Background: an optimization exercise with open tools, aiming at small area, a short achievable clock period and few clock cycles. Do not read the settings as production practice. Only simulation tests tie the RTL to the original design; equivalence was not proved. Some runs may be left out. An edit can pass the tests and still lose a function that they never use.

`flow/design.v`:
```
module LoopCounter #(parameter STOP = 10, WIDTH = 4) (
    clk, 
    rst,
    en, 
    clr, 
    co, 
    cnt
);
    input clk, rst, en, clr;
    output co;
    output reg [WIDTH-1:0] cnt;
    always @(posedge clk or posedge rst) begin
        if (rst)
            cnt <= {WIDTH{1'b0}};
        else if (clr)
            cnt <= {WIDTH{1'b0}};
        else if (en) begin
            if (cnt == STOP - 1) begin
                cnt <= {WIDTH{1'b0}};
            end
            else
                cnt <= cnt + 1;
        end
    end
    assign co = (en & (cnt == STOP - 1));
endmodule
module Register #(parameter SIZE = 32) (
    clk, 
    rst, 
    ld,
    clr,
    dataIn,
    dataOut
);
    input clk, rst, ld, clr;
    input [SIZE-1:0] dataIn;
    output reg [SIZE-1:0] dataOut;
    always @(posedge clk or posedge rst) begin
        if (rst)
            dataOut <= {SIZE{1'b0}};
        else if (clr)
            dataOut <= {SIZE{1'b0}};
        else if (ld)
            dataOut <= dataIn;
    end
endmodule
module Mux2 #(parameter SIZE = 32) (
    data0,
    data1,
    sel,
    out
);
    input [SIZE-1:0] data0, data1;
    input sel;
    output wire [SIZE-1:0] out;
    assign out = sel ? data1 : data0;
endmodule
module Adder #(parameter IN = 32, OUT = 32) (
    data0, 
    data1,
    sum
);
    input [IN-1:0] data0, data1;
    output [OUT-1:0] sum;
    assign sum = data0 + data1;
endmodule
module FixedPointMultiplier #(parameter WIDTH = 32, FRAC_SIZE = 30) (
    data0,
    data1,
    prod
);
    input   signed   [WIDTH-1:0] data0, data1;
    output  signed  [WIDTH-1:0] prod;
    localparam PARTIAL_PROD_SIZE = 2 * WIDTH;
    localparam INT_SIZE = WIDTH - FRAC_SIZE;
    wire    [PARTIAL_PROD_SIZE-1:0]     partialProd;
    assign partialProd = data0 * data1;
    assign prod = partialProd[PARTIAL_PROD_SIZE - INT_SIZE - 1 : FRAC_SIZE];
endmodule
module DenseDatapath #(parameter 
    IN_COUNT = 1600, 
    OUT_COUNT = 10, 
    DATA_SIZE = 32,
    WEIGHT_ADR_WIDTH = 14,
    BIAS_ADR_WIDTH = 4,
    IN_ADR_WIDTH = 11,
    OUT_ADR_WIDTH = 4
) (
    clk,
    rst,
    clear,
    inCntEn,
    clearReg,
    WorB,
    load,
    outCntEn,
    mulDone,
    calcDone,
    putData,
    weightAdr,
    weightData,
    biasAdr,
    biasData,
    axisif_bufferIn_data,
    axisif_bufferIn_adr,
    axisif_bufferOut_data,
    axisif_bufferOut_adr
);
    input clk, rst;
    input clear;
    input inCntEn;
    input clearReg;
    input WorB;
    input load;
    input outCntEn;
    output mulDone;
    output calcDone;
    output putData;
    output  [WEIGHT_ADR_WIDTH-1:0]              weightAdr;
    input   [DATA_SIZE-1:0]                     weightData;
    output  [BIAS_ADR_WIDTH-1:0]                biasAdr;
    input   [DATA_SIZE-1:0]                     biasData;
    input    [DATA_SIZE-1:0]             axisif_bufferIn_data;
    output   [IN_ADR_WIDTH-1:0]          axisif_bufferIn_adr;
    output   [DATA_SIZE-1:0]             axisif_bufferOut_data;
    output   [OUT_ADR_WIDTH-1:0]         axisif_bufferOut_adr;
    wire inputIndexGenerator_co;
    wire [IN_ADR_WIDTH-1:0] inputIndexGenerator_cnt;
    LoopCounter #(IN_COUNT, IN_ADR_WIDTH) inputIndexGenerator (
        .clk(clk), 
        .rst(rst),
        .en(inCntEn), 
        .clr(clear), 
        .co(inputIndexGenerator_co), 
        .cnt(inputIndexGenerator_cnt)
    );
    assign mulDone = inputIndexGenerator_co;
    wire outputIndexGenerator_co;
    wire [OUT_ADR_WIDTH-1:0] outputIndexGenerator_cnt;
    LoopCounter #(OUT_COUNT, OUT_ADR_WIDTH) outputIndexGenerator (
        .clk(clk), 
        .rst(rst),
        .en(outCntEn), 
        .clr(clear), 
        .co(outputIndexGenerator_co), 
        .cnt(outputIndexGenerator_cnt)
    );
    assign calcDone = outputIndexGenerator_co;
    assign putData = outputIndexGenerator_co;
    assign axisif_bufferIn_adr = inputIndexGenerator_cnt;
    assign axisif_bufferOut_adr = outputIndexGenerator_cnt;
    assign biasAdr = outputIndexGenerator_cnt;
    assign weightAdr = (inputIndexGenerator_cnt * OUT_COUNT) + outputIndexGenerator_cnt;
    localparam CALC_DATA_SIZE = DATA_SIZE;  
    wire [CALC_DATA_SIZE-1:0] signExtened_axisif_bufferIn_data;
    wire [CALC_DATA_SIZE-1:0] signExtened_weightData;
    assign signExtened_axisif_bufferIn_data = axisif_bufferIn_data;  
    assign signExtened_weightData = weightData;
    wire [CALC_DATA_SIZE-1:0] mul_prod;
    FixedPointMultiplier #(.WIDTH(CALC_DATA_SIZE), .FRAC_SIZE(30)) mul (
        .data0(signExtened_axisif_bufferIn_data),
        .data1(signExtened_weightData),
        .prod(mul_prod)
    );
    wire [CALC_DATA_SIZE-1:0] muxWeightOrBias_out;
    Mux2 #(CALC_DATA_SIZE) muxWeightOrBias(
        .data0(mul_prod),
        .data1(biasData),  
        .sel(WorB),
        .out(muxWeightOrBias_out)
    );
    wire [CALC_DATA_SIZE-1:0] add_data0, add_sum;
    Adder #(CALC_DATA_SIZE, CALC_DATA_SIZE) add (
        .data0(add_data0), 
        .data1(muxWeightOrBias_out),
        .sum(add_sum)
    );
    assign axisif_bufferOut_data = add_sum;
    Register #(CALC_DATA_SIZE) partialProductRegister (
        .clk(clk), 
        .rst(rst), 
        .ld(load),
        .clr(clearReg),
        .dataIn(add_sum),
        .dataOut(add_data0)
    );
endmodule
module DenseController (
    clk, 
    rst,
    mulDone,
    calcDone,
    putData,
    clear,
    WorB,
    load,
    inCntEn,
    outCntEn,
    clearReg,
    axisif_start,
    axisif_bufferOut_wr,
    axisif_done
);
    input clk, rst;
    input axisif_start;
    input mulDone;
    input calcDone;
    input putData;
    output reg clear;
    output reg WorB;
    output reg load;
    output reg inCntEn;
    output reg outCntEn;
    output reg clearReg;
    output reg axisif_bufferOut_wr;
    output reg axisif_done;
    localparam STATE_Idle = 0, 
               STATE_Init = 1, 
               STATE_GetData = 2, 
               STATE_ReInitInputCounter = 3, 
               STATE_CalcWeights = 4, 
               STATE_CalcBias = 5, 
               STATE_ReInitOutputCounter = 6, 
               STATE_PutData = 7;
    reg [2:0] ps, ns;
    always @(posedge clk or posedge rst) begin
        if (rst) begin
            ps <= STATE_Idle;
        end else begin
            ps <= ns;
        end
    end
    always @(*) begin
        ns = STATE_Idle;
        case (ps)
            STATE_Idle: ns = axisif_start ? STATE_CalcWeights : STATE_Idle;
            STATE_CalcWeights: ns = mulDone ? STATE_CalcBias : STATE_CalcWeights;
            STATE_CalcBias: ns = calcDone ? STATE_ReInitOutputCounter : STATE_CalcWeights;
            STATE_ReInitOutputCounter: ns = STATE_PutData;
            STATE_PutData: ns = putData ? STATE_Idle : STATE_PutData;
        endcase
    end
    always @(*) begin
        {clear, axisif_done, WorB, load, inCntEn, axisif_bufferOut_wr, outCntEn, clearReg} = 8'b0;
        case (ps)
            STATE_Idle: begin 
                clear = 1;
                axisif_done = 1;
            end
            STATE_CalcWeights: begin
                WorB = 0;
                load = 1;
                inCntEn = 1;
            end
            STATE_CalcBias: begin
                WorB = 1;
                axisif_bufferOut_wr = 1;
                outCntEn = 1;
                clearReg = 1;
            end
            STATE_ReInitOutputCounter: begin
                clear = 1;
            end
            STATE_PutData: begin
                outCntEn = 1;
            end
        endcase
    end
endmodule
module Dense #(parameter 
    IN_COUNT = 1600, 
    OUT_COUNT = 10, 
    DATA_SIZE = 32,
    WEIGHT_ADR_WIDTH = 14,
    BIAS_ADR_WIDTH = 4,
    IN_ADR_WIDTH = 11,
    OUT_ADR_WIDTH = 4
) (
    clk, 
    rst,
    weightAdr,
    weightData,
    biasAdr,
    biasData,
    axisif_start,
    axisif_done,
    axisif_bufferIn_adr,
    axisif_bufferIn_data,
    axisif_bufferOut_adr,
    axisif_bufferOut_data,
    axisif_bufferOut_wr
);
    input clk, rst;
    output  [WEIGHT_ADR_WIDTH-1:0]              weightAdr;
    input   [DATA_SIZE-1:0]                     weightData;
    output  [BIAS_ADR_WIDTH-1:0]                biasAdr;
    input   [DATA_SIZE-1:0]                     biasData;
    input                                   axisif_start;
    output                                  axisif_done;
    output      [IN_ADR_WIDTH-1:0]          axisif_bufferIn_adr;
    input       [DATA_SIZE-1:0]             axisif_bufferIn_data;
    output      [OUT_ADR_WIDTH-1:0]         axisif_bufferOut_adr;
    output      [DATA_SIZE-1:0]             axisif_bufferOut_data;
    output                                  axisif_bufferOut_wr;
    wire clear, inCntEn, clearReg, WorB, load, outCntEn;
    wire mulDone, calcDone, putData;
    DenseDatapath #(
        .IN_COUNT(IN_COUNT),
        .OUT_COUNT(OUT_COUNT),
        .DATA_SIZE(DATA_SIZE),
        .WEIGHT_ADR_WIDTH(WEIGHT_ADR_WIDTH),
        .BIAS_ADR_WIDTH(BIAS_ADR_WIDTH),
        .IN_ADR_WIDTH(IN_ADR_WIDTH),
        .OUT_ADR_WIDTH(OUT_ADR_WIDTH)
    ) denseDP (
        .clk(clk),
        .rst(rst),
        .clear(clear),
        .inCntEn(inCntEn),
        .clearReg(clearReg),
        .WorB(WorB),
        .load(load),
        .outCntEn(outCntEn),
        .mulDone(mulDone),
        .calcDone(calcDone),
        .putData(putData),
        .weightAdr(weightAdr),
        .weightData(weightData),
        .biasAdr(biasAdr),
        .biasData(biasData),
        .axisif_bufferIn_data(axisif_bufferIn_data),
        .axisif_bufferIn_adr(axisif_bufferIn_adr),
        .axisif_bufferOut_data(axisif_bufferOut_data),
        .axisif_bufferOut_adr(axisif_bufferOut_adr)
    );
    DenseController denseCU (
        .clk(clk), 
        .rst(rst),
        .mulDone(mulDone),
        .calcDone(calcDone),
        .putData(putData),
        .clear(clear),
        .WorB(WorB),
        .load(load),
        .inCntEn(inCntEn),
        .outCntEn(outCntEn),
        .clearReg(clearReg),
        .axisif_start(axisif_start),
        .axisif_bufferOut_wr(axisif_bufferOut_wr),
        .axisif_done(axisif_done)
    );
endmodule
```
`flow/run.sh`:
```
#!/bin/bash
# synth_recipe.tcl (not shown) runs the flow's synth.tcl, then flattens the netlist and writes it again
# the make line also repeats each setting of config.mk as NAME=value (left out here)
make -C /OpenROAD-flow-scripts/flow DESIGN_CONFIG=/design/flow/config.mk WORK_HOME=/design/flow/orfs CLKGATE_MAP_FILE= SYNTH_SCRIPT=/design/flow/synth_recipe.tcl finish
```
`flow/config.mk`:
```
export PLATFORM = sky130hd
export DESIGN_NAME = Dense
export DESIGN_NICKNAME = Dense
export VERILOG_FILES = /design/flow/design.v
export SDC_FILE = /design/flow/constraint.sdc
export NUM_CORES = 8
export LEC_CHECK = 0
export CAP_MARGIN = 20
export CORE_MARGIN = 2
export CORE_UTILIZATION = 40
export SLEW_MARGIN = 20
```
`flow/constraint.sdc`:
```
create_clock -name core_clock -period 22.0 [get_ports {clk}]
set_input_delay 4.4000 -clock core_clock [delete_from_list [all_inputs] [get_ports {clk}]]
set_output_delay 4.4000 -clock core_clock [all_outputs]
set_load 0.01 [all_outputs]
```
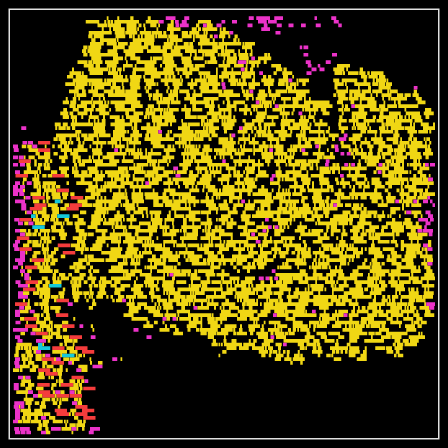
run_1/placement_by_type.png
Key: red = flops [cells 50, share of their area 3.1%]; yellow = combinational and other logic [cells 3959, share of their area 91%]; cyan = clock drivers and dummy loads [cells 8, share of their area 0.38%]; magenta = other buffers and delay cells [cells 248, share of their area 5.5%]
cell area after layout: 0.0424 mm2
Seq/total area: 2.95%
post-route core utilization: 43.7%
number of cell rows: 114

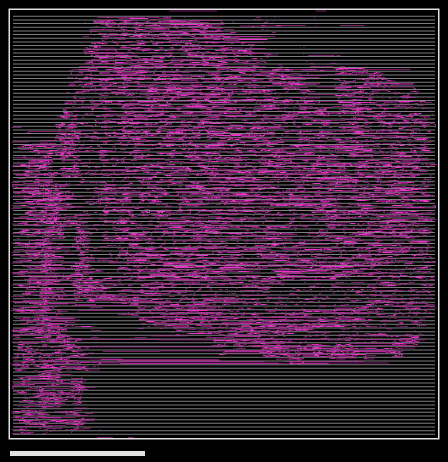
run_1/layer_met1.png
Scale bar: 100 um. Supply wires on this layer in gray.
The longest straight run is 132 um. 5065 nets have wire on it.
GRT met1 Usage: 30.1%
DR vias: 28026
Final Routed Wirelength: 107000 um

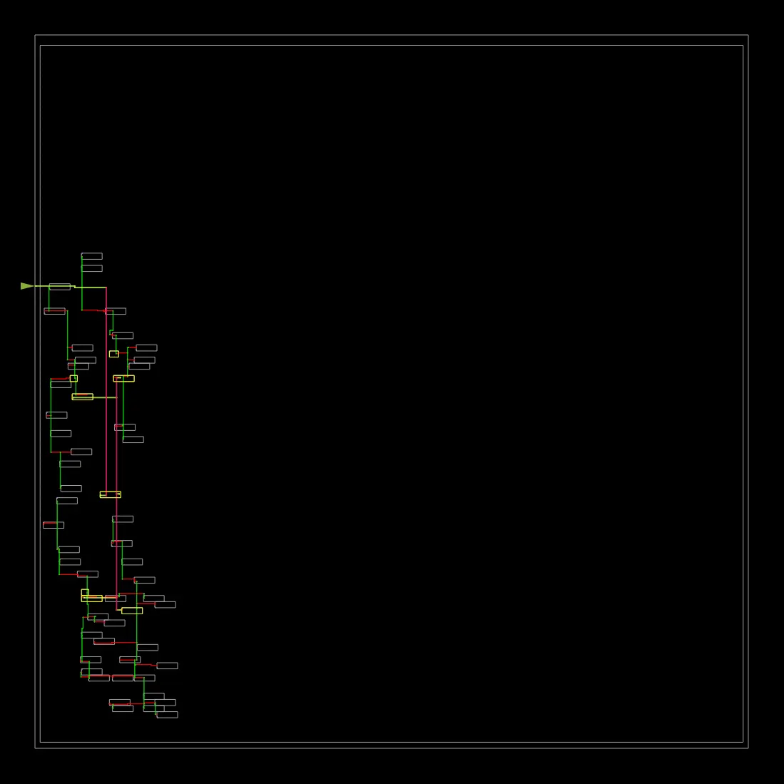
run_1/clocks.png
# clk buffers: 5
number of clock buffers inserted by TritonCTS: 5
Sinks on Clock Net: 50

==> metrics.yaml, run 1 <==
status:
  run_status: "no timing/DRC/antenna violations"
worst_setup_path:
  cp_slowest_stage_delay_ns: 1.25
  critical_path.endpoint_type: "output pin"
  path_buf_inv: 5
  critical_path_arrival_ns: 16.13
  timing.critical_path.mode_cell: "sky130_fd_sc_hd__fa_1"
  worst_path_dominant_cell_family: "adder cells"
  critPathRequiredTime_ns: 17.60
  regToRegStartpoint: "denseCU.ps[1]"
  worst_r2r_path_depth: 17
  slowest_stage: "sky130_fd_sc_hd__clkdlybuf4s50_1"
  critical_path_cell_count: 35
  critPathKind: "in -> out"
cts:
  cts.reportedPaths.clkPinSlew_ns: 0.07
  clock_tree_from_tritoncts: "yes"
  hold_buffers: 0
  post-cts-setup-buffer-count: 0
  clock_path_buffers: 2
finish:
  multi_input_gate_share_of_the_layout_cell_area_pct: 79.2
  diodes: 5
  non_clock_buffer_count: 248
  multiInputCombCellCount: 3005
  n_fill_cell: 9526
  area.growth.synth_to_final_pct: 7.96
  layout.nonclk_buf_share_pct: 5.28
  layout-drive-gt1-share_pct: 2.70
  seq_cells: 50
  clock_tree_area_fraction_pct: 0.363
placement:
  dp_slack_ns: 1.54
  place_congestion: 0.908
  detailed_place.area_mm2: 0.0423
min_path:
  hold_path_class: "reg -> reg"
  min-delay-start: "denseDP.partialProductRegister.dataOut[28]"
detailed_routing:
  dr.pass1.iters: 5
  routed_via_density: 5.05
  drc: 0
  antenna_violating_nets_post_route: 0
timing:
  maxSlewHeadroom_pct: 21.1
  period_share_pct: 93.3
  maxSlewViolCount: 0
  max_slew.worst_pin.slew_ns: 1.18
  worst_clock_skew_ns: 0.00912
  rsz_0062_raised_after_global_routing: "no"
  finalHoldViolations: 0
  final.hold.worst_slack_ns: 0.504
  setup_tns_ns: 0
  setup_violations_final: 0
  achievable_frequency_ghz: 0.0487
synthesis:
  netlist_top_cells_area: "sky130_fd_sc_hd__fa_1, sky130_fd_sc_hd__inv_1, sky130_fd_sc_hd__ha_1"
  yosysTopAreaCellShare_pct: 54.2
  proportion_of_synthesized_area_in_mux_cells_pct: 0.0255
  netlist_area_mm2: 0.0393
  async_reset_ff_share_pct: 100
  synthesis.yosys.warnings: 4
  synth_cells: 4236
  synth.top_cells.by_count: "sky130_fd_sc_hd__fa_1, sky130_fd_sc_hd__inv_1, sky130_fd_sc_hd__nand2_1, sky130_fd_sc_hd__and2_1, sky130_fd_sc_hd__ha_1"
  post_synth.cell_area_avg_um2: 9.28
  post_synthesis_simple_gate_area_fraction_pct: 15.8
  compound_gate_fraction_of_synth_area_pct: 5.64
  synth_largest_area_cell: "sky130_fd_sc_hd__fa_1"
  synth_top_family_by_area: "adder cells"
  yosysMostFrequentCell: "sky130_fd_sc_hd__fa_1"
  synth_enable_flop_cells: 0
grt:
  first_global_vias: 31160
  grt_use_total_pct: 22.2
  grt_pass1_wl_um: 177000
  antenna_found_initial: 4
  grt_start_max_net_pins: 51
die:
  die-area_mm2: 0.101
  die_width_um: 317
  start_util_pct: 40.5
  tapCellCount: 1276
Testbench counts for the RTL of run 1, summed over its fixed seeds: cycles 640,880.
==> run 1: placed cells by master (no fill, tap or decap), drive strengths merged, types with 18 or more instances in the layout <==
master and count:
o21bai 19, a22o 28, a21oi 93, nand2 618
and3 18, a21o 42, buf 90, inv 956
fa 1064, nand3 31, nand2b 20, nor2b 30
xor2 36, ha 234, and2 444, o21ai 72
clkdlybuf4s50 158, nor2 57, dfrtp 50, xnor2 68
==> run 1: per-layer routing <==
layer	GRT usage, %	wire [um]	vias to the layer above
met5	0	0	-
li1	-	-	12442
met4	7.27	3870	0
met1	30.1	45200	14757
met2	37.9	53000	692
met3	1.66	4550	135
==> run 1: registers in the layout (all words and copies together), names as in the netlist <==
register / flops
denseDP.partialProductRegister.dataOut: 32
denseDP.inputIndexGenerator.cnt: 11
denseCU.ps: 3
denseDP.outputIndexGenerator.cnt: 4
==> run 1: metrics by stage <==
step | cells
finish | 5546
global route | 5543
CTS | 5541
detailed placement | 5533
global placement | 5533
floorplan | 4236
run_1/wires.png
Two of the layers only.
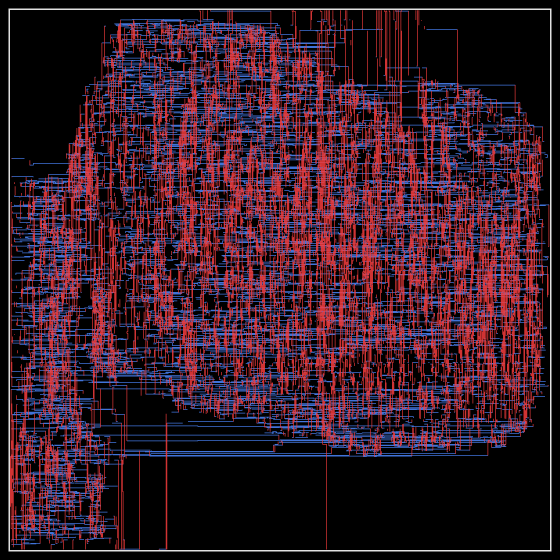

--- run 2: outline of the changes from run 1 ---
flow/design.v: 352 -> 2901 lines; modules unchanged: 0
  FullAdd: new, 10 lines
  HalfAdd: new, 9 lines
  MacTree: new, 2711 lines
  Dense: edited, 83 -> 171 lines
  removed: LoopCounter, Register, Mux2, Adder, FixedPointMultiplier, DenseDatapath, DenseController
==> module Dense as of run 2 <==
module Dense #(parameter
    IN_COUNT = 1600,
    OUT_COUNT = 10,
    DATA_SIZE = 32,
    WEIGHT_ADR_WIDTH = 14,
    BIAS_ADR_WIDTH = 4,
    IN_ADR_WIDTH = 11,
    OUT_ADR_WIDTH = 4
) (
    clk,
    rst,
    weightAdr,
    weightData,
    biasAdr,
    biasData,
    axisif_start,
    axisif_done,
    axisif_bufferIn_adr,
    axisif_bufferIn_data,
    axisif_bufferOut_adr,
    axisif_bufferOut_data,
    axisif_bufferOut_wr
);
    input clk, rst;
    output  [WEIGHT_ADR_WIDTH-1:0]              weightAdr;
    input   [DATA_SIZE-1:0]                     weightData;
    output  [BIAS_ADR_WIDTH-1:0]                biasAdr;
    input   [DATA_SIZE-1:0]                     biasData;
    input                                   axisif_start;
    output                                  axisif_done;
    output      [IN_ADR_WIDTH-1:0]          axisif_bufferIn_adr;
    input       [DATA_SIZE-1:0]             axisif_bufferIn_data;
    output      [OUT_ADR_WIDTH-1:0]         axisif_bufferOut_adr;
    output      [DATA_SIZE-1:0]             axisif_bufferOut_data;
    output                                  axisif_bufferOut_wr;
    localparam PH_IDLE = 2'd0, PH_BIAS = 2'd1, PH_RUN = 2'd2;
    reg [1:0]  ph;
    reg [2:0]  bcnt;      
    reg        pass;      
    reg [10:0] s;         
    reg [13:0] sbase;     
    reg        sdone;     
    reg        hold2;     
    reg [2:0]  cnt;       
    reg [2:0]  sl;        
    reg [13:0] wa;        
    reg        aB, aC, aW;
    reg        bB, bC;
    reg [3:0]  adrB, adrC, adrW;
    reg        done_r;
    reg [31:0] x1, wr1;
    reg [31:0] r0, r1, r2, r3;
    reg [31:0] hs_r, hc_r;
    reg        cin_r;
    wire nz = |axisif_bufferIn_data;
    wire busy = (ph != PH_IDLE);
    wire free = (cnt[2:1] == 2'b00);              
    wire gate = (ph == PH_RUN) | ((ph == PH_BIAS) & (bcnt == 3'd1));
    wire dec = busy & ~sdone & ~hold2 & nz & free & gate;
    wire adv = busy & ~sdone & (hold2 | ~nz);
    wire last_in = (s == IN_COUNT - 1);
    wire pass_end = (ph == PH_RUN) & sdone & free;
    wire [2:0] sl_n = (sl == 3'd4) ? 3'd0 : sl + 3'd1;
    wire aA = busy;
    wire aA_n = (ph == PH_IDLE) ? axisif_start : ~(pass_end & pass);
    wire bA = (ph == PH_BIAS);
    wire [3:0] adrA = pass ? {1'b0, sl} + 4'd5 : {1'b0, sl};
    always @(posedge clk or posedge rst) begin
        if (rst) begin
            ph <= PH_IDLE;
            bcnt <= 3'd0;
            pass <= 1'b0;
            s <= 11'd0;
            sbase <= 14'd0;
            sdone <= 1'b0;
            hold2 <= 1'b0;
            cnt <= 3'd0;
            sl <= 3'd0;
            wa <= 14'd0;
            aB <= 1'b0;
            aC <= 1'b0;
            aW <= 1'b0;
            bB <= 1'b0;
            bC <= 1'b0;
            adrB <= 4'd0;
            adrC <= 4'd0;
            adrW <= 4'd0;
            done_r <= 1'b1;
        end else begin
            sl <= sl_n;
            aB <= aA;
            aC <= aB;
            aW <= aC;
            bB <= bA;
            bC <= bB;
            adrB <= adrA;
            adrC <= adrB;
            adrW <= adrC;
            done_r <= ~(aA_n | aA | aB | aC);
            hold2 <= dec;
            if (dec)
                wa <= sbase + {11'd0, sl_n};
            else if (sl_n == 3'd0)
                wa <= wa - 14'd4;
            else
                wa <= wa + 14'd1;
            if (dec)
                cnt <= 3'd5;
            else if (cnt != 3'd0)
                cnt <= cnt - 3'd1;
            if (adv) begin
                if (last_in)
                    sdone <= 1'b1;
                else begin
                    s <= s + 11'd1;
                    sbase <= sbase + 14'd10;
                end
            end
            case (ph)
                PH_IDLE: if (axisif_start) begin
                    ph <= PH_BIAS;
                    bcnt <= 3'd5;
                    pass <= 1'b0;
                    s <= 11'd0;
                    sbase <= 14'd0;
                    sdone <= 1'b0;
                end
                PH_BIAS: begin
                    bcnt <= bcnt - 3'd1;
                    if (bcnt == 3'd1)
                        ph <= PH_RUN;
                end
                default: if (pass_end) begin
                    if (pass) begin
                        ph <= PH_IDLE;
                    end else begin
                        ph <= PH_BIAS;
                        bcnt <= 3'd5;
                        pass <= 1'b1;
                        s <= 11'd0;
                        sbase <= 14'd5;
                        sdone <= 1'b0;
                    end
                end
            endcase
        end
    end
    wire [31:0] hs, hc;
    wire cin;
    MacTree tree (.x(x1), .w(wr1), .acc(r3), .hs(hs), .hc(hc), .cin(cin));
    wire [32:0] sum = {hs_r, 1'b1} + {hc_r, cin_r};
    always @(posedge clk) begin
        wr1 <= weightData & {32{cnt != 3'd0}};
        if (hold2)
            x1 <= axisif_bufferIn_data;
        hs_r <= hs;
        hc_r <= hc;
        cin_r <= cin;
        r0 <= bC ? biasData : sum[32:1];
        r1 <= r0;
        r2 <= r1;
        r3 <= r2;
    end
    assign weightAdr = wa;
    assign biasAdr = adrC;
    assign axisif_bufferIn_adr = s;
    assign axisif_bufferOut_adr = adrW;
    assign axisif_bufferOut_data = r0;
    assign axisif_bufferOut_wr = aW;
    assign axisif_done = done_r;
endmodule
==> module FullAdd as of run 2 <==
module FullAdd (
    input  a,
    input  b,
    input  c,
    output s,
    output co
);
    assign s = a ^ b ^ c;
    assign co = (a & b) | (a & c) | (b & c);
endmodule
==> module HalfAdd as of run 2 <==
module HalfAdd (
    input  a,
    input  b,
    output s,
    output co
);
    assign s = a ^ b;
    assign co = a & b;
endmodule
--- a/flow/config.mk
+++ b/flow/config.mk
@@ -10,2 +10,3 @@
 export CORE_UTILIZATION = 40
 export SLEW_MARGIN = 20
+export SYNTH_HIERARCHICAL = 1
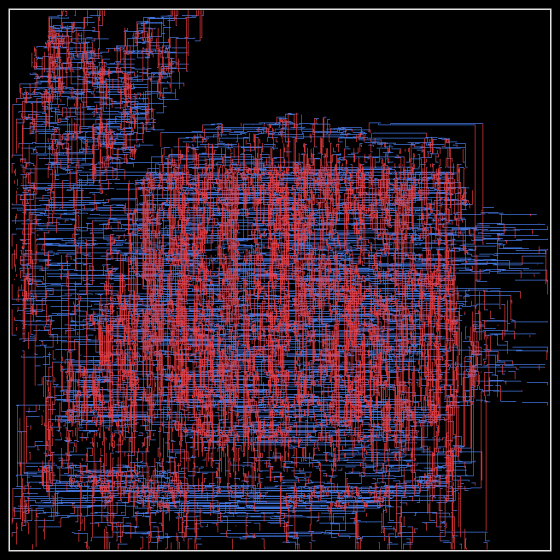
run_2/wires.png
Two of the layers only.
Key: blue = metal 1 [wire length 43.2 mm]; red = metal 2 [wire length 43.9 mm]
Final Routed Wirelength: 102000 um
GRT Total Usage: 24.0%
post-DR wirelength/cell: 24.3 um
DR vias: 24753

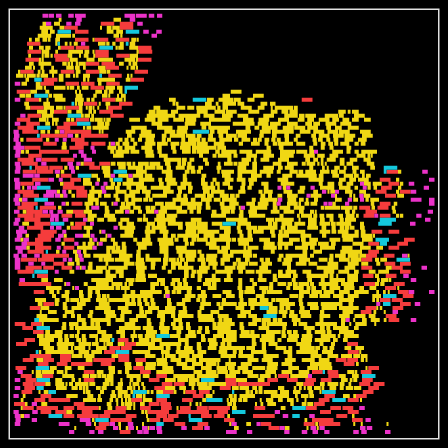
run_2/placement_by_type.png
Key: yellow = combinational and other logic [cells 2483, share of their area 69%]; magenta = other buffers and delay cells [cells 251, share of their area 6.6%]; cyan = clock drivers and dummy loads [cells 68, share of their area 3.6%]; red = flops [cells 328, share of their area 21%]
number of cell rows: 105
post-route core utilization: 44.2%
cell area after layout: 0.0362 mm2
Seq/total area: 20.0%

==> run 2 against run 1 <==
Non-clock buffer count rose by 3. Synthesized cell count fell by 25%. Final cell count fell by 24%. Via count fell by 12%. Largest cell class unchanged. Area after synthesis fell by 16%. Maximum frequency rose to 3.1 times the previous value. Flip-flop and latch count rose by 278. Still clean.
==> metrics.yaml, run 2 <==
detailed_routing:
  drc: 0  # unchanged
  drt_iter0_markers: 2625
  antenna_violating_nets_post_route: 0  # unchanged
  routed_via_density: 5.89  # +17%
  dr.pass1.iters: 6  # +1
synthesis:
  synth_top_family_by_area: "adder cells"
  post_synthesis_simple_gate_area_fraction_pct: 6.25  # -9.6 points
  synthesis.yosys.warnings: 7  # +3
  synth_adder_area_share_pct: 33.1
  synth_xor_xnor_area_share_pct: 15.8
  synth.top_cells.by_count: "sky130_fd_sc_hd__xnor2_1, sky130_fd_sc_hd__a22oi_1, sky130_fd_sc_hd__fa_1, sky130_fd_sc_hd__dfxtp_1, sky130_fd_sc_hd__clkbuf_1"
  netlist_area_mm2: 0.0329  # -16%
  post_synth.cell_area_avg_um2: 10.4  # +12%
  yosysTopAreaCellShare_pct: 27.5  # -27 points
  ys_seq_area_share_pct: 22.0
  async_reset_ff_share_pct: 21.6  # -78 points
  netlist_top_cells_area: "sky130_fd_sc_hd__fa_1, sky130_fd_sc_hd__xnor2_1, sky130_fd_sc_hd__dfxtp_1"
  ys_types: 69
  proportion_of_synthesized_area_in_mux_cells_pct: 0.418  # +0.39 points
  synth_largest_area_cell: "sky130_fd_sc_hd__fa_1"
  synth_enable_flop_cells: 32  # +32
  yosys_most_used_dff: "sky130_fd_sc_hd__dfxtp_1"
  synth_cells: 3169  # -25%
  yosysMostFrequentCell: "sky130_fd_sc_hd__xnor2_1"
  compound_gate_fraction_of_synth_area_pct: 16.0  # +10 points
  yosys_register_bits: 328
placement:
  placed_cell_count: 4132  # -25%
  dp_slack_ns: 14.82  # +13.28 ns
  detailed_place.area_mm2: 0.0349  # -17%
  hpwl_um: 67500
  port_bufs: 165
  place_congestion: 0.899  # -0.93%
min_path:
  hold_path_class: "reg -> reg"
  hold_end: "r3[1]"
  min-delay-start: "r2[1]"
  worst_hold_stages: 0
cts:
  clock_tree_from_tritoncts: "yes"
  clock_insertion_delay_worst_skew_ns: 0.59
  htreeDepth: 2
  cts.reportedPaths.clkPinSlew_ns: 0.06  # about the same
  hold_buffers: 0  # unchanged
  postCtsResizedCells: 0
  clock-root-buffer: "sky130_fd_sc_hd__clkbuf_16"
  post-cts-setup-buffer-count: 0  # unchanged
  clock_path_buffers: 3  # +1
  tritoncts.num_buffers: 38  # +33
  clock_sink_count: 328  # +560%
timing:
  timing.final.ws_setup_ns: 15.34
  maxSlewViolCount: 0  # unchanged
  timing.final.crit_period_ns: 6.66
  max_slew.worst_pin.slew_ns: 0.908  # -0.272 ns
  setup_violations_final: 0  # unchanged
  rsz_0062_raised_after_global_routing: "no"
  achievable_frequency_ghz: 0.150  # +210%
  finalHoldViolations: 0  # unchanged
  worst_clock_skew_ns: 0.0243  # +0.0152 ns
  period_share_pct: 30.3  # -63 points
  maxSlewHeadroom_pct: 39.5  # +18 points
  final.hold.worst_slack_ns: 0.323  # -0.180 ns
  setup_tns_ns: 0  # unchanged
grt:
  antenna_found_initial: 0  # -4
  grt_pass1_wl_um: 156000  # -12%
  grt.overflow.total: 0
  grt_start_max_net_pins: 72  # +41%
  first_global_vias: 25438  # -18%
worst_setup_path:
  critical_path_arrival_ns: 7.19  # -8.94 ns
  regToRegStartpoint: "wr1[1]"
  cp_cell_sequence: "buf_4, ha_1, buf_4, a22oi_1, xnor2_1, fa_1, fa_1, fa_1, fa_1, fa_1, fa_1, ha_1, ha_1, nand4_1, nor3_2, nand2_1, a2111oi_2, a21o_1"
  worst_path_dominant_cell_family: "adder cells"
  start_kind: "flop"
  cp-endpoint: "cin_r"
  critical_path_cell_count: 18  # -49%
  worstSetupStartpoint: "wr1[1]"
  worst_r2r_path_depth: 18  # +1
  rrSetupSlack_ns: 15.34
  timing.critical_path.mode_cell: "sky130_fd_sc_hd__fa_1"
  critPathKind: "reg -> reg"
  slowest_stage: "sky130_fd_sc_hd__ha_1"
  end_of_the_worst_register_to_register_path: "cin_r"
  path_buf_inv: 2  # -3
  critPathRequiredTime_ns: 22.53  # +4.93 ns
  critical_path.endpoint_type: "flop"
  critical_path_peak_fanout: 32
  cp_slowest_stage_delay_ns: 0.62  # -0.63 ns
die:
  core_area_mm2: 0.0817
  io_pins: 166
  die-area_mm2: 0.0846  # -16%
  start_util_pct: 40.3  # -0.24 points
  die_width_um: 291  # -8.4%
  fp.dieH_um: 291
finish:
  n_fill_cell: 7774  # -18%
  layout-drive-gt1-share_pct: 6.13  # +3.4 points
  diodes: 0  # -5
  nNetsFinal: 3800
  layout_commonest_cell: "sky130_fd_sc_hd__xnor2_1"
  layout.cells.most_common_list: "sky130_fd_sc_hd__xnor2_1, sky130_fd_sc_hd__a22oi_1, sky130_fd_sc_hd__fa_1, sky130_fd_sc_hd__dfxtp_1, sky130_fd_sc_hd__clkdlybuf4s50_1"
  layoutNonFillerInstCount: 4200  # -24%
  multiInputGateArea_mm2: 0.0236
  area.sequential_mm2: 0.00725
  area.growth.synth_to_final_pct: 9.87
status:
  run_status: "no timing/DRC/antenna violations"
flow_run:
  max_cap_viol_count: 0
Testbench counts for the RTL of run 2, summed over its fixed seeds: cycles 328,620.
run 2: cell types whose count changed in the layout (fill, tap and decap cells not counted), sizes merged, moves of 30 or more:
cell / change
ha: -87
o21ai: +30
dfxtp: +225
fa: -612
inv: -857
nand2: -490
and2: -439
clkbuf: +47
a22oi: +463
edfxtp: +32
xnor2: +475
run 2: per-module statistics from Yosys (local to each module, per instance):
module   flip-flops and latches  copies in the design  cells inside  cell area, um2
MacTree                       0                     1          1657           11800
Dense                       328                     1          1018           11500
FullAdd                       0                   450             1            20.0
HalfAdd                       0                    44             1            12.5
run 2: final cells by class:
| cell class | count | share of cell area (%) |
|---|---|---|
| clock inverters | 16 | 0.502 |
| clock buffers | 52 | 2.97 |
| well taps | 1070 | 3.70 |
| repair buffers | 251 | 6.35 |
| multi-input cells | 2373 | 65.3 |
| flip-flops and latches | 328 | 20.0 |
| inverters | 110 | 1.15 |
run 2: routing by layer:
layer  up-vias  part of all wire (%)  track usage (%)
li1      10642                     -                -
met1     12346                    42             33.7
met2      1542                    43             35.7
met3       223                    12             6.20
met4         0                   3.2             8.20
met5         -                     0                0
run_2/layer_met1.png
Scale bar: 100 um. Supply wires on this layer in gray.
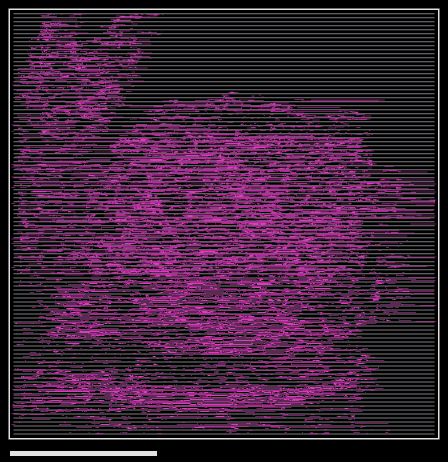

==> run 2 -> run 3 <==
--- a/flow/design.v
+++ b/flow/design.v
@@ -22,6 +22,6 @@
     input  [31:0] w,
     input  [31:0] acc,
-    output [31:0] hs,
-    output [31:0] hc,
+    output [41:0] hs,
+    output [41:0] hc,
     output        cin
 );
@@ -2722,10 +2722,10 @@
 assign k1545 = acc[31] | p527;
 HalfAdd us1546 (.a(s1544), .b(k1541), .s(s1546), .co(k1547));
-wire [29:0] lowa = {k919, s916, k865, k839, k815, k791, k769, k747, k727, k707, s704, k671, k655, k639, k625, k611, s608, k587, k577, s574, s564, k551, s548, s542, s536, s532, k529, p34, p2, bn0};
-wire [29:0] lowb = {s946, s918, s890, s864, s838, s814, s790, s768, s746, s726, s706, s688, s670, s654, s638, s624, s610, s598, s586, s576, s566, s558, s550, s544, s538, s534, s530, s528, 1'b0, p1};
-wire [30:0] lows = {1'b0, lowa} + {1'b0, lowb};
-assign cin = lows[30];
-assign hs = {s1546, k1539, s1538, k1527, s1526, k1511, s1510, k1491, s1490, k1467, s1466, k1439, s1438, k1407, s1406, k1371, s1370, k1331, s1330, k1287, s1286, k1239, s1238, k1187, s1186, k1131, s1130, k1071, k1039, k1007, s1006, k947};
-assign hc = {k1543, s1542, k1533, s1532, k1519, s1518, k1501, s1500, k1479, s1478, k1453, s1452, k1423, s1422, k1389, s1388, k1351, s1350, k1309, s1308, k1263, s1262, k1213, s1212, k1159, s1158, k1101, s1100, s1070, s1038, k977, s976};
+wire [19:0] lowa = {s704, k671, k655, k639, k625, k611, s608, k587, k577, s574, s564, k551, s548, s542, s536, s532, k529, p34, p2, bn0};
+wire [19:0] lowb = {s706, s688, s670, s654, s638, s624, s610, s598, s586, s576, s566, s558, s550, s544, s538, s534, s530, s528, 1'b0, p1};
+wire [20:0] lows = {1'b0, lowa} + {1'b0, lowb};
+assign cin = lows[20];
+assign hs = {s1546, k1539, s1538, k1527, s1526, k1511, s1510, k1491, s1490, k1467, s1466, k1439, s1438, k1407, s1406, k1371, s1370, k1331, s1330, k1287, s1286, k1239, s1238, k1187, s1186, k1131, s1130, k1071, k1039, k1007, s1006, k947, k919, s916, k865, k839, k815, k791, k769, k747, k727, k707};
+assign hc = {k1543, s1542, k1533, s1532, k1519, s1518, k1501, s1500, k1479, s1478, k1453, s1452, k1423, s1422, k1389, s1388, k1351, s1350, k1309, s1308, k1263, s1262, k1213, s1212, k1159, s1158, k1101, s1100, s1070, s1038, k977, s976, s946, s918, s890, s864, s838, s814, s790, s768, s746, s726};
 endmodule
 module Dense #(parameter
@@ -2781,5 +2781,6 @@
     reg [31:0] x1, wr1;
     reg [31:0] r0, r1, r2, r3;
-    reg [31:0] hs_r, hc_r;
+    localparam CW = 42;   
+    reg [CW-1:0] hs_r, hc_r;
     reg        cin_r;
     wire nz = |axisif_bufferIn_data;
@@ -2799,21 +2800,10 @@
         if (rst) begin
             ph <= PH_IDLE;
-            bcnt <= 3'd0;
-            pass <= 1'b0;
-            s <= 11'd0;
-            sbase <= 14'd0;
-            sdone <= 1'b0;
             hold2 <= 1'b0;
             cnt <= 3'd0;
             sl <= 3'd0;
-            wa <= 14'd0;
             aB <= 1'b0;
             aC <= 1'b0;
             aW <= 1'b0;
-            bB <= 1'b0;
-            bC <= 1'b0;
-            adrB <= 4'd0;
-            adrC <= 4'd0;
-            adrW <= 4'd0;
             done_r <= 1'b1;
         end else begin
@@ -2822,21 +2812,41 @@
             aC <= aB;
             aW <= aC;
-            bB <= bA;
-            bC <= bB;
-            adrB <= adrA;
-            adrC <= adrB;
-            adrW <= adrC;
             done_r <= ~(aA_n | aA | aB | aC);
             hold2 <= dec;
             if (dec)
-                wa <= sbase + {11'd0, sl_n};
-            else if (sl_n == 3'd0)
-                wa <= wa - 14'd4;
-            else
-                wa <= wa + 14'd1;
-            if (dec)
                 cnt <= 3'd5;
             else if (cnt != 3'd0)
                 cnt <= cnt - 3'd1;
+            case (ph)
+                PH_IDLE: if (axisif_start)
+                    ph <= PH_BIAS;
+                PH_BIAS: if (bcnt == 3'd1)
+                    ph <= PH_RUN;
+                default: if (pass_end)
+                    ph <= pass ? PH_IDLE : PH_BIAS;
+            endcase
+        end
+    end
+    wire restart = ((ph == PH_IDLE) & axisif_start) | (pass_end & ~pass);
+    always @(posedge clk) begin
+        bB <= bA;
+        bC <= bB;
+        adrB <= adrA;
+        adrC <= adrB;
+        adrW <= adrC;
+        if (dec)
+            wa <= sbase + {11'd0, sl_n};
+        else if (sl_n == 3'd0)
+            wa <= wa - 14'd4;
+        else
+            wa <= wa + 14'd1;
+        if (restart) begin
+            bcnt <= 3'd5;
+            pass <= (ph != PH_IDLE);
+            s <= 11'd0;
+            sbase <= (ph != PH_IDLE) ? 14'd5 : 14'd0;
+            sdone <= 1'b0;
+        end else begin
+            bcnt <= bcnt - 3'd1;
             if (adv) begin
                 if (last_in)
@@ -2847,37 +2857,10 @@
                 end
             end
-            case (ph)
-                PH_IDLE: if (axisif_start) begin
-                    ph <= PH_BIAS;
-                    bcnt <= 3'd5;
-                    pass <= 1'b0;
-                    s <= 11'd0;
-                    sbase <= 14'd0;
-                    sdone <= 1'b0;
-                end
-                PH_BIAS: begin
-                    bcnt <= bcnt - 3'd1;
-                    if (bcnt == 3'd1)
-                        ph <= PH_RUN;
-                end
-                default: if (pass_end) begin
-                    if (pass) begin
-                        ph <= PH_IDLE;
-                    end else begin
-                        ph <= PH_BIAS;
-                        bcnt <= 3'd5;
-                        pass <= 1'b1;
-                        s <= 11'd0;
-                        sbase <= 14'd5;
-                        sdone <= 1'b0;
-                    end
-                end
-            endcase
         end
     end
-    wire [31:0] hs, hc;
+    wire [CW-1:0] hs, hc;
     wire cin;
     MacTree tree (.x(x1), .w(wr1), .acc(r3), .hs(hs), .hc(hc), .cin(cin));
-    wire [32:0] sum = {hs_r, 1'b1} + {hc_r, cin_r};
+    wire [CW:0] sum = {hs_r, 1'b1} + {hc_r, cin_r};
     always @(posedge clk) begin
         wr1 <= weightData & {32{cnt != 3'd0}};
@@ -2887,5 +2870,5 @@
         hc_r <= hc;
         cin_r <= cin;
-        r0 <= bC ? biasData : sum[32:1];
+        r0 <= bC ? biasData : sum[CW:CW-31];
         r1 <= r0;
         r2 <= r1;
==> flow/flow/run.sh (new file) <==
#!/bin/bash
# Own layout flow: the standard ORFS flow (standard.sh), with timing repair
# aiming for a larger setup slack than the default, so that the repair steps
# size up and buffer the critical paths. The clock period and constraints are
# the standard flow's, unchanged. make's full output goes to flow_make.log; every ORFS step
# also writes its own log under orfs/logs/.
set -euo pipefail
bash standard.sh SETUP_SLACK_MARGIN=16.5 finish > flow_make.log 2>&1
==> flow/standard.sh (new file) <==
#!/bin/bash
# synth_recipe.tcl (not shown) runs the flow's synth.tcl, then flattens the netlist and writes it again
# the make line also repeats each setting of config.mk as NAME=value (left out here)
make -C /OpenROAD-flow-scripts/flow DESIGN_CONFIG=/design/flow/config.mk WORK_HOME=/design/flow/orfs CLKGATE_MAP_FILE= SYNTH_SCRIPT=/design/flow/synth_recipe.tcl "${@:-finish}"
removed: flow/run.sh
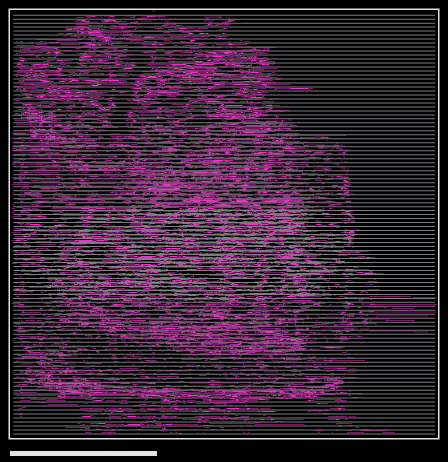
run_3/layer_met1.png
Scale bar: 100 um. Supply wires on this layer in gray.
The wires run mostly horizontal. The layer holds 39% of the routed length. 3427 nets have wire on it. The longest straight run is 120 um. The layer carries 41.6 mm of wire.
GRT met1 Usage: 32.0%
Final Routed Wirelength: 106000 um

==> run 3 against run 2 <==
Final cell count increased by 0.88%. First-iteration DRC count up 1.9%. Synthesized cell count up 0.28%. Maximum frequency rose by 16%. Non-clock buffer count increased by 32. Flip-flop and latch count is 20 higher. Critical path type is now in -> reg.
==> metrics.yaml, run 3 <==
finish:
  layout.clock_buffers: 51  # -1.9%
  finish.utilization_pct: 44.8  # +0.58 points
  layout.nonclk_buf_share_pct: 6.26  # -0.098 points
  layout-drive-gt1-share_pct: 12.5  # +6.4 points
  layoutNonFillerInstCount: 4237  # +0.88%
  reg_top3: "hc_r x42, hs_r x42"
  area.sequential_mm2: 0.00762  # +5.2%
  multi_input_gate_share_of_the_layout_cell_area_pct: 64.5  # -0.73 points
  largest_cell_class: "multi-input gates"
  multiInputCombCellCount: 2345  # -1.2%
  seq-cell-share_pct: 20.7  # +0.67 points
  area.growth.synth_to_final_pct: 11.1
  post-route-cell-area_mm2: 0.0368  # +1.8%
  layout_commonest_cell: "sky130_fd_sc_hd__xnor2_1"
  n_fill_cell: 7658  # -1.5%
  multiInputGateArea_mm2: 0.0238  # +0.66%
  nonclk_inv_count: 119  # +8.2%
  layout.cells.most_common_list: "sky130_fd_sc_hd__xnor2_1, sky130_fd_sc_hd__a22oi_1, sky130_fd_sc_hd__fa_1, sky130_fd_sc_hd__dfxtp_1, sky130_fd_sc_hd__ha_1"
  clock_tree_area_fraction_pct: 3.58  # +0.11 points
  non_clock_buffer_count: 283  # +13%
  seq_cells: 348  # +6.1%
  nNetsFinal: 3833  # +0.87%
  diodes: 1  # +1
worst_setup_path:
  cp_slowest_stage_delay_ns: 0.50  # -0.12 ns
  end_of_the_worst_register_to_register_path: "hc_r[14]"
  path_buf_inv: 2  # unchanged
  start_kind: "input port"
  regToRegStartpoint: "wr1[11]"
  worst_path_dominant_cell_family: "simple AND/OR/NAND/NOR gates"
  timing.critical_path.mode_cell: "sky130_fd_sc_hd__nand4_1"
  critPathRequiredTime_ns: 22.50  # -0.03 ns
  critical_path_peak_fanout: 7  # -78%
  critical_path.endpoint_type: "flop"
  critPathKind: "in -> reg"
  rrSetupSlack_ns: 16.67  # +1.33 ns
  cp_cell_sequence: "buf_8, nor4_4, nand4_1, o21bai_4, nand4_1, buf_6, or3_4, a21oi_2"
  slowest_stage: "sky130_fd_sc_hd__nor4_4"
  worst_r2r_path_depth: 10  # -8
  critical_path_arrival_ns: 6.26  # -0.93 ns
synthesis:
  synth_cells: 3178  # +0.28%
  netlist_area_mm2: 0.0331  # +0.71%
  synth.top_cells.by_count: "sky130_fd_sc_hd__xnor2_1, sky130_fd_sc_hd__a22oi_1, sky130_fd_sc_hd__fa_1, sky130_fd_sc_hd__dfxtp_1, sky130_fd_sc_hd__clkbuf_1"
  yosys_register_bits: 348  # +6.1%
  ys_types: 78  # +13%
  yosys_most_used_dff: "sky130_fd_sc_hd__dfxtp_1"
  post_synth.cell_area_avg_um2: 10.4  # +0.42%
  yosysMostFrequentCell: "sky130_fd_sc_hd__xnor2_1"
  synth_largest_area_cell: "sky130_fd_sc_hd__fa_1"
  async_reset_ff_share_pct: 3.74  # -18 points
  synthesis.yosys.warnings: 7  # unchanged
  netlist_top_cells_area: "sky130_fd_sc_hd__fa_1, sky130_fd_sc_hd__dfxtp_1, sky130_fd_sc_hd__xnor2_1"
  yosysTopAreaCellShare_pct: 27.2  # -0.25 points
  ys_seq_area_share_pct: 22.7  # +0.69 points
  synth_enable_flop_cells: 49  # +53%
grt:
  grt.overflow.total: 0  # unchanged
  grt.met2_usage_pct: 37.7  # +2.1 points
  grt-busiest-layer: "met2"
  globalRouteMet3Util_pct: 7.68  # +1.5 points
  grt_start_max_net_pins: 66  # -8.3%
  first_global_vias: 25736  # +1.2%
  antenna_found_initial: 5  # +5
  grt_pass1_wl_um: 161000  # +3.0%
timing:
  finalHoldViolations: 0  # unchanged
  max_slew.worst_pin.slew_ns: 1.02  # +0.111 ns
  timing.final.crit_period_ns: 5.76  # -0.900 ns
  timing.final.ws_setup_ns: 16.24  # +0.900 ns
  achievable_frequency_ghz: 0.174  # +16%
  final.hold.worst_slack_ns: 0.320  # -0.00323 ns
  rsz_0062_raised_after_global_routing: "yes"
  setup_violations_final: 0  # unchanged
  maxSlewHeadroom_pct: 32.0  # -7.4 points
  period_share_pct: 26.2  # -4.1 points
  maxSlewViolCount: 0  # unchanged
  worst_clock_skew_ns: 0.0184  # -0.00596 ns
  setup_tns_ns: 0  # unchanged
placement:
  detailed_place.area_mm2: 0.0351  # +0.69%
  place_congestion: 0.883  # -1.8%
  dp_slack_ns: 14.60  # -0.220 ns
  placed_cell_count: 4126  # -0.15%
  port_bufs: 165  # unchanged
  hpwl_um: 67000  # -0.71%
die:
  start_util_pct: 40.4  # +0.090 points
  fp.dieH_um: 292  # +0.35%
  core_area_mm2: 0.0821  # +0.48%
  die_width_um: 292  # +0.35%
  tapCellCount: 1070  # unchanged
  die-area_mm2: 0.0852  # +0.70%
  placement_rows: 105  # unchanged
  io_pins: 166  # unchanged
min_path:
  hold_path_class: "reg -> reg"
  worst_hold_stages: 0  # unchanged
  min-delay-start: "r1[22]"
  hold_end: "r2[22]"
detailed_routing:
  routed_via_density: 5.94  # +0.76%
  sum_of_met2_wire_segment_lengths_after_detailed_routing_um: 47200  # +7.5%
  maxUsedRoutingLayer: "met5"
  drc: 0  # unchanged
  routed-via-count: 25162  # +1.7%
  antenna_violating_nets_post_route: 0  # unchanged
  dr.pass1.iters: 6  # unchanged
  detailed_route_wire_length_on_metal_1_um: 41600  # -3.7%
  routed-wl-met3_um: 12200  # +3.0%
  drt_iter0_markers: 2675  # +1.9%
status:
  run_status: "no timing/DRC/antenna violations"
cts:
  clock_tree_from_tritoncts: "yes"
  clock_path_buffers: 3  # unchanged
  clock_sink_count: 348  # +6.1%
  tritoncts.num_buffers: 39  # +2.6%
  cts.reportedPaths.clkPinSlew_ns: 0.06  # about the same
  post-cts-setup-buffer-count: 31  # +31
  postCtsResizedCells: 448  # +448
  htreeDepth: 2  # unchanged
  clock_insertion_delay_worst_skew_ns: 0.58  # about the same
  hold_buffers: 0  # unchanged
  clock-root-buffer: "sky130_fd_sc_hd__clkbuf_16"
flow_run:
  max_cap_viol_count: 0  # unchanged
Testbench counts for the RTL of run 3, summed over its fixed seeds: cycles 328,620.
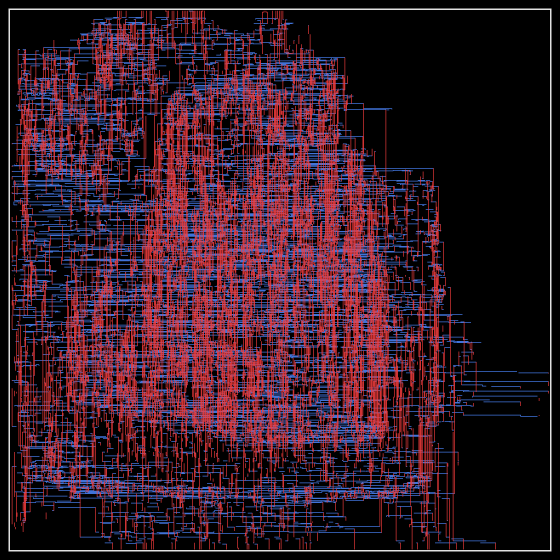
run_3/wires.png
Two of the layers only.
Key: blue = metal 1 [wire length 41.6 mm]; red = metal 2 [wire length 47.2 mm]
post-DR wirelength/cell: 25.0 um
GRT Total Usage: 24.7%

## run 3: per-module statistics from Yosys, one instance, submodules excluded
module   cell area [um2]  flops+latches  times used
HalfAdd             12.5              0          44
Dense              11900            348           1
MacTree            11700              0           1
FullAdd             20.0              0         450
## run 3: worst max-delay path by stage
stage | depth (start not counted) | end | slack (ns) | startpoint
floorplan | 6 | wa[1] | 16.21 | axisif_bufferIn_data[5]
global placement | 8 | wa[0] | 14.64 | axisif_bufferIn_data[1]
detailed placement | 8 | wa[0] | 14.60 | axisif_bufferIn_data[1]
CTS | 8 | s[6] | 16.27 | axisif_bufferIn_data[14]
global route | 10 | s[10] | 16.19 | axisif_bufferIn_data[4]
finish | 8 | s[6] | 16.24 | axisif_bufferIn_data[4]
## run 3: cell families after synthesis
kind of cell	Yosys count	synth area share, %
XOR/XNOR	586	15.5
multiplexers	9	0.283
AO/OA/AOI/OAI	767	15.9
AND/OR/NAND/NOR	384	6.09
buffers and inverters	486	6.69
adder cells (fa/ha/maj)	598	32.8
flip-flops	348	22.7
run_3/clocks.png
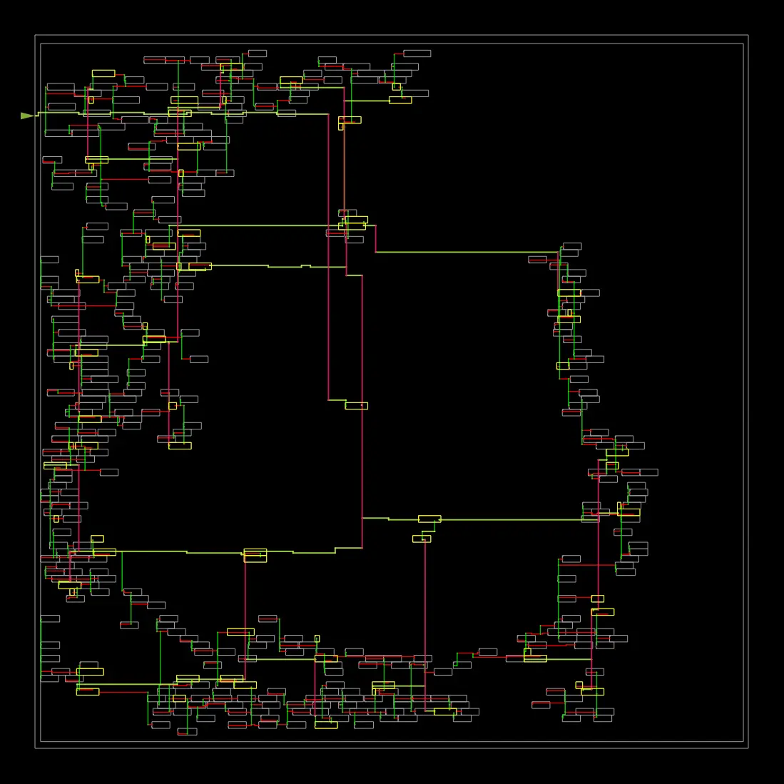

==> run 3 -> run 4 <==
--- a/flow/design.v
+++ b/flow/design.v
@@ -1,2 +1,13 @@
+module Mux2 #(parameter SIZE = 32) (
+    data0,
+    data1,
+    sel,
+    out
+);
+    input [SIZE-1:0] data0, data1;
+    input sel;
+    output wire [SIZE-1:0] out;
+    assign out = sel ? data1 : data0;
+endmodule
 module FullAdd (
     input  a,
@@ -18,4 +29,399 @@
     assign co = a & b;
 endmodule
+module CarryAdd (
+    input  [41:0] a,
+    input  [41:0] b,
+    input         ci,
+    output [41:0] s
+);
+wire G1;
+wire G10;
+wire G11;
+wire G12;
+wire G13;
+wire G14;
+wire G15;
+wire G16;
+wire G17;
+wire G18;
+wire G19;
+wire G2;
+wire G20;
+wire G21;
+wire G22;
+wire G23;
+wire G24;
+wire G25;
+wire G26;
+wire G27;
+wire G28;
+wire G29;
+wire G3;
+wire G30;
+wire G31;
+wire G32;
+wire G33;
+wire G34;
+wire G35;
+wire G36;
+wire G37;
+wire G38;
+wire G39;
+wire G4;
+wire G40;
+wire G41;
+wire G42;
+wire G43;
+wire G44;
+wire G45;
+wire G46;
+wire G47;
+wire G48;
+wire G49;
+wire G5;
+wire G50;
+wire G51;
+wire G52;
+wire G53;
+wire G54;
+wire G55;
+wire G56;
+wire G57;
+wire G58;
+wire G59;
+wire G6;
+wire G60;
+wire G61;
+wire G62;
+wire G63;
+wire G64;
+wire G65;
+wire G66;
+wire G67;
+wire G68;
+wire G69;
+wire G7;
+wire G70;
+wire G71;
+wire G72;
+wire G73;
+wire G74;
+wire G75;
+wire G76;
+wire G8;
+wire G9;
+wire P10;
+wire P11;
+wire P12;
+wire P13;
+wire P14;
+wire P15;
+wire P16;
+wire P17;
+wire P18;
+wire P19;
+wire P2;
+wire P20;
+wire P21;
+wire P23;
+wire P24;
+wire P25;
+wire P26;
+wire P27;
+wire P28;
+wire P29;
+wire P3;
+wire P30;
+wire P31;
+wire P33;
+wire P34;
+wire P35;
+wire P36;
+wire P38;
+wire P4;
+wire P5;
+wire P6;
+wire P7;
+wire P8;
+wire P9;
+wire g0;
+wire g1;
+wire g10;
+wire g11;
+wire g12;
+wire g13;
+wire g14;
+wire g15;
+wire g16;
+wire g17;
+wire g18;
+wire g19;
+wire g2;
+wire g20;
+wire g21;
+wire g22;
+wire g23;
+wire g24;
+wire g25;
+wire g26;
+wire g27;
+wire g28;
+wire g29;
+wire g3;
+wire g30;
+wire g31;
+wire g32;
+wire g33;
+wire g34;
+wire g35;
+wire g36;
+wire g37;
+wire g38;
+wire g39;
+wire g4;
+wire g40;
+wire g41;
+wire g5;
+wire g6;
+wire g7;
+wire g8;
+wire g9;
+wire p0;
+wire p1;
+wire p10;
+wire p11;
+wire p12;
+wire p13;
+wire p14;
+wire p15;
+wire p16;
+wire p17;
+wire p18;
+wire p19;
+wire p2;
+wire p20;
+wire p21;
+wire p22;
+wire p23;
+wire p24;
+wire p25;
+wire p26;
+wire p27;
+wire p28;
+wire p29;
+wire p3;
+wire p30;
+wire p31;
+wire p32;
+wire p33;
+wire p34;
+wire p35;
+wire p36;
+wire p37;
+wire p38;
+wire p39;
+wire p4;
+wire p40;
+wire p41;
+wire p5;
+wire p6;
+wire p7;
+wire p8;
+wire p9;
+HalfAdd h0 (.a(a[0]), .b(b[0]), .s(p0), .co(g0));
+HalfAdd h1 (.a(a[1]), .b(b[1]), .s(p1), .co(g1));
+HalfAdd h2 (.a(a[2]), .b(b[2]), .s(p2), .co(g2));
+HalfAdd h3 (.a(a[3]), .b(b[3]), .s(p3), .co(g3));
+HalfAdd h4 (.a(a[4]), .b(b[4]), .s(p4), .co(g4));
+HalfAdd h5 (.a(a[5]), .b(b[5]), .s(p5), .co(g5));
+HalfAdd h6 (.a(a[6]), .b(b[6]), .s(p6), .co(g6));
+HalfAdd h7 (.a(a[7]), .b(b[7]), .s(p7), .co(g7));
+HalfAdd h8 (.a(a[8]), .b(b[8]), .s(p8), .co(g8));
+HalfAdd h9 (.a(a[9]), .b(b[9]), .s(p9), .co(g9));
+HalfAdd h10 (.a(a[10]), .b(b[10]), .s(p10), .co(g10));
+HalfAdd h11 (.a(a[11]), .b(b[11]), .s(p11), .co(g11));
+HalfAdd h12 (.a(a[12]), .b(b[12]), .s(p12), .co(g12));
+HalfAdd h13 (.a(a[13]), .b(b[13]), .s(p13), .co(g13));
+HalfAdd h14 (.a(a[14]), .b(b[14]), .s(p14), .co(g14));
+HalfAdd h15 (.a(a[15]), .b(b[15]), .s(p15), .co(g15));
+HalfAdd h16 (.a(a[16]), .b(b[16]), .s(p16), .co(g16));
+HalfAdd h17 (.a(a[17]), .b(b[17]), .s(p17), .co(g17));
+HalfAdd h18 (.a(a[18]), .b(b[18]), .s(p18), .co(g18));
+HalfAdd h19 (.a(a[19]), .b(b[19]), .s(p19), .co(g19));
+HalfAdd h20 (.a(a[20]), .b(b[20]), .s(p20), .co(g20));
+HalfAdd h21 (.a(a[21]), .b(b[21]), .s(p21), .co(g21));
+HalfAdd h22 (.a(a[22]), .b(b[22]), .s(p22), .co(g22));
+HalfAdd h23 (.a(a[23]), .b(b[23]), .s(p23), .co(g23));
+HalfAdd h24 (.a(a[24]), .b(b[24]), .s(p24), .co(g24));
+HalfAdd h25 (.a(a[25]), .b(b[25]), .s(p25), .co(g25));
+HalfAdd h26 (.a(a[26]), .b(b[26]), .s(p26), .co(g26));
+HalfAdd h27 (.a(a[27]), .b(b[27]), .s(p27), .co(g27));
+HalfAdd h28 (.a(a[28]), .b(b[28]), .s(p28), .co(g28));
+HalfAdd h29 (.a(a[29]), .b(b[29]), .s(p29), .co(g29));
+HalfAdd h30 (.a(a[30]), .b(b[30]), .s(p30), .co(g30));
+HalfAdd h31 (.a(a[31]), .b(b[31]), .s(p31), .co(g31));
+HalfAdd h32 (.a(a[32]), .b(b[32]), .s(p32), .co(g32));
+HalfAdd h33 (.a(a[33]), .b(b[33]), .s(p33), .co(g33));
+HalfAdd h34 (.a(a[34]), .b(b[34]), .s(p34), .co(g34));
+HalfAdd h35 (.a(a[35]), .b(b[35]), .s(p35), .co(g35));
+HalfAdd h36 (.a(a[36]), .b(b[36]), .s(p36), .co(g36));
+HalfAdd h37 (.a(a[37]), .b(b[37]), .s(p37), .co(g37));
+HalfAdd h38 (.a(a[38]), .b(b[38]), .s(p38), .co(g38));
+HalfAdd h39 (.a(a[39]), .b(b[39]), .s(p39), .co(g39));
+HalfAdd h40 (.a(a[40]), .b(b[40]), .s(p40), .co(g40));
+HalfAdd h41 (.a(a[41]), .b(b[41]), .s(p41), .co(g41));
+assign G1 = g0 | (p0 & ci);
+assign G2 = g2 | (p2 & g1);
+assign P2 = p2 & p1;
+assign G3 = g4 | (p4 & g3);
+assign P3 = p4 & p3;
+assign G4 = g6 | (p6 & g5);
+assign P4 = p6 & p5;
+assign G5 = g8 | (p8 & g7);
+assign P5 = p8 & p7;
+assign G6 = g10 | (p10 & g9);
+assign P6 = p10 & p9;
+assign G7 = g12 | (p12 & g11);
+assign P7 = p12 & p11;
+assign G8 = g14 | (p14 & g13);
+assign P8 = p14 & p13;
+assign G9 = g16 | (p16 & g15);
+assign P9 = p16 & p15;
+assign G10 = g18 | (p18 & g17);
+assign P10 = p18 & p17;
+assign G11 = g20 | (p20 & g19);
+assign P11 = p20 & p19;
+assign G12 = g22 | (p22 & g21);
+assign P12 = p22 & p21;
+assign G13 = g24 | (p24 & g23);
+assign P13 = p24 & p23;
+assign G14 = g26 | (p26 & g25);
+assign P14 = p26 & p25;
+assign G15 = g28 | (p28 & g27);
+assign P15 = p28 & p27;
+assign G16 = g30 | (p30 & g29);
+assign P16 = p30 & p29;
+assign G17 = g32 | (p32 & g31);
+assign P17 = p32 & p31;
+assign G18 = g34 | (p34 & g33);
+assign P18 = p34 & p33;
+assign G19 = g36 | (p36 & g35);
+assign P19 = p36 & p35;
+assign G20 = g38 | (p38 & g37);
+assign P20 = p38 & p37;
+assign G21 = g40 | (p40 & g39);
+assign P21 = p40 & p39;
+assign G22 = G2 | (P2 & G1);
+assign G23 = G4 | (P4 & G3);
+assign P23 = P4 & P3;
+assign G24 = G6 | (P6 & G5);
+assign P24 = P6 & P5;
+assign G25 = G8 | (P8 & G7);
+assign P25 = P8 & P7;
+assign G26 = G10 | (P10 & G9);
+assign P26 = P10 & P9;
+assign G27 = G12 | (P12 & G11);
+assign P27 = P12 & P11;
+assign G28 = G14 | (P14 & G13);
+assign P28 = P14 & P13;
+assign G29 = G16 | (P16 & G15);
+assign P29 = P16 & P15;
+assign G30 = G18 | (P18 & G17);
+assign P30 = P18 & P17;
+assign G31 = G20 | (P20 & G19);
+assign P31 = P20 & P19;
+assign G32 = G23 | (P23 & G22);
+assign G33 = G25 | (P25 & G24);
+assign P33 = P25 & P24;
+assign G34 = G27 | (P27 & G26);
+assign P34 = P27 & P26;
+assign G35 = G29 | (P29 & G28);
+assign P35 = P29 & P28;
+assign G36 = G31 | (P31 & G30);
+assign P36 = P31 & P30;
+assign G37 = G33 | (P33 & G32);
+assign G38 = G35 | (P35 & G34);
+assign P38 = P35 & P34;
+assign G39 = G38 | (P38 & G37);
+assign G40 = G34 | (P34 & G37);
+assign G41 = G36 | (P36 & G39);
+assign G42 = G24 | (P24 & G32);
+assign G43 = G26 | (P26 & G37);
+assign G44 = G28 | (P28 & G40);
+assign G45 = G30 | (P30 & G39);
+assign G46 = G3 | (P3 & G22);
+assign G47 = G5 | (P5 & G32);
+assign G48 = G7 | (P7 & G42);
+assign G49 = G9 | (P9 & G37);
+assign G50 = G11 | (P11 & G43);
+assign G51 = G13 | (P13 & G40);
+assign G52 = G15 | (P15 & G44);
+assign G53 = G17 | (P17 & G39);
+assign G54 = G19 | (P19 & G45);
+assign G55 = G21 | (P21 & G41);
+assign G56 = g1 | (p1 & G1);
+assign G57 = g3 | (p3 & G22);
+assign G58 = g5 | (p5 & G46);
+assign G59 = g7 | (p7 & G32);
+assign G60 = g9 | (p9 & G47);
+assign G61 = g11 | (p11 & G42);
+assign G62 = g13 | (p13 & G48);
+assign G63 = g15 | (p15 & G37);
+assign G64 = g17 | (p17 & G49);
+assign G65 = g19 | (p19 & G43);
+assign G66 = g21 | (p21 & G50);
+assign G67 = g23 | (p23 & G40);
+assign G68 = g25 | (p25 & G51);
+assign G69 = g27 | (p27 & G44);
+assign G70 = g29 | (p29 & G52);
+assign G71 = g31 | (p31 & G39);
+assign G72 = g33 | (p33 & G53);
+assign G73 = g35 | (p35 & G45);
+assign G74 = g37 | (p37 & G54);
+assign G75 = g39 | (p39 & G41);
+assign G76 = g41 | (p41 & G55);
+assign s[0] = p0 ^ ci;
+assign s[1] = p1 ^ G1;
+assign s[2] = p2 ^ G56;
+assign s[3] = p3 ^ G22;
+assign s[4] = p4 ^ G57;
+assign s[5] = p5 ^ G46;
+assign s[6] = p6 ^ G58;
+assign s[7] = p7 ^ G32;
+assign s[8] = p8 ^ G59;
+assign s[9] = p9 ^ G47;
+assign s[10] = p10 ^ G60;
+assign s[11] = p11 ^ G42;
+assign s[12] = p12 ^ G61;
+assign s[13] = p13 ^ G48;
+assign s[14] = p14 ^ G62;
+assign s[15] = p15 ^ G37;
+assign s[16] = p16 ^ G63;
+assign s[17] = p17 ^ G49;
+assign s[18] = p18 ^ G64;
+assign s[19] = p19 ^ G43;
+assign s[20] = p20 ^ G65;
+assign s[21] = p21 ^ G50;
+assign s[22] = p22 ^ G66;
+assign s[23] = p23 ^ G40;
+assign s[24] = p24 ^ G67;
+assign s[25] = p25 ^ G51;
+assign s[26] = p26 ^ G68;
+assign s[27] = p27 ^ G44;
+assign s[28] = p28 ^ G69;
+assign s[29] = p29 ^ G52;
+assign s[30] = p30 ^ G70;
+assign s[31] = p31 ^ G39;
+assign s[32] = p32 ^ G71;
+assign s[33] = p33 ^ G53;
+assign s[34] = p34 ^ G72;
+assign s[35] = p35 ^ G45;
+assign s[36] = p36 ^ G73;
+assign s[37] = p37 ^ G54;
+assign s[38] = p38 ^ G74;
+assign s[39] = p39 ^ G41;
+assign s[40] = p40 ^ G75;
+assign s[41] = p41 ^ G55;
+endmodule
 module MacTree (
     input  [31:0] x,
@@ -2766,8 +3172,6 @@
     localparam PH_IDLE = 2'd0, PH_BIAS = 2'd1, PH_RUN = 2'd2;
     reg [1:0]  ph;
-    reg [2:0]  bcnt;      
     reg        pass;      
     reg [10:0] s;         
-    reg [13:0] sbase;     
     reg        sdone;     
     reg        hold2;     
@@ -2785,22 +3189,38 @@
     reg        cin_r;
     wire nz = |axisif_bufferIn_data;
-    wire busy = (ph != PH_IDLE);
+    wire idle = (ph == PH_IDLE);
+    wire busy = ~idle;
     wire free = (cnt[2:1] == 2'b00);              
-    wire gate = (ph == PH_RUN) | ((ph == PH_BIAS) & (bcnt == 3'd1));
-    wire dec = busy & ~sdone & ~hold2 & nz & free & gate;
-    wire adv = busy & ~sdone & (hold2 | ~nz);
-    wire last_in = (s == IN_COUNT - 1);
     wire pass_end = (ph == PH_RUN) & sdone & free;
-    wire [2:0] sl_n = (sl == 3'd4) ? 3'd0 : sl + 3'd1;
+    wire init = idle | (pass_end & ~pass);        
+    wire canD = busy & ~sdone & ~hold2 & free;    
+    wire last_in = (s == IN_COUNT - 1);
+    wire [2:0] sl_n = sl[2] ? 3'd0 : sl + 3'd1;
+    wire [13:0] cand = {s, 3'b000} + {2'b00, s, 1'b0} + (pass ? 14'd5 : 14'd0) + {11'd0, sl_n};
+    wire [13:0] step = (sl_n == 3'd0) ? wa - 14'd4 : wa + 14'd1;
+    wire [2:0] cntdec = (cnt == 3'd0) ? 3'd0 : cnt - 3'd1;
     wire aA = busy;
-    wire aA_n = (ph == PH_IDLE) ? axisif_start : ~(pass_end & pass);
+    wire aA_n = idle ? axisif_start : ~(pass_end & pass);
     wire bA = (ph == PH_BIAS);
     wire [3:0] adrA = pass ? {1'b0, sl} + 4'd5 : {1'b0, sl};
+    wire scan = busy & ~sdone;
+    wire advn = scan & hold2;
+    wire [10:0] s_z = init ? 11'd0 : (scan & ~last_in) ? s + 11'd1 : s;
+    wire [10:0] s_n = init ? 11'd0 : (advn & ~last_in) ? s + 11'd1 : s;
+    wire sdone_z = ~init & (sdone | (scan & last_in));
+    wire sdone_n = ~init & (sdone | (advn & last_in));
+    wire [13:0] wa_n = canD ? cand : step;
+    wire [2:0] cnt_z = init ? 3'd5 : cntdec;
+    wire [2:0] cnt_n = (init | canD) ? 3'd5 : cntdec;
+    wire [29:0] nxt;
+    Mux2 #(30) late (
+        .data0({s_z, sdone_z, step, cnt_z, 1'b0}),
+        .data1({s_n, sdone_n, wa_n, cnt_n, canD}),
+        .sel(nz),
+        .out(nxt)
+    );
     always @(posedge clk or posedge rst) begin
         if (rst) begin
             ph <= PH_IDLE;
-            hold2 <= 1'b0;
-            cnt <= 3'd0;
-            sl <= 3'd0;
             aB <= 1'b0;
             aC <= 1'b0;
@@ -2808,18 +3228,12 @@
             done_r <= 1'b1;
         end else begin
-            sl <= sl_n;
             aB <= aA;
             aC <= aB;
             aW <= aC;
             done_r <= ~(aA_n | aA | aB | aC);
-            hold2 <= dec;
-            if (dec)
-                cnt <= 3'd5;
-            else if (cnt != 3'd0)
-                cnt <= cnt - 3'd1;
             case (ph)
                 PH_IDLE: if (axisif_start)
                     ph <= PH_BIAS;
-                PH_BIAS: if (bcnt == 3'd1)
+                PH_BIAS: if (cnt == 3'd1)
                     ph <= PH_RUN;
                 default: if (pass_end)
@@ -2828,6 +3242,6 @@
         end
     end
-    wire restart = ((ph == PH_IDLE) & axisif_start) | (pass_end & ~pass);
     always @(posedge clk) begin
+        sl <= sl_n;
         bB <= bA;
         bC <= bB;
@@ -2835,32 +3249,12 @@
         adrC <= adrB;
         adrW <= adrC;
-        if (dec)
-            wa <= sbase + {11'd0, sl_n};
-        else if (sl_n == 3'd0)
-            wa <= wa - 14'd4;
-        else
-            wa <= wa + 14'd1;
-        if (restart) begin
-            bcnt <= 3'd5;
-            pass <= (ph != PH_IDLE);
-            s <= 11'd0;
-            sbase <= (ph != PH_IDLE) ? 14'd5 : 14'd0;
-            sdone <= 1'b0;
-        end else begin
-            bcnt <= bcnt - 3'd1;
-            if (adv) begin
-                if (last_in)
-                    sdone <= 1'b1;
-                else begin
-                    s <= s + 11'd1;
-                    sbase <= sbase + 14'd10;
-                end
-            end
-        end
+        pass <= ~idle & (pass | pass_end);
+        {s, sdone, wa, cnt, hold2} <= nxt;
     end
     wire [CW-1:0] hs, hc;
     wire cin;
     MacTree tree (.x(x1), .w(wr1), .acc(r3), .hs(hs), .hc(hc), .cin(cin));
-    wire [CW:0] sum = {hs_r, 1'b1} + {hc_r, cin_r};
+    wire [CW-1:0] sum;
+    CarryAdd cpa (.a(hs_r), .b(hc_r), .ci(cin_r), .s(sum));
     always @(posedge clk) begin
         wr1 <= weightData & {32{cnt != 3'd0}};
@@ -2870,5 +3264,5 @@
         hc_r <= hc;
         cin_r <= cin;
-        r0 <= bC ? biasData : sum[CW:CW-31];
+        r0 <= bC ? biasData : sum[CW-1:CW-32];
         r1 <= r0;
         r2 <= r1;
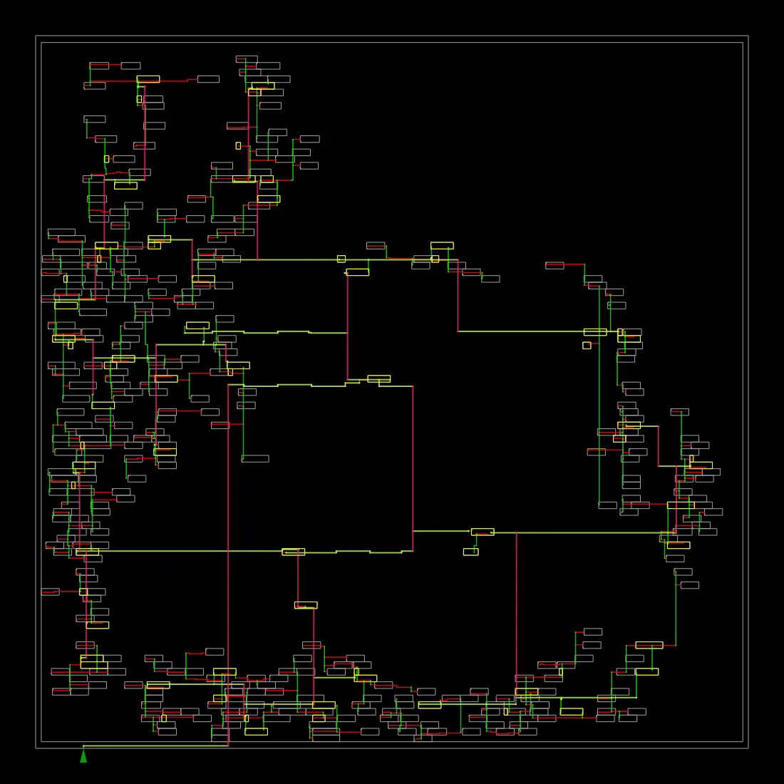
run_4/clocks.png
Clk Latency, worst-skew pair: 0.58 ns
number of clock buffers inserted by TritonCTS: 39
maximum clock skew at final layout: 0.0163 ns
# clk buffers: 55

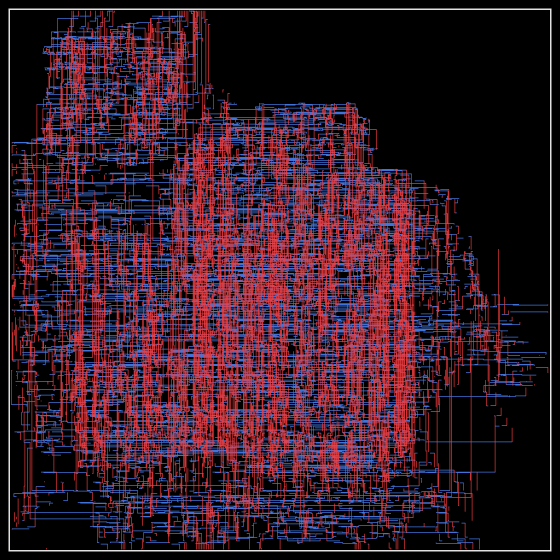
run_4/wires.png
Two of the layers only.
Key: red = metal 2 [wire length 46.0 mm]; blue = metal 1 [wire length 42.3 mm]
DR vias: 24230
GRT Total Usage: 24.3%

==> run 4 against run 3 <==
Sequential share of layout area down 1.2 points. Non-clock buffer count shrank 8. Hold slack hardly changed. Via count shrank 3.7%. Global-route usage decreased by 0.33 points. Largest cell class unchanged. Highest routed layer unchanged.
==> metrics.yaml, run 4 <==
status:
  run_status: "no timing/DRC/antenna violations"
timing:
  maxSlewHeadroom_pct: 33.3  # +1.3 points
  max_slew.worst_pin.slew_ns: 1.00  # -0.0193 ns
  period_share_pct: 25.4  # -0.79 points
  maxSlewViolCount: 0  # unchanged
  achievable_frequency_ghz: 0.179  # +3.1%
  final.hold.worst_slack_ns: 0.321  # +0.000358 ns
  timing.final.crit_period_ns: 5.59  # -0.174 ns
  rsz_0062_raised_after_global_routing: "yes"
  setup_violations_final: 0  # unchanged
  setup_tns_ns: 0  # unchanged
worst_setup_path:
  rrSetupSlack_ns: 16.63  # -0.04 ns
  cp_cell_sequence: "buf_6"
  critical_path.endpoint_type: "output pin"
  regToRegStartpoint: "wr1[9]"
  end_of_the_worst_register_to_register_path: "hc_r[14]"
  worst_r2r_path_depth: 12  # +2
  cp_slowest_stage_delay_ns: 0.52  # +0.02 ns
  critPathRequiredTime_ns: 17.60  # -4.90 ns
  path_buf_inv: 1  # -1
  slowest_stage: "sky130_fd_sc_hd__dfstp_2"
  critical_path_arrival_ns: 1.19  # -5.07 ns
  worst_path_dominant_cell_family: "flip-flops"
  critical_path_peak_fanout: 1  # -6
  critPathKind: "reg -> out"
cts:
  clock_path_buffers: 3  # unchanged
  post-cts-setup-buffer-count: 25  # -19%
  clock-root-buffer: "sky130_fd_sc_hd__clkbuf_16"
  hold_buffers: 0  # unchanged
  htreeDepth: 2  # unchanged
  cts.reportedPaths.clkPinSlew_ns: 0.06  # about the same
  clock_tree_from_tritoncts: "yes"
  clock_sink_count: 331  # -4.9%
grt:
  antenna_found_initial: 5  # unchanged
  grt.overflow.total: 0  # unchanged
  grt_start_max_net_pins: 66  # unchanged
  first_global_vias: 25180  # -2.2%
  grt_pass1_wl_um: 157000  # -2.0%
detailed_routing:
  avgRoutedWirePerCell_um: 25.0  # about the same
  dr.pass1.iters: 6  # unchanged
  routed_wirelength_um: 104000  # -2.1%
  routed_via_density: 5.84  # -1.6%
  antenna_violating_nets_post_route: 0  # unchanged
  drt_iter0_markers: 2351  # -12%
  drc: 0  # unchanged
die:
  placement_rows: 105  # unchanged
  die_width_um: 291  # -0.24%
  die-area_mm2: 0.0848  # -0.47%
  core_area_mm2: 0.0818  # -0.32%
  fp.dieH_um: 291  # -0.24%
  start_util_pct: 40.3  # -0.063 points
finish:
  post-route-cell-area_mm2: 0.0363  # -1.4%
  reg_top3: "hc_r x42, hs_r x42"
  nNetsFinal: 3778  # -1.4%
  layout.cells.most_common_list: "sky130_fd_sc_hd__xnor2_1, sky130_fd_sc_hd__a22oi_1, sky130_fd_sc_hd__fa_1, sky130_fd_sc_hd__dfxtp_1, sky130_fd_sc_hd__ha_1"
  layout_commonest_cell: "sky130_fd_sc_hd__xnor2_1"
  area.growth.synth_to_final_pct: 10.0
  layout-drive-gt1-share_pct: 13.8  # +1.3 points
  finish.utilization_pct: 44.3  # -0.48 points
synthesis:
  post_synth.cell_area_avg_um2: 10.7  # +2.3%
  synthesis.yosys.warnings: 7  # unchanged
  netlist_area_mm2: 0.0330  # -0.48%
  synth_cells: 3091  # -2.7%
placement:
  place_congestion: 0.854  # -3.2%
  detailed_place.area_mm2: 0.0349  # -0.59%
  placed_cell_count: 4044  # -2.0%
  port_bufs: 165  # unchanged
  hpwl_um: 65600  # -2.2%
  dp_slack_ns: 15.09  # +0.488 ns
min_path:
  worst_hold_stages: 0  # unchanged
  hold_path_class: "reg -> reg"
  min-delay-start: "adrB[1]"
  hold_end: "adrC[1]"
Testbench counts for the RTL of run 4, summed over its fixed seeds: cycles 328,620.
## run 4: worst max-delay path by stage
stage / startpoint / endpoint / slack [ns] / cells past startpoint
6_report: done_r / axisif_done / 16.41 / 1
5_1_grt: done_r / axisif_done / 16.39 / 1
4_1_cts: done_r / axisif_done / 16.39 / 1
3_5_place_dp: axisif_bufferIn_data[17] / s[7] / 15.09 / 6
3_3_place_gp: axisif_bufferIn_data[17] / s[9] / 15.13 / 6
2_1_floorplan: axisif_bufferIn_data[5] / cnt[0] / 16.41 / 5
## run 4: final cells by class
type | count | area [um2]
multi-input cells | 2285 | 24000
clock inverters | 16 | 180
clock buffers | 55 | 1130
well taps | 1070 | 1340
inverters | 112 | 433
repair buffers | 275 | 2140
fillers | 7714 | 45600
diodes | 3 | 7.51
flip-flops and latches | 331 | 7080
## run 4: routing by layer
metal | vias up | share of wire, % | routed length (um) | global-route usage (%)
met4 | 10 | 3.9 | 4030 | 9.47
met5 | - | 0.066 | 69 | 0
met3 | 303 | 11 | 11400 | 6.38
met1 | 12074 | 41 | 42300 | 32.6
met2 | 1451 | 44 | 46000 | 37.5
li1 | 10392 | - | - | -
run_4/placement_by_type.png
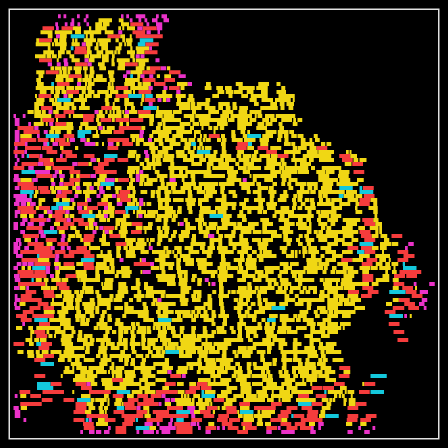

==> run 5: too many edits to list; what changed since run 4 <==
flow/design.v: 3278 -> 3294 lines; modules unchanged: 4
  MacTree: edited, 2711 -> 2711 lines
  BoothEnc: new, 16 lines
  Dense: edited, 142 -> 142 lines
==> module BoothEnc as of run 5 <==
module BoothEnc (
    input  b2,
    input  b1,
    input  b0,
    output sa,
    output sb,
    output ng,
    output ngn,
    output pb
);
    assign sa = ~(b1 ^ b0);
    assign sb = ~((b2 & ~b1 & ~b0) | (~b2 & b1 & b0));
    assign ng = b2;
    assign ngn = ~b2;
    assign pb = (b2 & ~(b1 & b0)) | (~b2 & ~b1 & ~b0);
endmodule
==> module Dense as of run 5 <==
module Dense #(parameter
    IN_COUNT = 1600,
    OUT_COUNT = 10,
    DATA_SIZE = 32,
    WEIGHT_ADR_WIDTH = 14,
    BIAS_ADR_WIDTH = 4,
    IN_ADR_WIDTH = 11,
    OUT_ADR_WIDTH = 4
) (
    clk,
    rst,
    weightAdr,
    weightData,
    biasAdr,
    biasData,
    axisif_start,
    axisif_done,
    axisif_bufferIn_adr,
    axisif_bufferIn_data,
    axisif_bufferOut_adr,
    axisif_bufferOut_data,
    axisif_bufferOut_wr
);
    input clk, rst;
    output  [WEIGHT_ADR_WIDTH-1:0]              weightAdr;
    input   [DATA_SIZE-1:0]                     weightData;
    output  [BIAS_ADR_WIDTH-1:0]                biasAdr;
    input   [DATA_SIZE-1:0]                     biasData;
    input                                   axisif_start;
    output                                  axisif_done;
    output      [IN_ADR_WIDTH-1:0]          axisif_bufferIn_adr;
    input       [DATA_SIZE-1:0]             axisif_bufferIn_data;
    output      [OUT_ADR_WIDTH-1:0]         axisif_bufferOut_adr;
    output      [DATA_SIZE-1:0]             axisif_bufferOut_data;
    output                                  axisif_bufferOut_wr;
    localparam PH_IDLE = 2'd0, PH_BIAS = 2'd1, PH_RUN = 2'd2;
    reg [1:0]  ph;
    reg        pass;      
    reg [10:0] s;         
    reg        sdone;     
    reg        hold2;     
    reg [2:0]  cnt;       
    reg [2:0]  sl;        
    reg [13:0] wa;        
    reg        aB, aC, aW;
    reg        bB, bC;
    reg [3:0]  adrB, adrC, adrW;
    reg        busy_r;    
    reg [31:0] x1, wr1;
    reg [31:0] r0, r1, r2, r3;
    localparam CW = 42;   
    reg [CW-1:0] hs_r, hc_r;
    reg        cin_r;
    wire nz = |axisif_bufferIn_data;
    wire idle = (ph == PH_IDLE);
    wire busy = ~idle;
    wire free = (cnt[2:1] == 2'b00);              
    wire pass_end = (ph == PH_RUN) & sdone & free;
    wire init = idle | (pass_end & ~pass);        
    wire canD = busy & ~sdone & ~hold2 & free;    
    wire last_in = (s == IN_COUNT - 1);
    wire [2:0] sl_n = sl[2] ? 3'd0 : sl + 3'd1;
    wire [13:0] cand = {s, 3'b000} + {2'b00, s, 1'b0} + (pass ? 14'd5 : 14'd0) + {11'd0, sl_n};
    wire [13:0] step = (sl_n == 3'd0) ? wa - 14'd4 : wa + 14'd1;
    wire [2:0] cntdec = (cnt == 3'd0) ? 3'd0 : cnt - 3'd1;
    wire aA = busy;
    wire aA_n = idle ? axisif_start : ~(pass_end & pass);
    wire bA = (ph == PH_BIAS);
    wire [3:0] adrA = pass ? {1'b0, sl} + 4'd5 : {1'b0, sl};
    wire scan = busy & ~sdone;
    wire advn = scan & hold2;
    wire [10:0] s_z = init ? 11'd0 : (scan & ~last_in) ? s + 11'd1 : s;
    wire [10:0] s_n = init ? 11'd0 : (advn & ~last_in) ? s + 11'd1 : s;
    wire sdone_z = ~init & (sdone | (scan & last_in));
    wire sdone_n = ~init & (sdone | (advn & last_in));
    wire [2:0] cnt_z = init ? 3'd5 : cntdec;
    wire [2:0] cnt_n = (init | canD) ? 3'd5 : cntdec;
    wire [15:0] nxt;
    Mux2 #(16) late (
        .data0({s_z, sdone_z, cnt_z, 1'b0}),
        .data1({s_n, sdone_n, cnt_n, canD}),
        .sel(nz),
        .out(nxt)
    );
    always @(posedge clk or posedge rst) begin
        if (rst) begin
            ph <= PH_IDLE;
            aB <= 1'b0;
            aC <= 1'b0;
            aW <= 1'b0;
            busy_r <= 1'b0;
        end else begin
            aB <= aA;
            aC <= aB;
            aW <= aC;
            busy_r <= aA_n | aA | aB | aC;
            case (ph)
                PH_IDLE: if (axisif_start)
                    ph <= PH_BIAS;
                PH_BIAS: if (cnt == 3'd1)
                    ph <= PH_RUN;
                default: if (pass_end)
                    ph <= pass ? PH_IDLE : PH_BIAS;
            endcase
        end
    end
    always @(posedge clk) begin
        sl <= sl_n;
        bB <= bA;
        bC <= bB;
        adrB <= adrA;
        adrC <= adrB;
        adrW <= adrC;
        pass <= ~idle & (pass | pass_end);
        {s, sdone, cnt, hold2} <= nxt;
        wa <= canD ? cand : step;
    end
    wire [CW-1:0] hs, hc;
    wire cin;
    MacTree tree (.x(x1), .w(wr1), .acc(r3), .hs(hs), .hc(hc), .cin(cin));
    wire [CW-1:0] sum;
    CarryAdd cpa (.a(hs_r), .b(hc_r), .ci(cin_r), .s(sum));
    always @(posedge clk) begin
        wr1 <= weightData & {32{cnt != 3'd0}};
        if (hold2)
            x1 <= axisif_bufferIn_data;
        hs_r <= hs;
        hc_r <= hc;
        cin_r <= cin;
        r0 <= bC ? biasData : sum[CW-1:CW-32];
        r1 <= r0;
        r2 <= r1;
        r3 <= r2;
    end
    assign weightAdr = wa;
    assign biasAdr = adrC;
    assign axisif_bufferIn_adr = s;
    assign axisif_bufferOut_adr = adrW;
    assign axisif_bufferOut_data = r0;
    assign axisif_bufferOut_wr = aW;
    assign axisif_done = ~busy_r;
endmodule
==> flow/flow/run.sh (replaced) <==
#!/bin/bash
# Own layout flow: the standard ORFS flow (standard.sh) with two changes:
#  - timing repair aims for a larger setup slack than the default, so that the
#    repair steps size up and buffer the critical paths;
#  - the port buffers are buf_2 cells.
# The clock period and constraints are the standard flow's, unchanged. make's full output
# goes to flow_make.log; every ORFS step also writes its own log under
# orfs/logs/.
set -euo pipefail
bash standard.sh SETUP_SLACK_MARGIN=16.5 "BUFFER_PORTS_ARGS=-buffer_cell sky130_fd_sc_hd__buf_2" finish > flow_make.log 2>&1
--- a/flow/config.mk
+++ b/flow/config.mk
@@ -8,5 +8,5 @@
 export CAP_MARGIN = 20
 export CORE_MARGIN = 2
-export CORE_UTILIZATION = 40
+export CORE_UTILIZATION = 60
 export SLEW_MARGIN = 20
 export SYNTH_HIERARCHICAL = 1
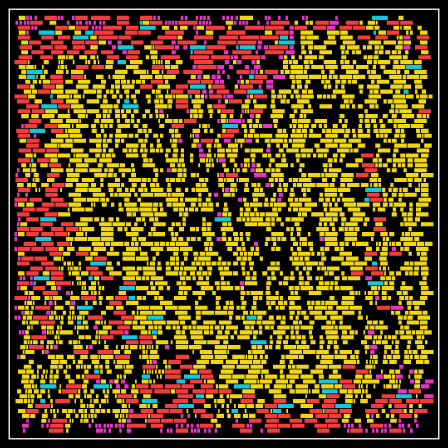
run_5/placement_by_type.png
Key: red = flops [cells 331, share of their area 21%]; yellow = combinational and other logic [cells 2364, share of their area 70%]; magenta = other buffers and delay cells [cells 274, share of their area 5.4%]; cyan = clock drivers and dummy loads [cells 68, share of their area 3.7%]
Core ar.: 0.0537 mm2
cell area after layout: 0.0347 mm2
number of cell rows: 85

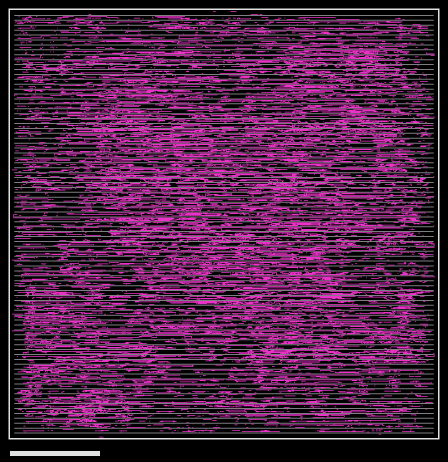
run_5/layer_met1.png
Scale bar: 50 um. Supply wires on this layer in gray.
The wires run mostly horizontal. The longest straight run is 75.4 um. The layer carries 37.9 mm of wire.
DR vias: 24414
GRT met1 Usage: 46.3%

==> run 5 against run 4 <==
Highest routed layer is now met4. Non-clock buffer count down 1. Synthesized cell count up 0.29%. Final cell count down 10%. Worst setup slack better by 0.075 ns. First-iteration DRC count down 0.77%. Still clean. Global-route usage up 11 points. Area after synthesis down 1.3%. Register-to-register slack worse by 0.06 ns. Cell area down 4.5%. Largest cell class unchanged.
==> metrics.yaml, run 5 <==
status:
  run_status: "no timing/DRC/antenna violations"
finish:
  layout_commonest_cell: "sky130_fd_sc_hd__xnor2_1"
  n_fill_cell: 4398  # -43%
  layout-drive-gt1-share_pct: 16.9  # +3.0 points
  finish.utilization_pct: 64.5  # +20 points
  reg_top3: "hc_r x42, hs_r x42"
  nNetsFinal: 3743  # -0.93%
  area.growth.synth_to_final_pct: 6.47
cts:
  clock_tree_from_tritoncts: "yes"
  tritoncts.num_buffers: 38  # -2.6%
  clock_insertion_delay_worst_skew_ns: 0.58  # about the same
  hold_buffers: 0  # unchanged
  clock-root-buffer: "sky130_fd_sc_hd__clkbuf_16"
  clock_path_buffers: 3  # unchanged
  cts.reportedPaths.clkPinSlew_ns: 0.06  # about the same
  clock_sink_count: 331  # unchanged
grt:
  grt_start_max_net_pins: 41  # -38%
  grt_use_total_pct: 35.8  # +11 points
  antenna_found_initial: 1  # -4
  first_global_vias: 25861  # +2.7%
  grt.overflow.total: 0  # unchanged
min_path:
  hold_end: "r3[25]"
  worst_hold_stages: 0  # unchanged
  min-delay-start: "r2[25]"
  hold_path_class: "reg -> reg"
timing:
  period_share_pct: 25.0  # -0.34 points
  maxSlewHeadroom_pct: 29.7  # -3.6 points
  achievable_frequency_ghz: 0.181  # +1.4%
  rsz_0062_raised_after_global_routing: "yes"
  timing.final.ws_setup_ns: 16.49
  setup_violations_final: 0  # unchanged
  maxSlewViolCount: 0  # unchanged
  timing.final.crit_period_ns: 5.51  # -0.0747 ns
  final.hold.worst_slack_ns: 0.321  # +0.000792 ns
  setup_tns_ns: 0  # unchanged
  max_slew.worst_pin.slew_ns: 1.05  # +0.0481 ns
placement:
  port_bufs: 165  # unchanged
  placed_cell_count: 3639  # -10%
  hpwl_um: 65900  # +0.47%
  detailed_place.area_mm2: 0.0329  # -5.8%
  dp_slack_ns: 16.09  # +1.00 ns
die:
  start_util_pct: 60.6  # +20 points
  fp.dieH_um: 237  # -19%
  die-area_mm2: 0.0561  # -34%
  die_width_um: 237  # -19%
worst_setup_path:
  cp_slowest_stage_delay_ns: 0.40  # -0.12 ns
  critPathKind: "reg -> out"
  end_of_the_worst_register_to_register_path: "cin_r"
  critical_path.endpoint_type: "output pin"
  rrSetupSlack_ns: 16.57  # -0.06 ns
  cp_cell_sequence: "buf_2"
  regToRegStartpoint: "wr1[5]"
  critical_path_cell_count: 1  # unchanged
  worstSetupStartpoint: "wa[1]"
  slowest_stage: "sky130_fd_sc_hd__edfxtp_1"
  worst_path_dominant_cell_family: "flip-flops"
  critPathRequiredTime_ns: 17.60  # about the same
  path_buf_inv: 1  # unchanged
  critical_path_arrival_ns: 1.11  # -0.08 ns
detailed_routing:
  dr.pass1.iters: 6  # unchanged
  antenna_violating_nets_post_route: 0  # unchanged
  drc: 0  # unchanged
  drt_iter0_markers: 2333  # -0.77%
  avgRoutedWirePerCell_um: 26.6  # +6.3%
  routed_via_density: 6.54  # +12%
  routed_wirelength_um: 99400  # -4.2%
synthesis:
  synthesis.yosys.warnings: 7  # unchanged
  synth_cells: 3100  # +0.29%
Testbench counts for the RTL of run 5, summed over its fixed seeds: cycles 328,620.
==> run 5: changes by cell type in the layout (fill, tap and decap cells not counted), sizes merged, moves of 24 or more <==
cell | previous run | this run
o22ai | 1 | 495
a22oi | 465 | 1
buf | 180 | 271
clkdlybuf4s50 | 68 | 0
nand2b | 36 | 5
a21oi | 102 | 78
==> run 5: how the worst max path moves through the flow <==
stage,slack [ns],endpoint
after global placement,16.08,s[9]
final,16.49,weightAdr[1]
after detailed placement,16.09,s[9]
after global routing,16.40,cin_r
after CTS,16.46,weightAdr[1]
after floorplan,16.33,s[0]
==> run 5: layout make-up <==
cell class                      count  area (um2)  area share [%]
Antenna cell                        1        2.50         0.00722
Clock buffer                       52        1080            3.13
Clock inverter                     16         164           0.473
Inverter                          105         405            1.17
Multi-Input combinational cell   2259       23200            66.9
Sequential cell                   331        7100            20.5
Tap cell                          696         871            2.51
Timing Repair Buffer              274        1830            5.27
==> run 5: repair_timing <==
item	in CTS	in global routing
endpoints found under the setup margin	51	25
buffers inserted	18	8
pin swaps	0	0
resized for setup	62	35
==> run 5: routing by layer <==
metal  track usage (%)  wire (um)
met5             0.173          0
met4              15.9       4930
met3              8.16       9840
met2              57.7      46700
met1              46.3      37900
run_5/clocks.png
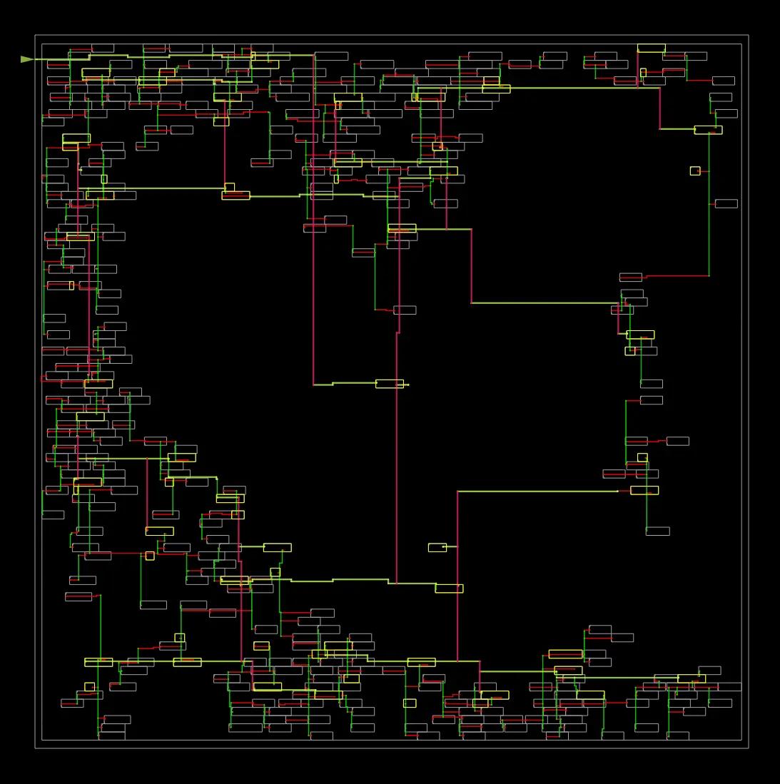

==> run 5 -> run 6 <==
--- a/flow/design.v
+++ b/flow/design.v
@@ -33,5 +33,5 @@
     input  [41:0] b,
     input         ci,
-    output [41:0] s
+    output [41:10] s
 );
 wire G1;
@@ -229,14 +229,24 @@
 wire p8;
 wire p9;
-HalfAdd h0 (.a(a[0]), .b(b[0]), .s(p0), .co(g0));
-HalfAdd h1 (.a(a[1]), .b(b[1]), .s(p1), .co(g1));
-HalfAdd h2 (.a(a[2]), .b(b[2]), .s(p2), .co(g2));
-HalfAdd h3 (.a(a[3]), .b(b[3]), .s(p3), .co(g3));
-HalfAdd h4 (.a(a[4]), .b(b[4]), .s(p4), .co(g4));
-HalfAdd h5 (.a(a[5]), .b(b[5]), .s(p5), .co(g5));
-HalfAdd h6 (.a(a[6]), .b(b[6]), .s(p6), .co(g6));
-HalfAdd h7 (.a(a[7]), .b(b[7]), .s(p7), .co(g7));
-HalfAdd h8 (.a(a[8]), .b(b[8]), .s(p8), .co(g8));
-HalfAdd h9 (.a(a[9]), .b(b[9]), .s(p9), .co(g9));
+assign g0 = a[0] & b[0];
+assign p0 = a[0] | b[0];
+assign g1 = a[1] & b[1];
+assign p1 = a[1] | b[1];
+assign g2 = a[2] & b[2];
+assign p2 = a[2] | b[2];
+assign g3 = a[3] & b[3];
+assign p3 = a[3] | b[3];
+assign g4 = a[4] & b[4];
+assign p4 = a[4] | b[4];
+assign g5 = a[5] & b[5];
+assign p5 = a[5] | b[5];
+assign g6 = a[6] & b[6];
+assign p6 = a[6] | b[6];
+assign g7 = a[7] & b[7];
+assign p7 = a[7] | b[7];
+assign g8 = a[8] & b[8];
+assign p8 = a[8] | b[8];
+assign g9 = a[9] & b[9];
+assign p9 = a[9] | b[9];
 HalfAdd h10 (.a(a[10]), .b(b[10]), .s(p10), .co(g10));
 HalfAdd h11 (.a(a[11]), .b(b[11]), .s(p11), .co(g11));
@@ -381,14 +391,4 @@
 assign G75 = g39 | (p39 & G41);
 assign G76 = g41 | (p41 & G55);
-assign s[0] = p0 ^ ci;
-assign s[1] = p1 ^ G1;
-assign s[2] = p2 ^ G56;
-assign s[3] = p3 ^ G22;
-assign s[4] = p4 ^ G57;
-assign s[5] = p5 ^ G46;
-assign s[6] = p6 ^ G58;
-assign s[7] = p7 ^ G32;
-assign s[8] = p8 ^ G59;
-assign s[9] = p9 ^ G47;
 assign s[10] = p10 ^ G60;
 assign s[11] = p11 ^ G42;
@@ -3130,6 +3130,45 @@
 wire [19:0] lowa = {s704, k671, k655, k639, k625, k611, s608, k587, k577, s574, s564, k551, s548, s542, s536, s532, k529, p34, p2, bp0};
 wire [19:0] lowb = {s706, s688, s670, s654, s638, s624, s610, s598, s586, s576, s566, s558, s550, s544, s538, s534, s530, s528, 1'b0, p1};
-wire [20:0] lows = {1'b0, lowa} + {1'b0, lowb};
-assign cin = lows[20];
+wire [19:0] lg = lowa & lowb;
+wire [19:0] lt = lowa | lowb;
+wire cg1 = lg[1] | (lt[1] & lg[0]);
+wire ct1 = lt[1] & lt[0];
+wire cg2 = lg[3] | (lt[3] & lg[2]);
+wire ct2 = lt[3] & lt[2];
+wire cg3 = lg[5] | (lt[5] & lg[4]);
+wire ct3 = lt[5] & lt[4];
+wire cg4 = lg[7] | (lt[7] & lg[6]);
+wire ct4 = lt[7] & lt[6];
+wire cg5 = lg[9] | (lt[9] & lg[8]);
+wire ct5 = lt[9] & lt[8];
+wire cg6 = lg[11] | (lt[11] & lg[10]);
+wire ct6 = lt[11] & lt[10];
+wire cg7 = lg[13] | (lt[13] & lg[12]);
+wire ct7 = lt[13] & lt[12];
+wire cg8 = lg[15] | (lt[15] & lg[14]);
+wire ct8 = lt[15] & lt[14];
+wire cg9 = lg[17] | (lt[17] & lg[16]);
+wire ct9 = lt[17] & lt[16];
+wire cg10 = lg[19] | (lt[19] & lg[18]);
+wire ct10 = lt[19] & lt[18];
+wire cg11 = cg2 | (ct2 & cg1);
+wire ct11 = ct2 & ct1;
+wire cg12 = cg4 | (ct4 & cg3);
+wire ct12 = ct4 & ct3;
+wire cg13 = cg6 | (ct6 & cg5);
+wire ct13 = ct6 & ct5;
+wire cg14 = cg8 | (ct8 & cg7);
+wire ct14 = ct8 & ct7;
+wire cg15 = cg10 | (ct10 & cg9);
+wire ct15 = ct10 & ct9;
+wire cg16 = cg12 | (ct12 & cg11);
+wire ct16 = ct12 & ct11;
+wire cg17 = cg14 | (ct14 & cg13);
+wire ct17 = ct14 & ct13;
+wire cg18 = cg17 | (ct17 & cg16);
+wire ct18 = ct17 & ct16;
+wire cg19 = cg15 | (ct15 & cg18);
+wire ct19 = ct15 & ct18;
+assign cin = cg19;
 assign hs = {s1546, k1539, s1538, k1527, s1526, k1511, s1510, k1491, s1490, k1467, s1466, k1439, s1438, k1407, s1406, k1371, s1370, k1331, s1330, k1287, s1286, k1239, s1238, k1187, s1186, k1131, s1130, k1071, k1039, k1007, s1006, k947, k919, s916, k865, k839, k815, k791, k769, k747, k727, k707};
 assign hc = {k1543, s1542, k1533, s1532, k1519, s1518, k1501, s1500, k1479, s1478, k1453, s1452, k1423, s1422, k1389, s1388, k1351, s1350, k1309, s1308, k1263, s1262, k1213, s1212, k1159, s1158, k1101, s1100, s1070, s1038, k977, s976, s946, s918, s890, s864, s838, s814, s790, s768, s746, s726};
@@ -3197,5 +3236,6 @@
     reg        aB, aC, aW;
     reg        bB, bC;
-    reg [3:0]  adrB, adrC, adrW;
+    reg        passB;
+    reg [3:0]  adrC, adrW;
     reg        busy_r;    
     reg [31:0] x1, wr1;
@@ -3214,10 +3254,12 @@
     wire [2:0] sl_n = sl[2] ? 3'd0 : sl + 3'd1;
     wire [13:0] cand = {s, 3'b000} + {2'b00, s, 1'b0} + (pass ? 14'd5 : 14'd0) + {11'd0, sl_n};
-    wire [13:0] step = (sl_n == 3'd0) ? wa - 14'd4 : wa + 14'd1;
+    wire wrap = (sl_n == 3'd0);
+    wire [13:0] step = wa + {{12{wrap}}, 1'b0, ~wrap};    
     wire [2:0] cntdec = (cnt == 3'd0) ? 3'd0 : cnt - 3'd1;
     wire aA = busy;
     wire aA_n = idle ? axisif_start : ~(pass_end & pass);
     wire bA = (ph == PH_BIAS);
-    wire [3:0] adrA = pass ? {1'b0, sl} + 4'd5 : {1'b0, sl};
+    wire [2:0] slC_n = (sl == 3'd0) ? 3'd4 : sl - 3'd1;
+    wire [3:0] adrC_n = passB ? {1'b0, slC_n} + 4'd5 : {1'b0, slC_n};
     wire scan = busy & ~sdone;
     wire advn = scan & hold2;
@@ -3238,4 +3280,5 @@
         if (rst) begin
             ph <= PH_IDLE;
+            sl <= 3'd0;
             aB <= 1'b0;
             aC <= 1'b0;
@@ -3243,4 +3286,5 @@
             busy_r <= 1'b0;
         end else begin
+            sl <= sl_n;
             aB <= aA;
             aC <= aB;
@@ -3258,18 +3302,17 @@
     end
     always @(posedge clk) begin
-        sl <= sl_n;
         bB <= bA;
         bC <= bB;
-        adrB <= adrA;
-        adrC <= adrB;
+        passB <= pass;
+        adrC <= adrC_n;
         adrW <= adrC;
         pass <= ~idle & (pass | pass_end);
         {s, sdone, cnt, hold2} <= nxt;
-        wa <= canD ? cand : step;
+        wa <= (canD | init) ? cand : step;
     end
     wire [CW-1:0] hs, hc;
     wire cin;
     MacTree tree (.x(x1), .w(wr1), .acc(r3), .hs(hs), .hc(hc), .cin(cin));
-    wire [CW-1:0] sum;
+    wire [CW-1:CW-32] sum;
     CarryAdd cpa (.a(hs_r), .b(hc_r), .ci(cin_r), .s(sum));
     always @(posedge clk) begin
--- a/flow/config.mk
+++ b/flow/config.mk
@@ -8,5 +8,7 @@
 export CAP_MARGIN = 20
 export CORE_MARGIN = 2
-export CORE_UTILIZATION = 60
+export CORE_UTILIZATION = 70
+export CTS_CLUSTER_DIAMETER = 120
+export CTS_CLUSTER_SIZE = 25
 export SLEW_MARGIN = 20
 export SYNTH_HIERARCHICAL = 1
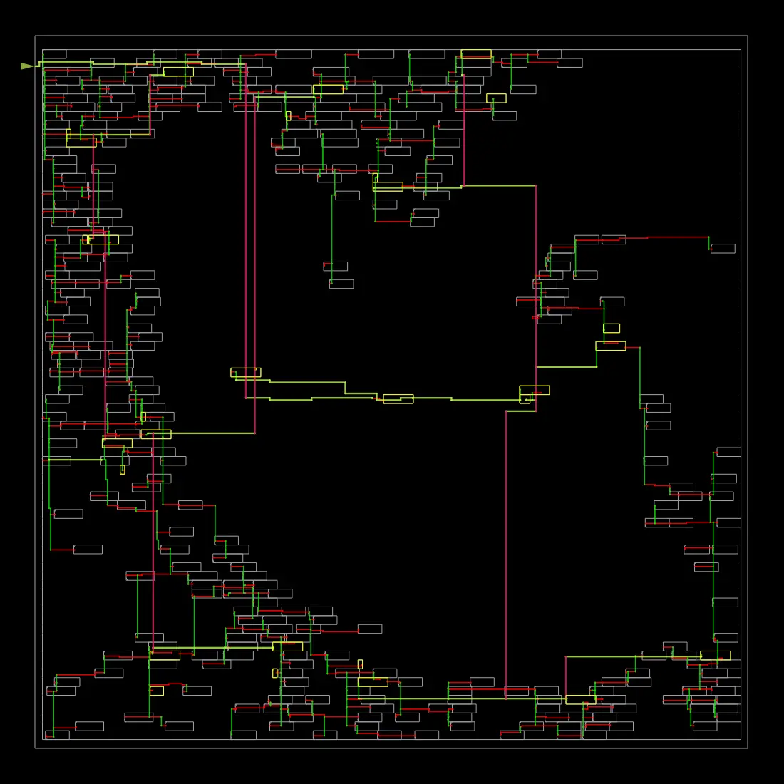
run_6/clocks.png
Clk Latency, worst-skew pair: 0.56 ns
Sinks on Clock Net: 328
count of sequential standard cells: 328

==> run 6 against run 5 <==
Non-clock buffer count down 7. Maximum frequency down 0.70%. Highest routed layer unchanged. Die area down 14%. Critical path depth up 4. Via count up 4.2%. Register-to-register slack worse by 0.07 ns. Hold slack better by 0.00085 ns. Cell area down 2.9%.
==> metrics.yaml, run 6 <==
worst_setup_path:
  worstSetupStartpoint: "axisif_bufferIn_data[17]"
  critical_path.endpoint_type: "flop"
  rrSetupSlack_ns: 16.50  # -0.07 ns
  critical_path_peak_fanout: 16
  critPathRequiredTime_ns: 22.44  # +4.84 ns
  start_kind: "input port"
  critPathKind: "in -> reg"
  cp-endpoint: "s[6]"
  critical_path_arrival_ns: 5.99  # +4.88 ns
  end_of_the_worst_register_to_register_path: "cin_r"
  worst_r2r_path_depth: 17
  regToRegStartpoint: "wr1[5]"
synthesis:
  synth_cells: 3119  # +0.61%
  synth_xor_xnor_area_share_pct: 15.5
  synth_top_family_by_area: "adder cells"
  yosysMostFrequentCell: "sky130_fd_sc_hd__xnor2_1"
  proportion_of_synthesized_area_in_mux_cells_pct: 2.10
  ys_types: 85
  synth_enable_flop_cells: 32
  synth.top_cells.by_count: "sky130_fd_sc_hd__xnor2_1, sky130_fd_sc_hd__o22ai_1, sky130_fd_sc_hd__fa_1, sky130_fd_sc_hd__dfxtp_1, sky130_fd_sc_hd__clkbuf_1"
  compound_gate_fraction_of_synth_area_pct: 14.5
  yosys_most_used_dff: "sky130_fd_sc_hd__dfxtp_1"
  synthesis.yosys.warnings: 7  # unchanged
  post_synthesis_simple_gate_area_fraction_pct: 5.35
timing:
  setup_violations_final: 0  # unchanged
  maxSlewViolCount: 0  # unchanged
  timing.final.crit_period_ns: 5.55  # +0.0385 ns
  timing.final.ws_setup_ns: 16.45  # -0.0385 ns
  achievable_frequency_ghz: 0.180  # -0.70%
  final.hold.worst_slack_ns: 0.322  # +0.000851 ns
  worst_clock_skew_ns: 0.0201
  rsz_0062_raised_after_global_routing: "yes"
  maxSlewHeadroom_pct: 28.3  # -1.5 points
  period_share_pct: 25.2  # +0.17 points
  max_slew.worst_pin.slew_ns: 1.07  # +0.0188 ns
  setup_tns_ns: 0  # unchanged
grt:
  grt_use_total_pct: 40.9  # +5.1 points
  first_global_vias: 26916  # +4.1%
  grt.overflow.total: 0  # unchanged
  grt-busiest-layer: "met2"
  grt_start_max_net_pins: 45  # +9.8%
  antenna_found_initial: 2  # +1
  globalRouteMet3Util_pct: 13.3  # +5.1 points
  grt.met2_usage_pct: 64.7  # +7.0 points
  grtUsageMet1_pct: 49.8  # +3.6 points
detailed_routing:
  avgRoutedWirePerCell_um: 27.1  # +1.7%
  routed-wl-met3_um: 12700  # +29%
  routed_via_density: 7.05  # +7.8%
  drt_iter0_markers: 3130  # +34%
  maxUsedRoutingLayer: "met4"
  sum_of_met2_wire_segment_lengths_after_detailed_routing_um: 44200  # -5.3%
  detailed_route_wire_length_on_metal_1_um: 34500  # -8.9%
  dr.pass1.iters: 8  # +2
  drc: 0  # unchanged
  antenna_violating_nets_post_route: 0  # unchanged
  routed-via-count: 25444  # +4.2%
  routed_wirelength_um: 97700  # -1.7%
die:
  core_area_mm2: 0.0456  # -15%
  fp.dieH_um: 219  # -7.5%
  start_util_pct: 71.1  # +11 points
  die-area_mm2: 0.0480  # -14%
  die_width_um: 219  # -7.5%
cts:
  postCtsResizedCells: 55  # -11%
  clock-root-buffer: "sky130_fd_sc_hd__clkbuf_16"
  tritoncts.num_buffers: 17  # -55%
  clock_path_buffers: 3  # unchanged
  hold_buffers: 0  # unchanged
  post-cts-setup-buffer-count: 14  # -4
  cts.reportedPaths.clkPinSlew_ns: 0.10  # +0.04 ns
  clock_tree_from_tritoncts: "yes"
finish:
  layout_commonest_cell: "sky130_fd_sc_hd__xnor2_1"
  nNetsFinal: 3701  # -1.1%
  layout-drive-gt1-share_pct: 15.7  # -1.2 points
  layout.cells.most_common_list: "sky130_fd_sc_hd__xnor2_1, sky130_fd_sc_hd__o22ai_1, sky130_fd_sc_hd__fa_1, sky130_fd_sc_hd__dfxtp_1, sky130_fd_sc_hd__buf_2"
  reg_top3: "hc_r x42, hs_r x42"
  area.growth.synth_to_final_pct: 3.82
  finish.utilization_pct: 73.8  # +9.3 points
min_path:
  min-delay-start: "r2[12]"
  worst_hold_stages: 0  # unchanged
  hold_end: "r3[12]"
  hold_path_class: "reg -> reg"
placement:
  dp_slack_ns: 15.91  # -0.181 ns
  hpwl_um: 62900  # -4.5%
  port_bufs: 165  # unchanged
status:
  run_status: "no timing/DRC/antenna violations"
Testbench counts for the RTL of run 6, summed over its fixed seeds: cycles 328,620.
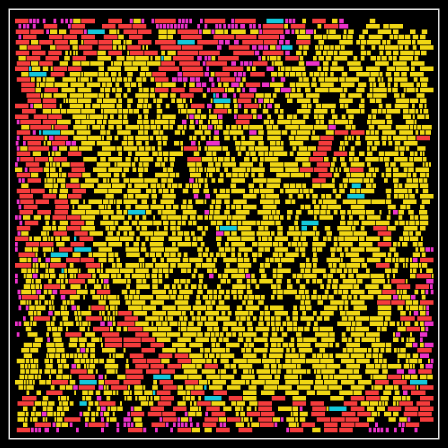
run_6/placement_by_type.png
Key: yellow = combinational and other logic [cells 2383, share of their area 72%]; cyan = clock drivers and dummy loads [cells 29, share of their area 1.5%]; magenta = other buffers and delay cells [cells 267, share of their area 5.2%]; red = flops [cells 328, share of their area 21%]
number of cell rows: 78
cell area after layout: 0.0336 mm2
Seq/total area: 20.9%

run 6: layout make-up:
type | count | area [um2]
Inverter | 100 | 379
Clock buffer | 26 | 469
Multi-Input combinational cell | 2283 | 23300
Fill cell | 3266 | 11900
Timing Repair Buffer | 267 | 1700
Sequential cell | 328 | 7040
Clock inverter | 3 | 36.3
Antenna cell | 2 | 5.00
Tap cell | 600 | 751
run 6: metrics by stage:
stage / instance area [um2] / cells
2_1_floorplan: 32500 / 3122
3_3_place_gp: 32800 / 3557
3_5_place_dp: 32800 / 3557
4_1_cts: 33500 / 3600
5_1_grt: 33600 / 3609
6_report: 33600 / 3609
run 6: worst max-delay path, stage by stage:
cell	delay, ns
sky130_fd_sc_hd__buf_2	0.11
sky130_fd_sc_hd__nor4_2	0.55
sky130_fd_sc_hd__nand4_1	0.17
sky130_fd_sc_hd__or2_4	0.39
sky130_fd_sc_hd__mux2_4	0.34
run_6/wires.png
Two of the layers only.
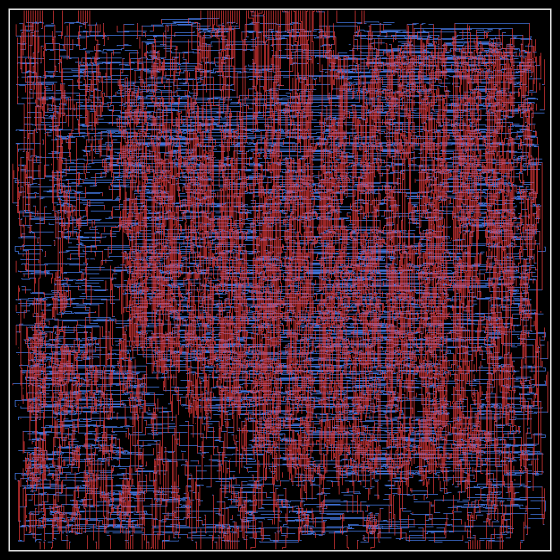

==> run 6 -> run 7 <==
==> flow/run.sh (new file) <==
#!/bin/bash
# synth_recipe.tcl (not shown) runs the flow's synth.tcl, then flattens the netlist and writes it again
# the make line also repeats each setting of config.mk as NAME=value (left out here)
make -C /OpenROAD-flow-scripts/flow DESIGN_CONFIG=/design/flow/config.mk WORK_HOME=/design/flow/orfs CLKGATE_MAP_FILE= SYNTH_SCRIPT=/design/flow/synth_recipe.tcl finish
removed: flow/flow/run.sh
removed: flow/standard.sh
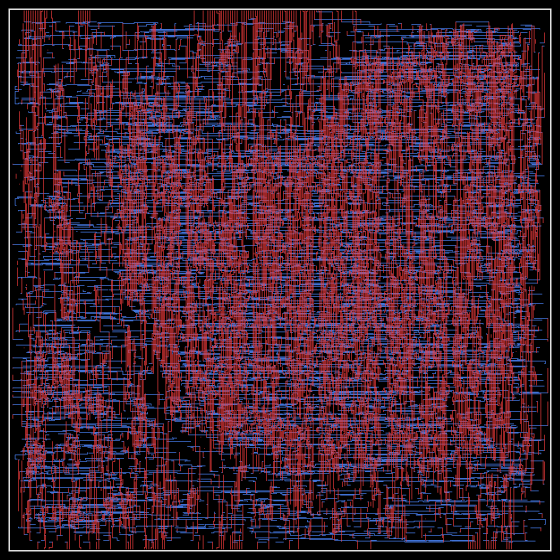
run_7/wires.png
Two of the layers only.
Key: red = metal 2 [wire length 44.0 mm]; blue = metal 1 [wire length 34.4 mm]
GRT Total Usage: 41.3%
Final Routed Wirelength: 98300 um
post-DR wirelength/cell: 27.4 um
DR vias: 25660

==> run 7 against run 6 <==
Still clean. Area after synthesis unchanged. Wire length is 0.62% higher. Cell area rose by 1.1%. Critical endpoint is now s[3].
==> metrics.yaml, run 7 <==
finish:
  area.growth.synth_to_final_pct: 5.00
  layout_commonest_cell: "sky130_fd_sc_hd__xnor2_1"
  non_clock_buffer_count: 246  # -7.9%
  multiInputCombCellCount: 2283  # unchanged
  finish.utilization_pct: 74.7  # +0.84 points
  reg_top3: "hc_r x42, hs_r x42"
  largest_cell_class: "multi-input gates"
  multi_input_gate_share_of_the_layout_cell_area_pct: 68.2  # -0.96 points
  area.sequential_mm2: 0.00695  # -1.2%
  seq-cell-share_pct: 20.4  # -0.49 points
  multiInputGateArea_mm2: 0.0232  # -0.26%
  nonclk_inv_count: 100  # unchanged
  layout.clock_buffers: 24  # -7.7%
  nNetsFinal: 3680  # -0.57%
  seq_cells: 328  # unchanged
  layout.nonclk_buf_share_pct: 6.64  # +1.6 points
  n_fill_cell: 3240  # -0.80%
  layout.cells.most_common_list: "sky130_fd_sc_hd__xnor2_1, sky130_fd_sc_hd__o22ai_1, sky130_fd_sc_hd__fa_1, sky130_fd_sc_hd__dfxtp_1, sky130_fd_sc_hd__clkdlybuf4s50_1"
  diodes: 0  # -2
  clock_tree_area_fraction_pct: 1.44  # -0.061 points
  layout-drive-gt1-share_pct: 8.41  # -7.3 points
die:
  fp.dieH_um: 219  # unchanged
  io_pins: 166
  tapCellCount: 600  # unchanged
  die-area_mm2: 0.0480  # unchanged
  placement_rows: 78  # unchanged
  start_util_pct: 71.1  # unchanged
  die_width_um: 219  # unchanged
  core_area_mm2: 0.0456  # unchanged
synthesis:
  synth_adder_area_share_pct: 33.9
  synth_largest_area_cell: "sky130_fd_sc_hd__fa_1"
  post_synth.cell_area_avg_um2: 10.4
  ys_types: 85  # unchanged
  compound_gate_fraction_of_synth_area_pct: 14.5  # unchanged
  yosys_most_used_dff: "sky130_fd_sc_hd__dfxtp_1"
  post_synthesis_simple_gate_area_fraction_pct: 5.35  # unchanged
  synth_enable_flop_cells: 32  # unchanged
  synthesis.yosys.warnings: 7  # unchanged
  yosysMostFrequentCell: "sky130_fd_sc_hd__xnor2_1"
  proportion_of_synthesized_area_in_mux_cells_pct: 2.10  # unchanged
  synth.top_cells.by_count: "sky130_fd_sc_hd__xnor2_1, sky130_fd_sc_hd__o22ai_1, sky130_fd_sc_hd__fa_1, sky130_fd_sc_hd__dfxtp_1, sky130_fd_sc_hd__clkbuf_1"
  yosys_register_bits: 328
  ys_seq_area_share_pct: 21.4
  synth_cells: 3119  # unchanged
  synth_xor_xnor_area_share_pct: 15.5  # unchanged
  synth_top_family_by_area: "adder cells"
  yosysTopAreaCellShare_pct: 27.9
  netlist_area_mm2: 0.0324
  netlist_top_cells_area: "sky130_fd_sc_hd__fa_1, sky130_fd_sc_hd__dfxtp_1, sky130_fd_sc_hd__xnor2_1"
  async_reset_ff_share_pct: 2.74
placement:
  hpwl_um: 62600  # -0.41%
  port_bufs: 165  # unchanged
  place_congestion: 0.916
cts:
  postCtsResizedCells: 0  # -100%
  clock_sink_count: 328  # unchanged
  tritoncts.num_buffers: 17  # unchanged
  clock_path_buffers: 3  # unchanged
  post-cts-setup-buffer-count: 0  # -14
  clock_tree_from_tritoncts: "yes"
  cts.reportedPaths.clkPinSlew_ns: 0.11  # about the same
  htreeDepth: 1
  hold_buffers: 0  # unchanged
  clock_insertion_delay_worst_skew_ns: 0.56  # about the same
  clock-root-buffer: "sky130_fd_sc_hd__clkbuf_16"
timing:
  max_slew.worst_pin.slew_ns: 1.21  # +0.147 ns
  setup_violations_final: 0  # unchanged
  maxSlewHeadroom_pct: 19.1  # -9.2 points
  setup_tns_ns: 0  # unchanged
  maxSlewViolCount: 0  # unchanged
  worst_clock_skew_ns: 0.0239  # +0.00374 ns
  final.hold.worst_slack_ns: 0.331  # +0.00840 ns
  achievable_frequency_ghz: 0.160  # -11%
  finalHoldViolations: 0
  rsz_0062_raised_after_global_routing: "no"
  period_share_pct: 28.4  # +3.2 points
  timing.final.crit_period_ns: 6.25  # +0.701 ns
detailed_routing:
  routed_via_density: 7.16  # +1.6%
  drc: 0  # unchanged
  dr.pass1.iters: 9  # +1
  drt_iter0_markers: 3584  # +15%
  antenna_violating_nets_post_route: 0  # unchanged
worst_setup_path:
  worst_path_dominant_cell_family: "simple AND/OR/NAND/NOR gates"
  critical_path_cell_count: 5  # unchanged
  worstSetupStartpoint: "axisif_bufferIn_data[17]"
  rrSetupSlack_ns: 15.99  # -0.51 ns
  slowest_stage: "sky130_fd_sc_hd__nor4_1"
  end_of_the_worst_register_to_register_path: "cin_r"
  path_buf_inv: 1  # unchanged
  critPathKind: "in -> reg"
  cp_slowest_stage_delay_ns: 0.74  # +0.19 ns
  cp_cell_sequence: "clkdlybuf4s50_1, nor4_1, nand4_1, or2_2, mux2_4"
  worst_r2r_path_depth: 16  # -1
  regToRegStartpoint: "wr1[9]"
  start_kind: "input port"
  critical_path_peak_fanout: 16  # unchanged
  critPathRequiredTime_ns: 22.46  # +0.02 ns
  cp-endpoint: "s[3]"
  critical_path.endpoint_type: "flop"
  critical_path_arrival_ns: 6.71  # +0.72 ns
grt:
  grt_start_max_net_pins: 45  # unchanged
  grt_pass1_wl_um: 151000
  antenna_found_initial: 1  # -1
  grt.overflow.total: 0  # unchanged
  first_global_vias: 26916  # unchanged
flow_run:
  max_cap_viol_count: 0
min_path:
  worst_hold_stages: 0  # unchanged
  hold_end: "bC"
  hold_path_class: "reg -> reg"
  min-delay-start: "bB"
status:
  run_status: "no timing/DRC/antenna violations"
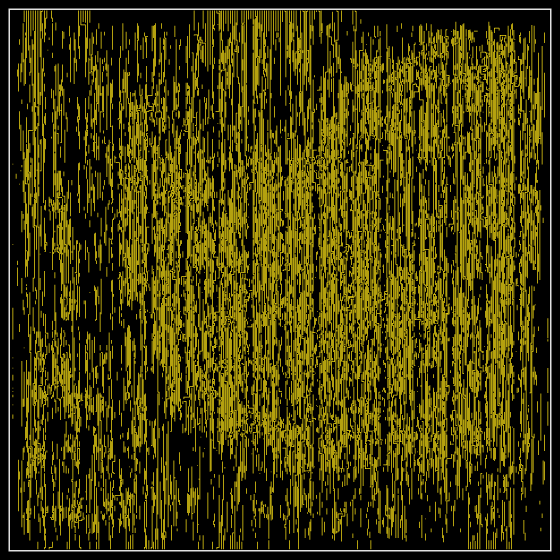
run_7/layer_met2.png
The layer carries 44.0 mm of wire. The wires run mostly vertical. The longest straight run is 54.1 um. The layer holds 45% of the routed length.
GR met2 Demand/Resource: 64.2%

-- run 7: cell types whose count changed in the layout (fill, tap and decap cells not counted), moves of 3 or more --
cell                              change
sky130_fd_sc_hd__clkdlybuf4s50_1    +165
sky130_fd_sc_hd__nor4_2               -7
sky130_fd_sc_hd__buf_2              -164
sky130_fd_sc_hd__dfxtp_2              -3
sky130_fd_sc_hd__dfxtp_4             -22
sky130_fd_sc_hd__clkbuf_8             -4
sky130_fd_sc_hd__dfxtp_1             +25
sky130_fd_sc_hd__buf_6               -14
sky130_fd_sc_hd__nor4_1               +8
-- run 7: metal layers --
metal | up-vias | routed length (um) | GRT usage (%)
met5 | - | 0 | 0.208
met4 | 0 | 6250 | 22.3
met3 | 631 | 13600 | 14.1
met2 | 2127 | 44000 | 64.2
met1 | 12511 | 34400 | 50.9
li1 | 10391 | - | -
-- run 7: through the flow --
stage	instances	worst slack, ns	cell area, um2
after global placement	3557	15.19	33500
final	3583	15.75	34000
after CTS	3583	15.77	34000
after global routing	3583	15.67	34000
after floorplan	3122	16.27	32400
after detailed placement	3557	15.19	33500

re-timing with driven ports:
No port has a modelled driver above. Below, the same layouts with a new extraction and two added sets of constraints.
Step 1, drivers: a clkbuf_16 drives clk and a buf_2 each remaining input, both assumed.
Step 2 moves the port delays by t, midway between the first and last clock arrival at a register: inputs arrive t later, outputs are due t later. That takes back most of the time a late clock gives input paths.
Three values: ideal, step 1, step 2; two values: the first two.
run	shift t [ns]	setup slack, ns	worst setup path at the end	worst register clock-pin slew, ns
run 1	0.353	1.472 / 1.441 / 1.441	input to output	0.08 / 0.08
run 2	0.644	15.341 / 15.341 / 14.816	input to register	0.06 / 0.06
run 3	0.637	16.241 / 16.267 / 15.630	input to register	0.06 / 0.06
run 4	0.636	16.415 / 16.349 / 15.829	input to register	0.06 / 0.06
run 5	0.625	16.490 / 16.427 / 16.061	input to register	0.07 / 0.07
run 6	0.615	16.451 / 16.427 / 15.877	input to register	0.11 / 0.11
run 7	0.611	15.750 / 15.747 / 15.182	input to register	0.11 / 0.11
After both steps every run listed still meets setup and hold. The setup slack of run 3, which loses most, moves by +0.026 ns with the drivers and by -0.611 ns with both steps.
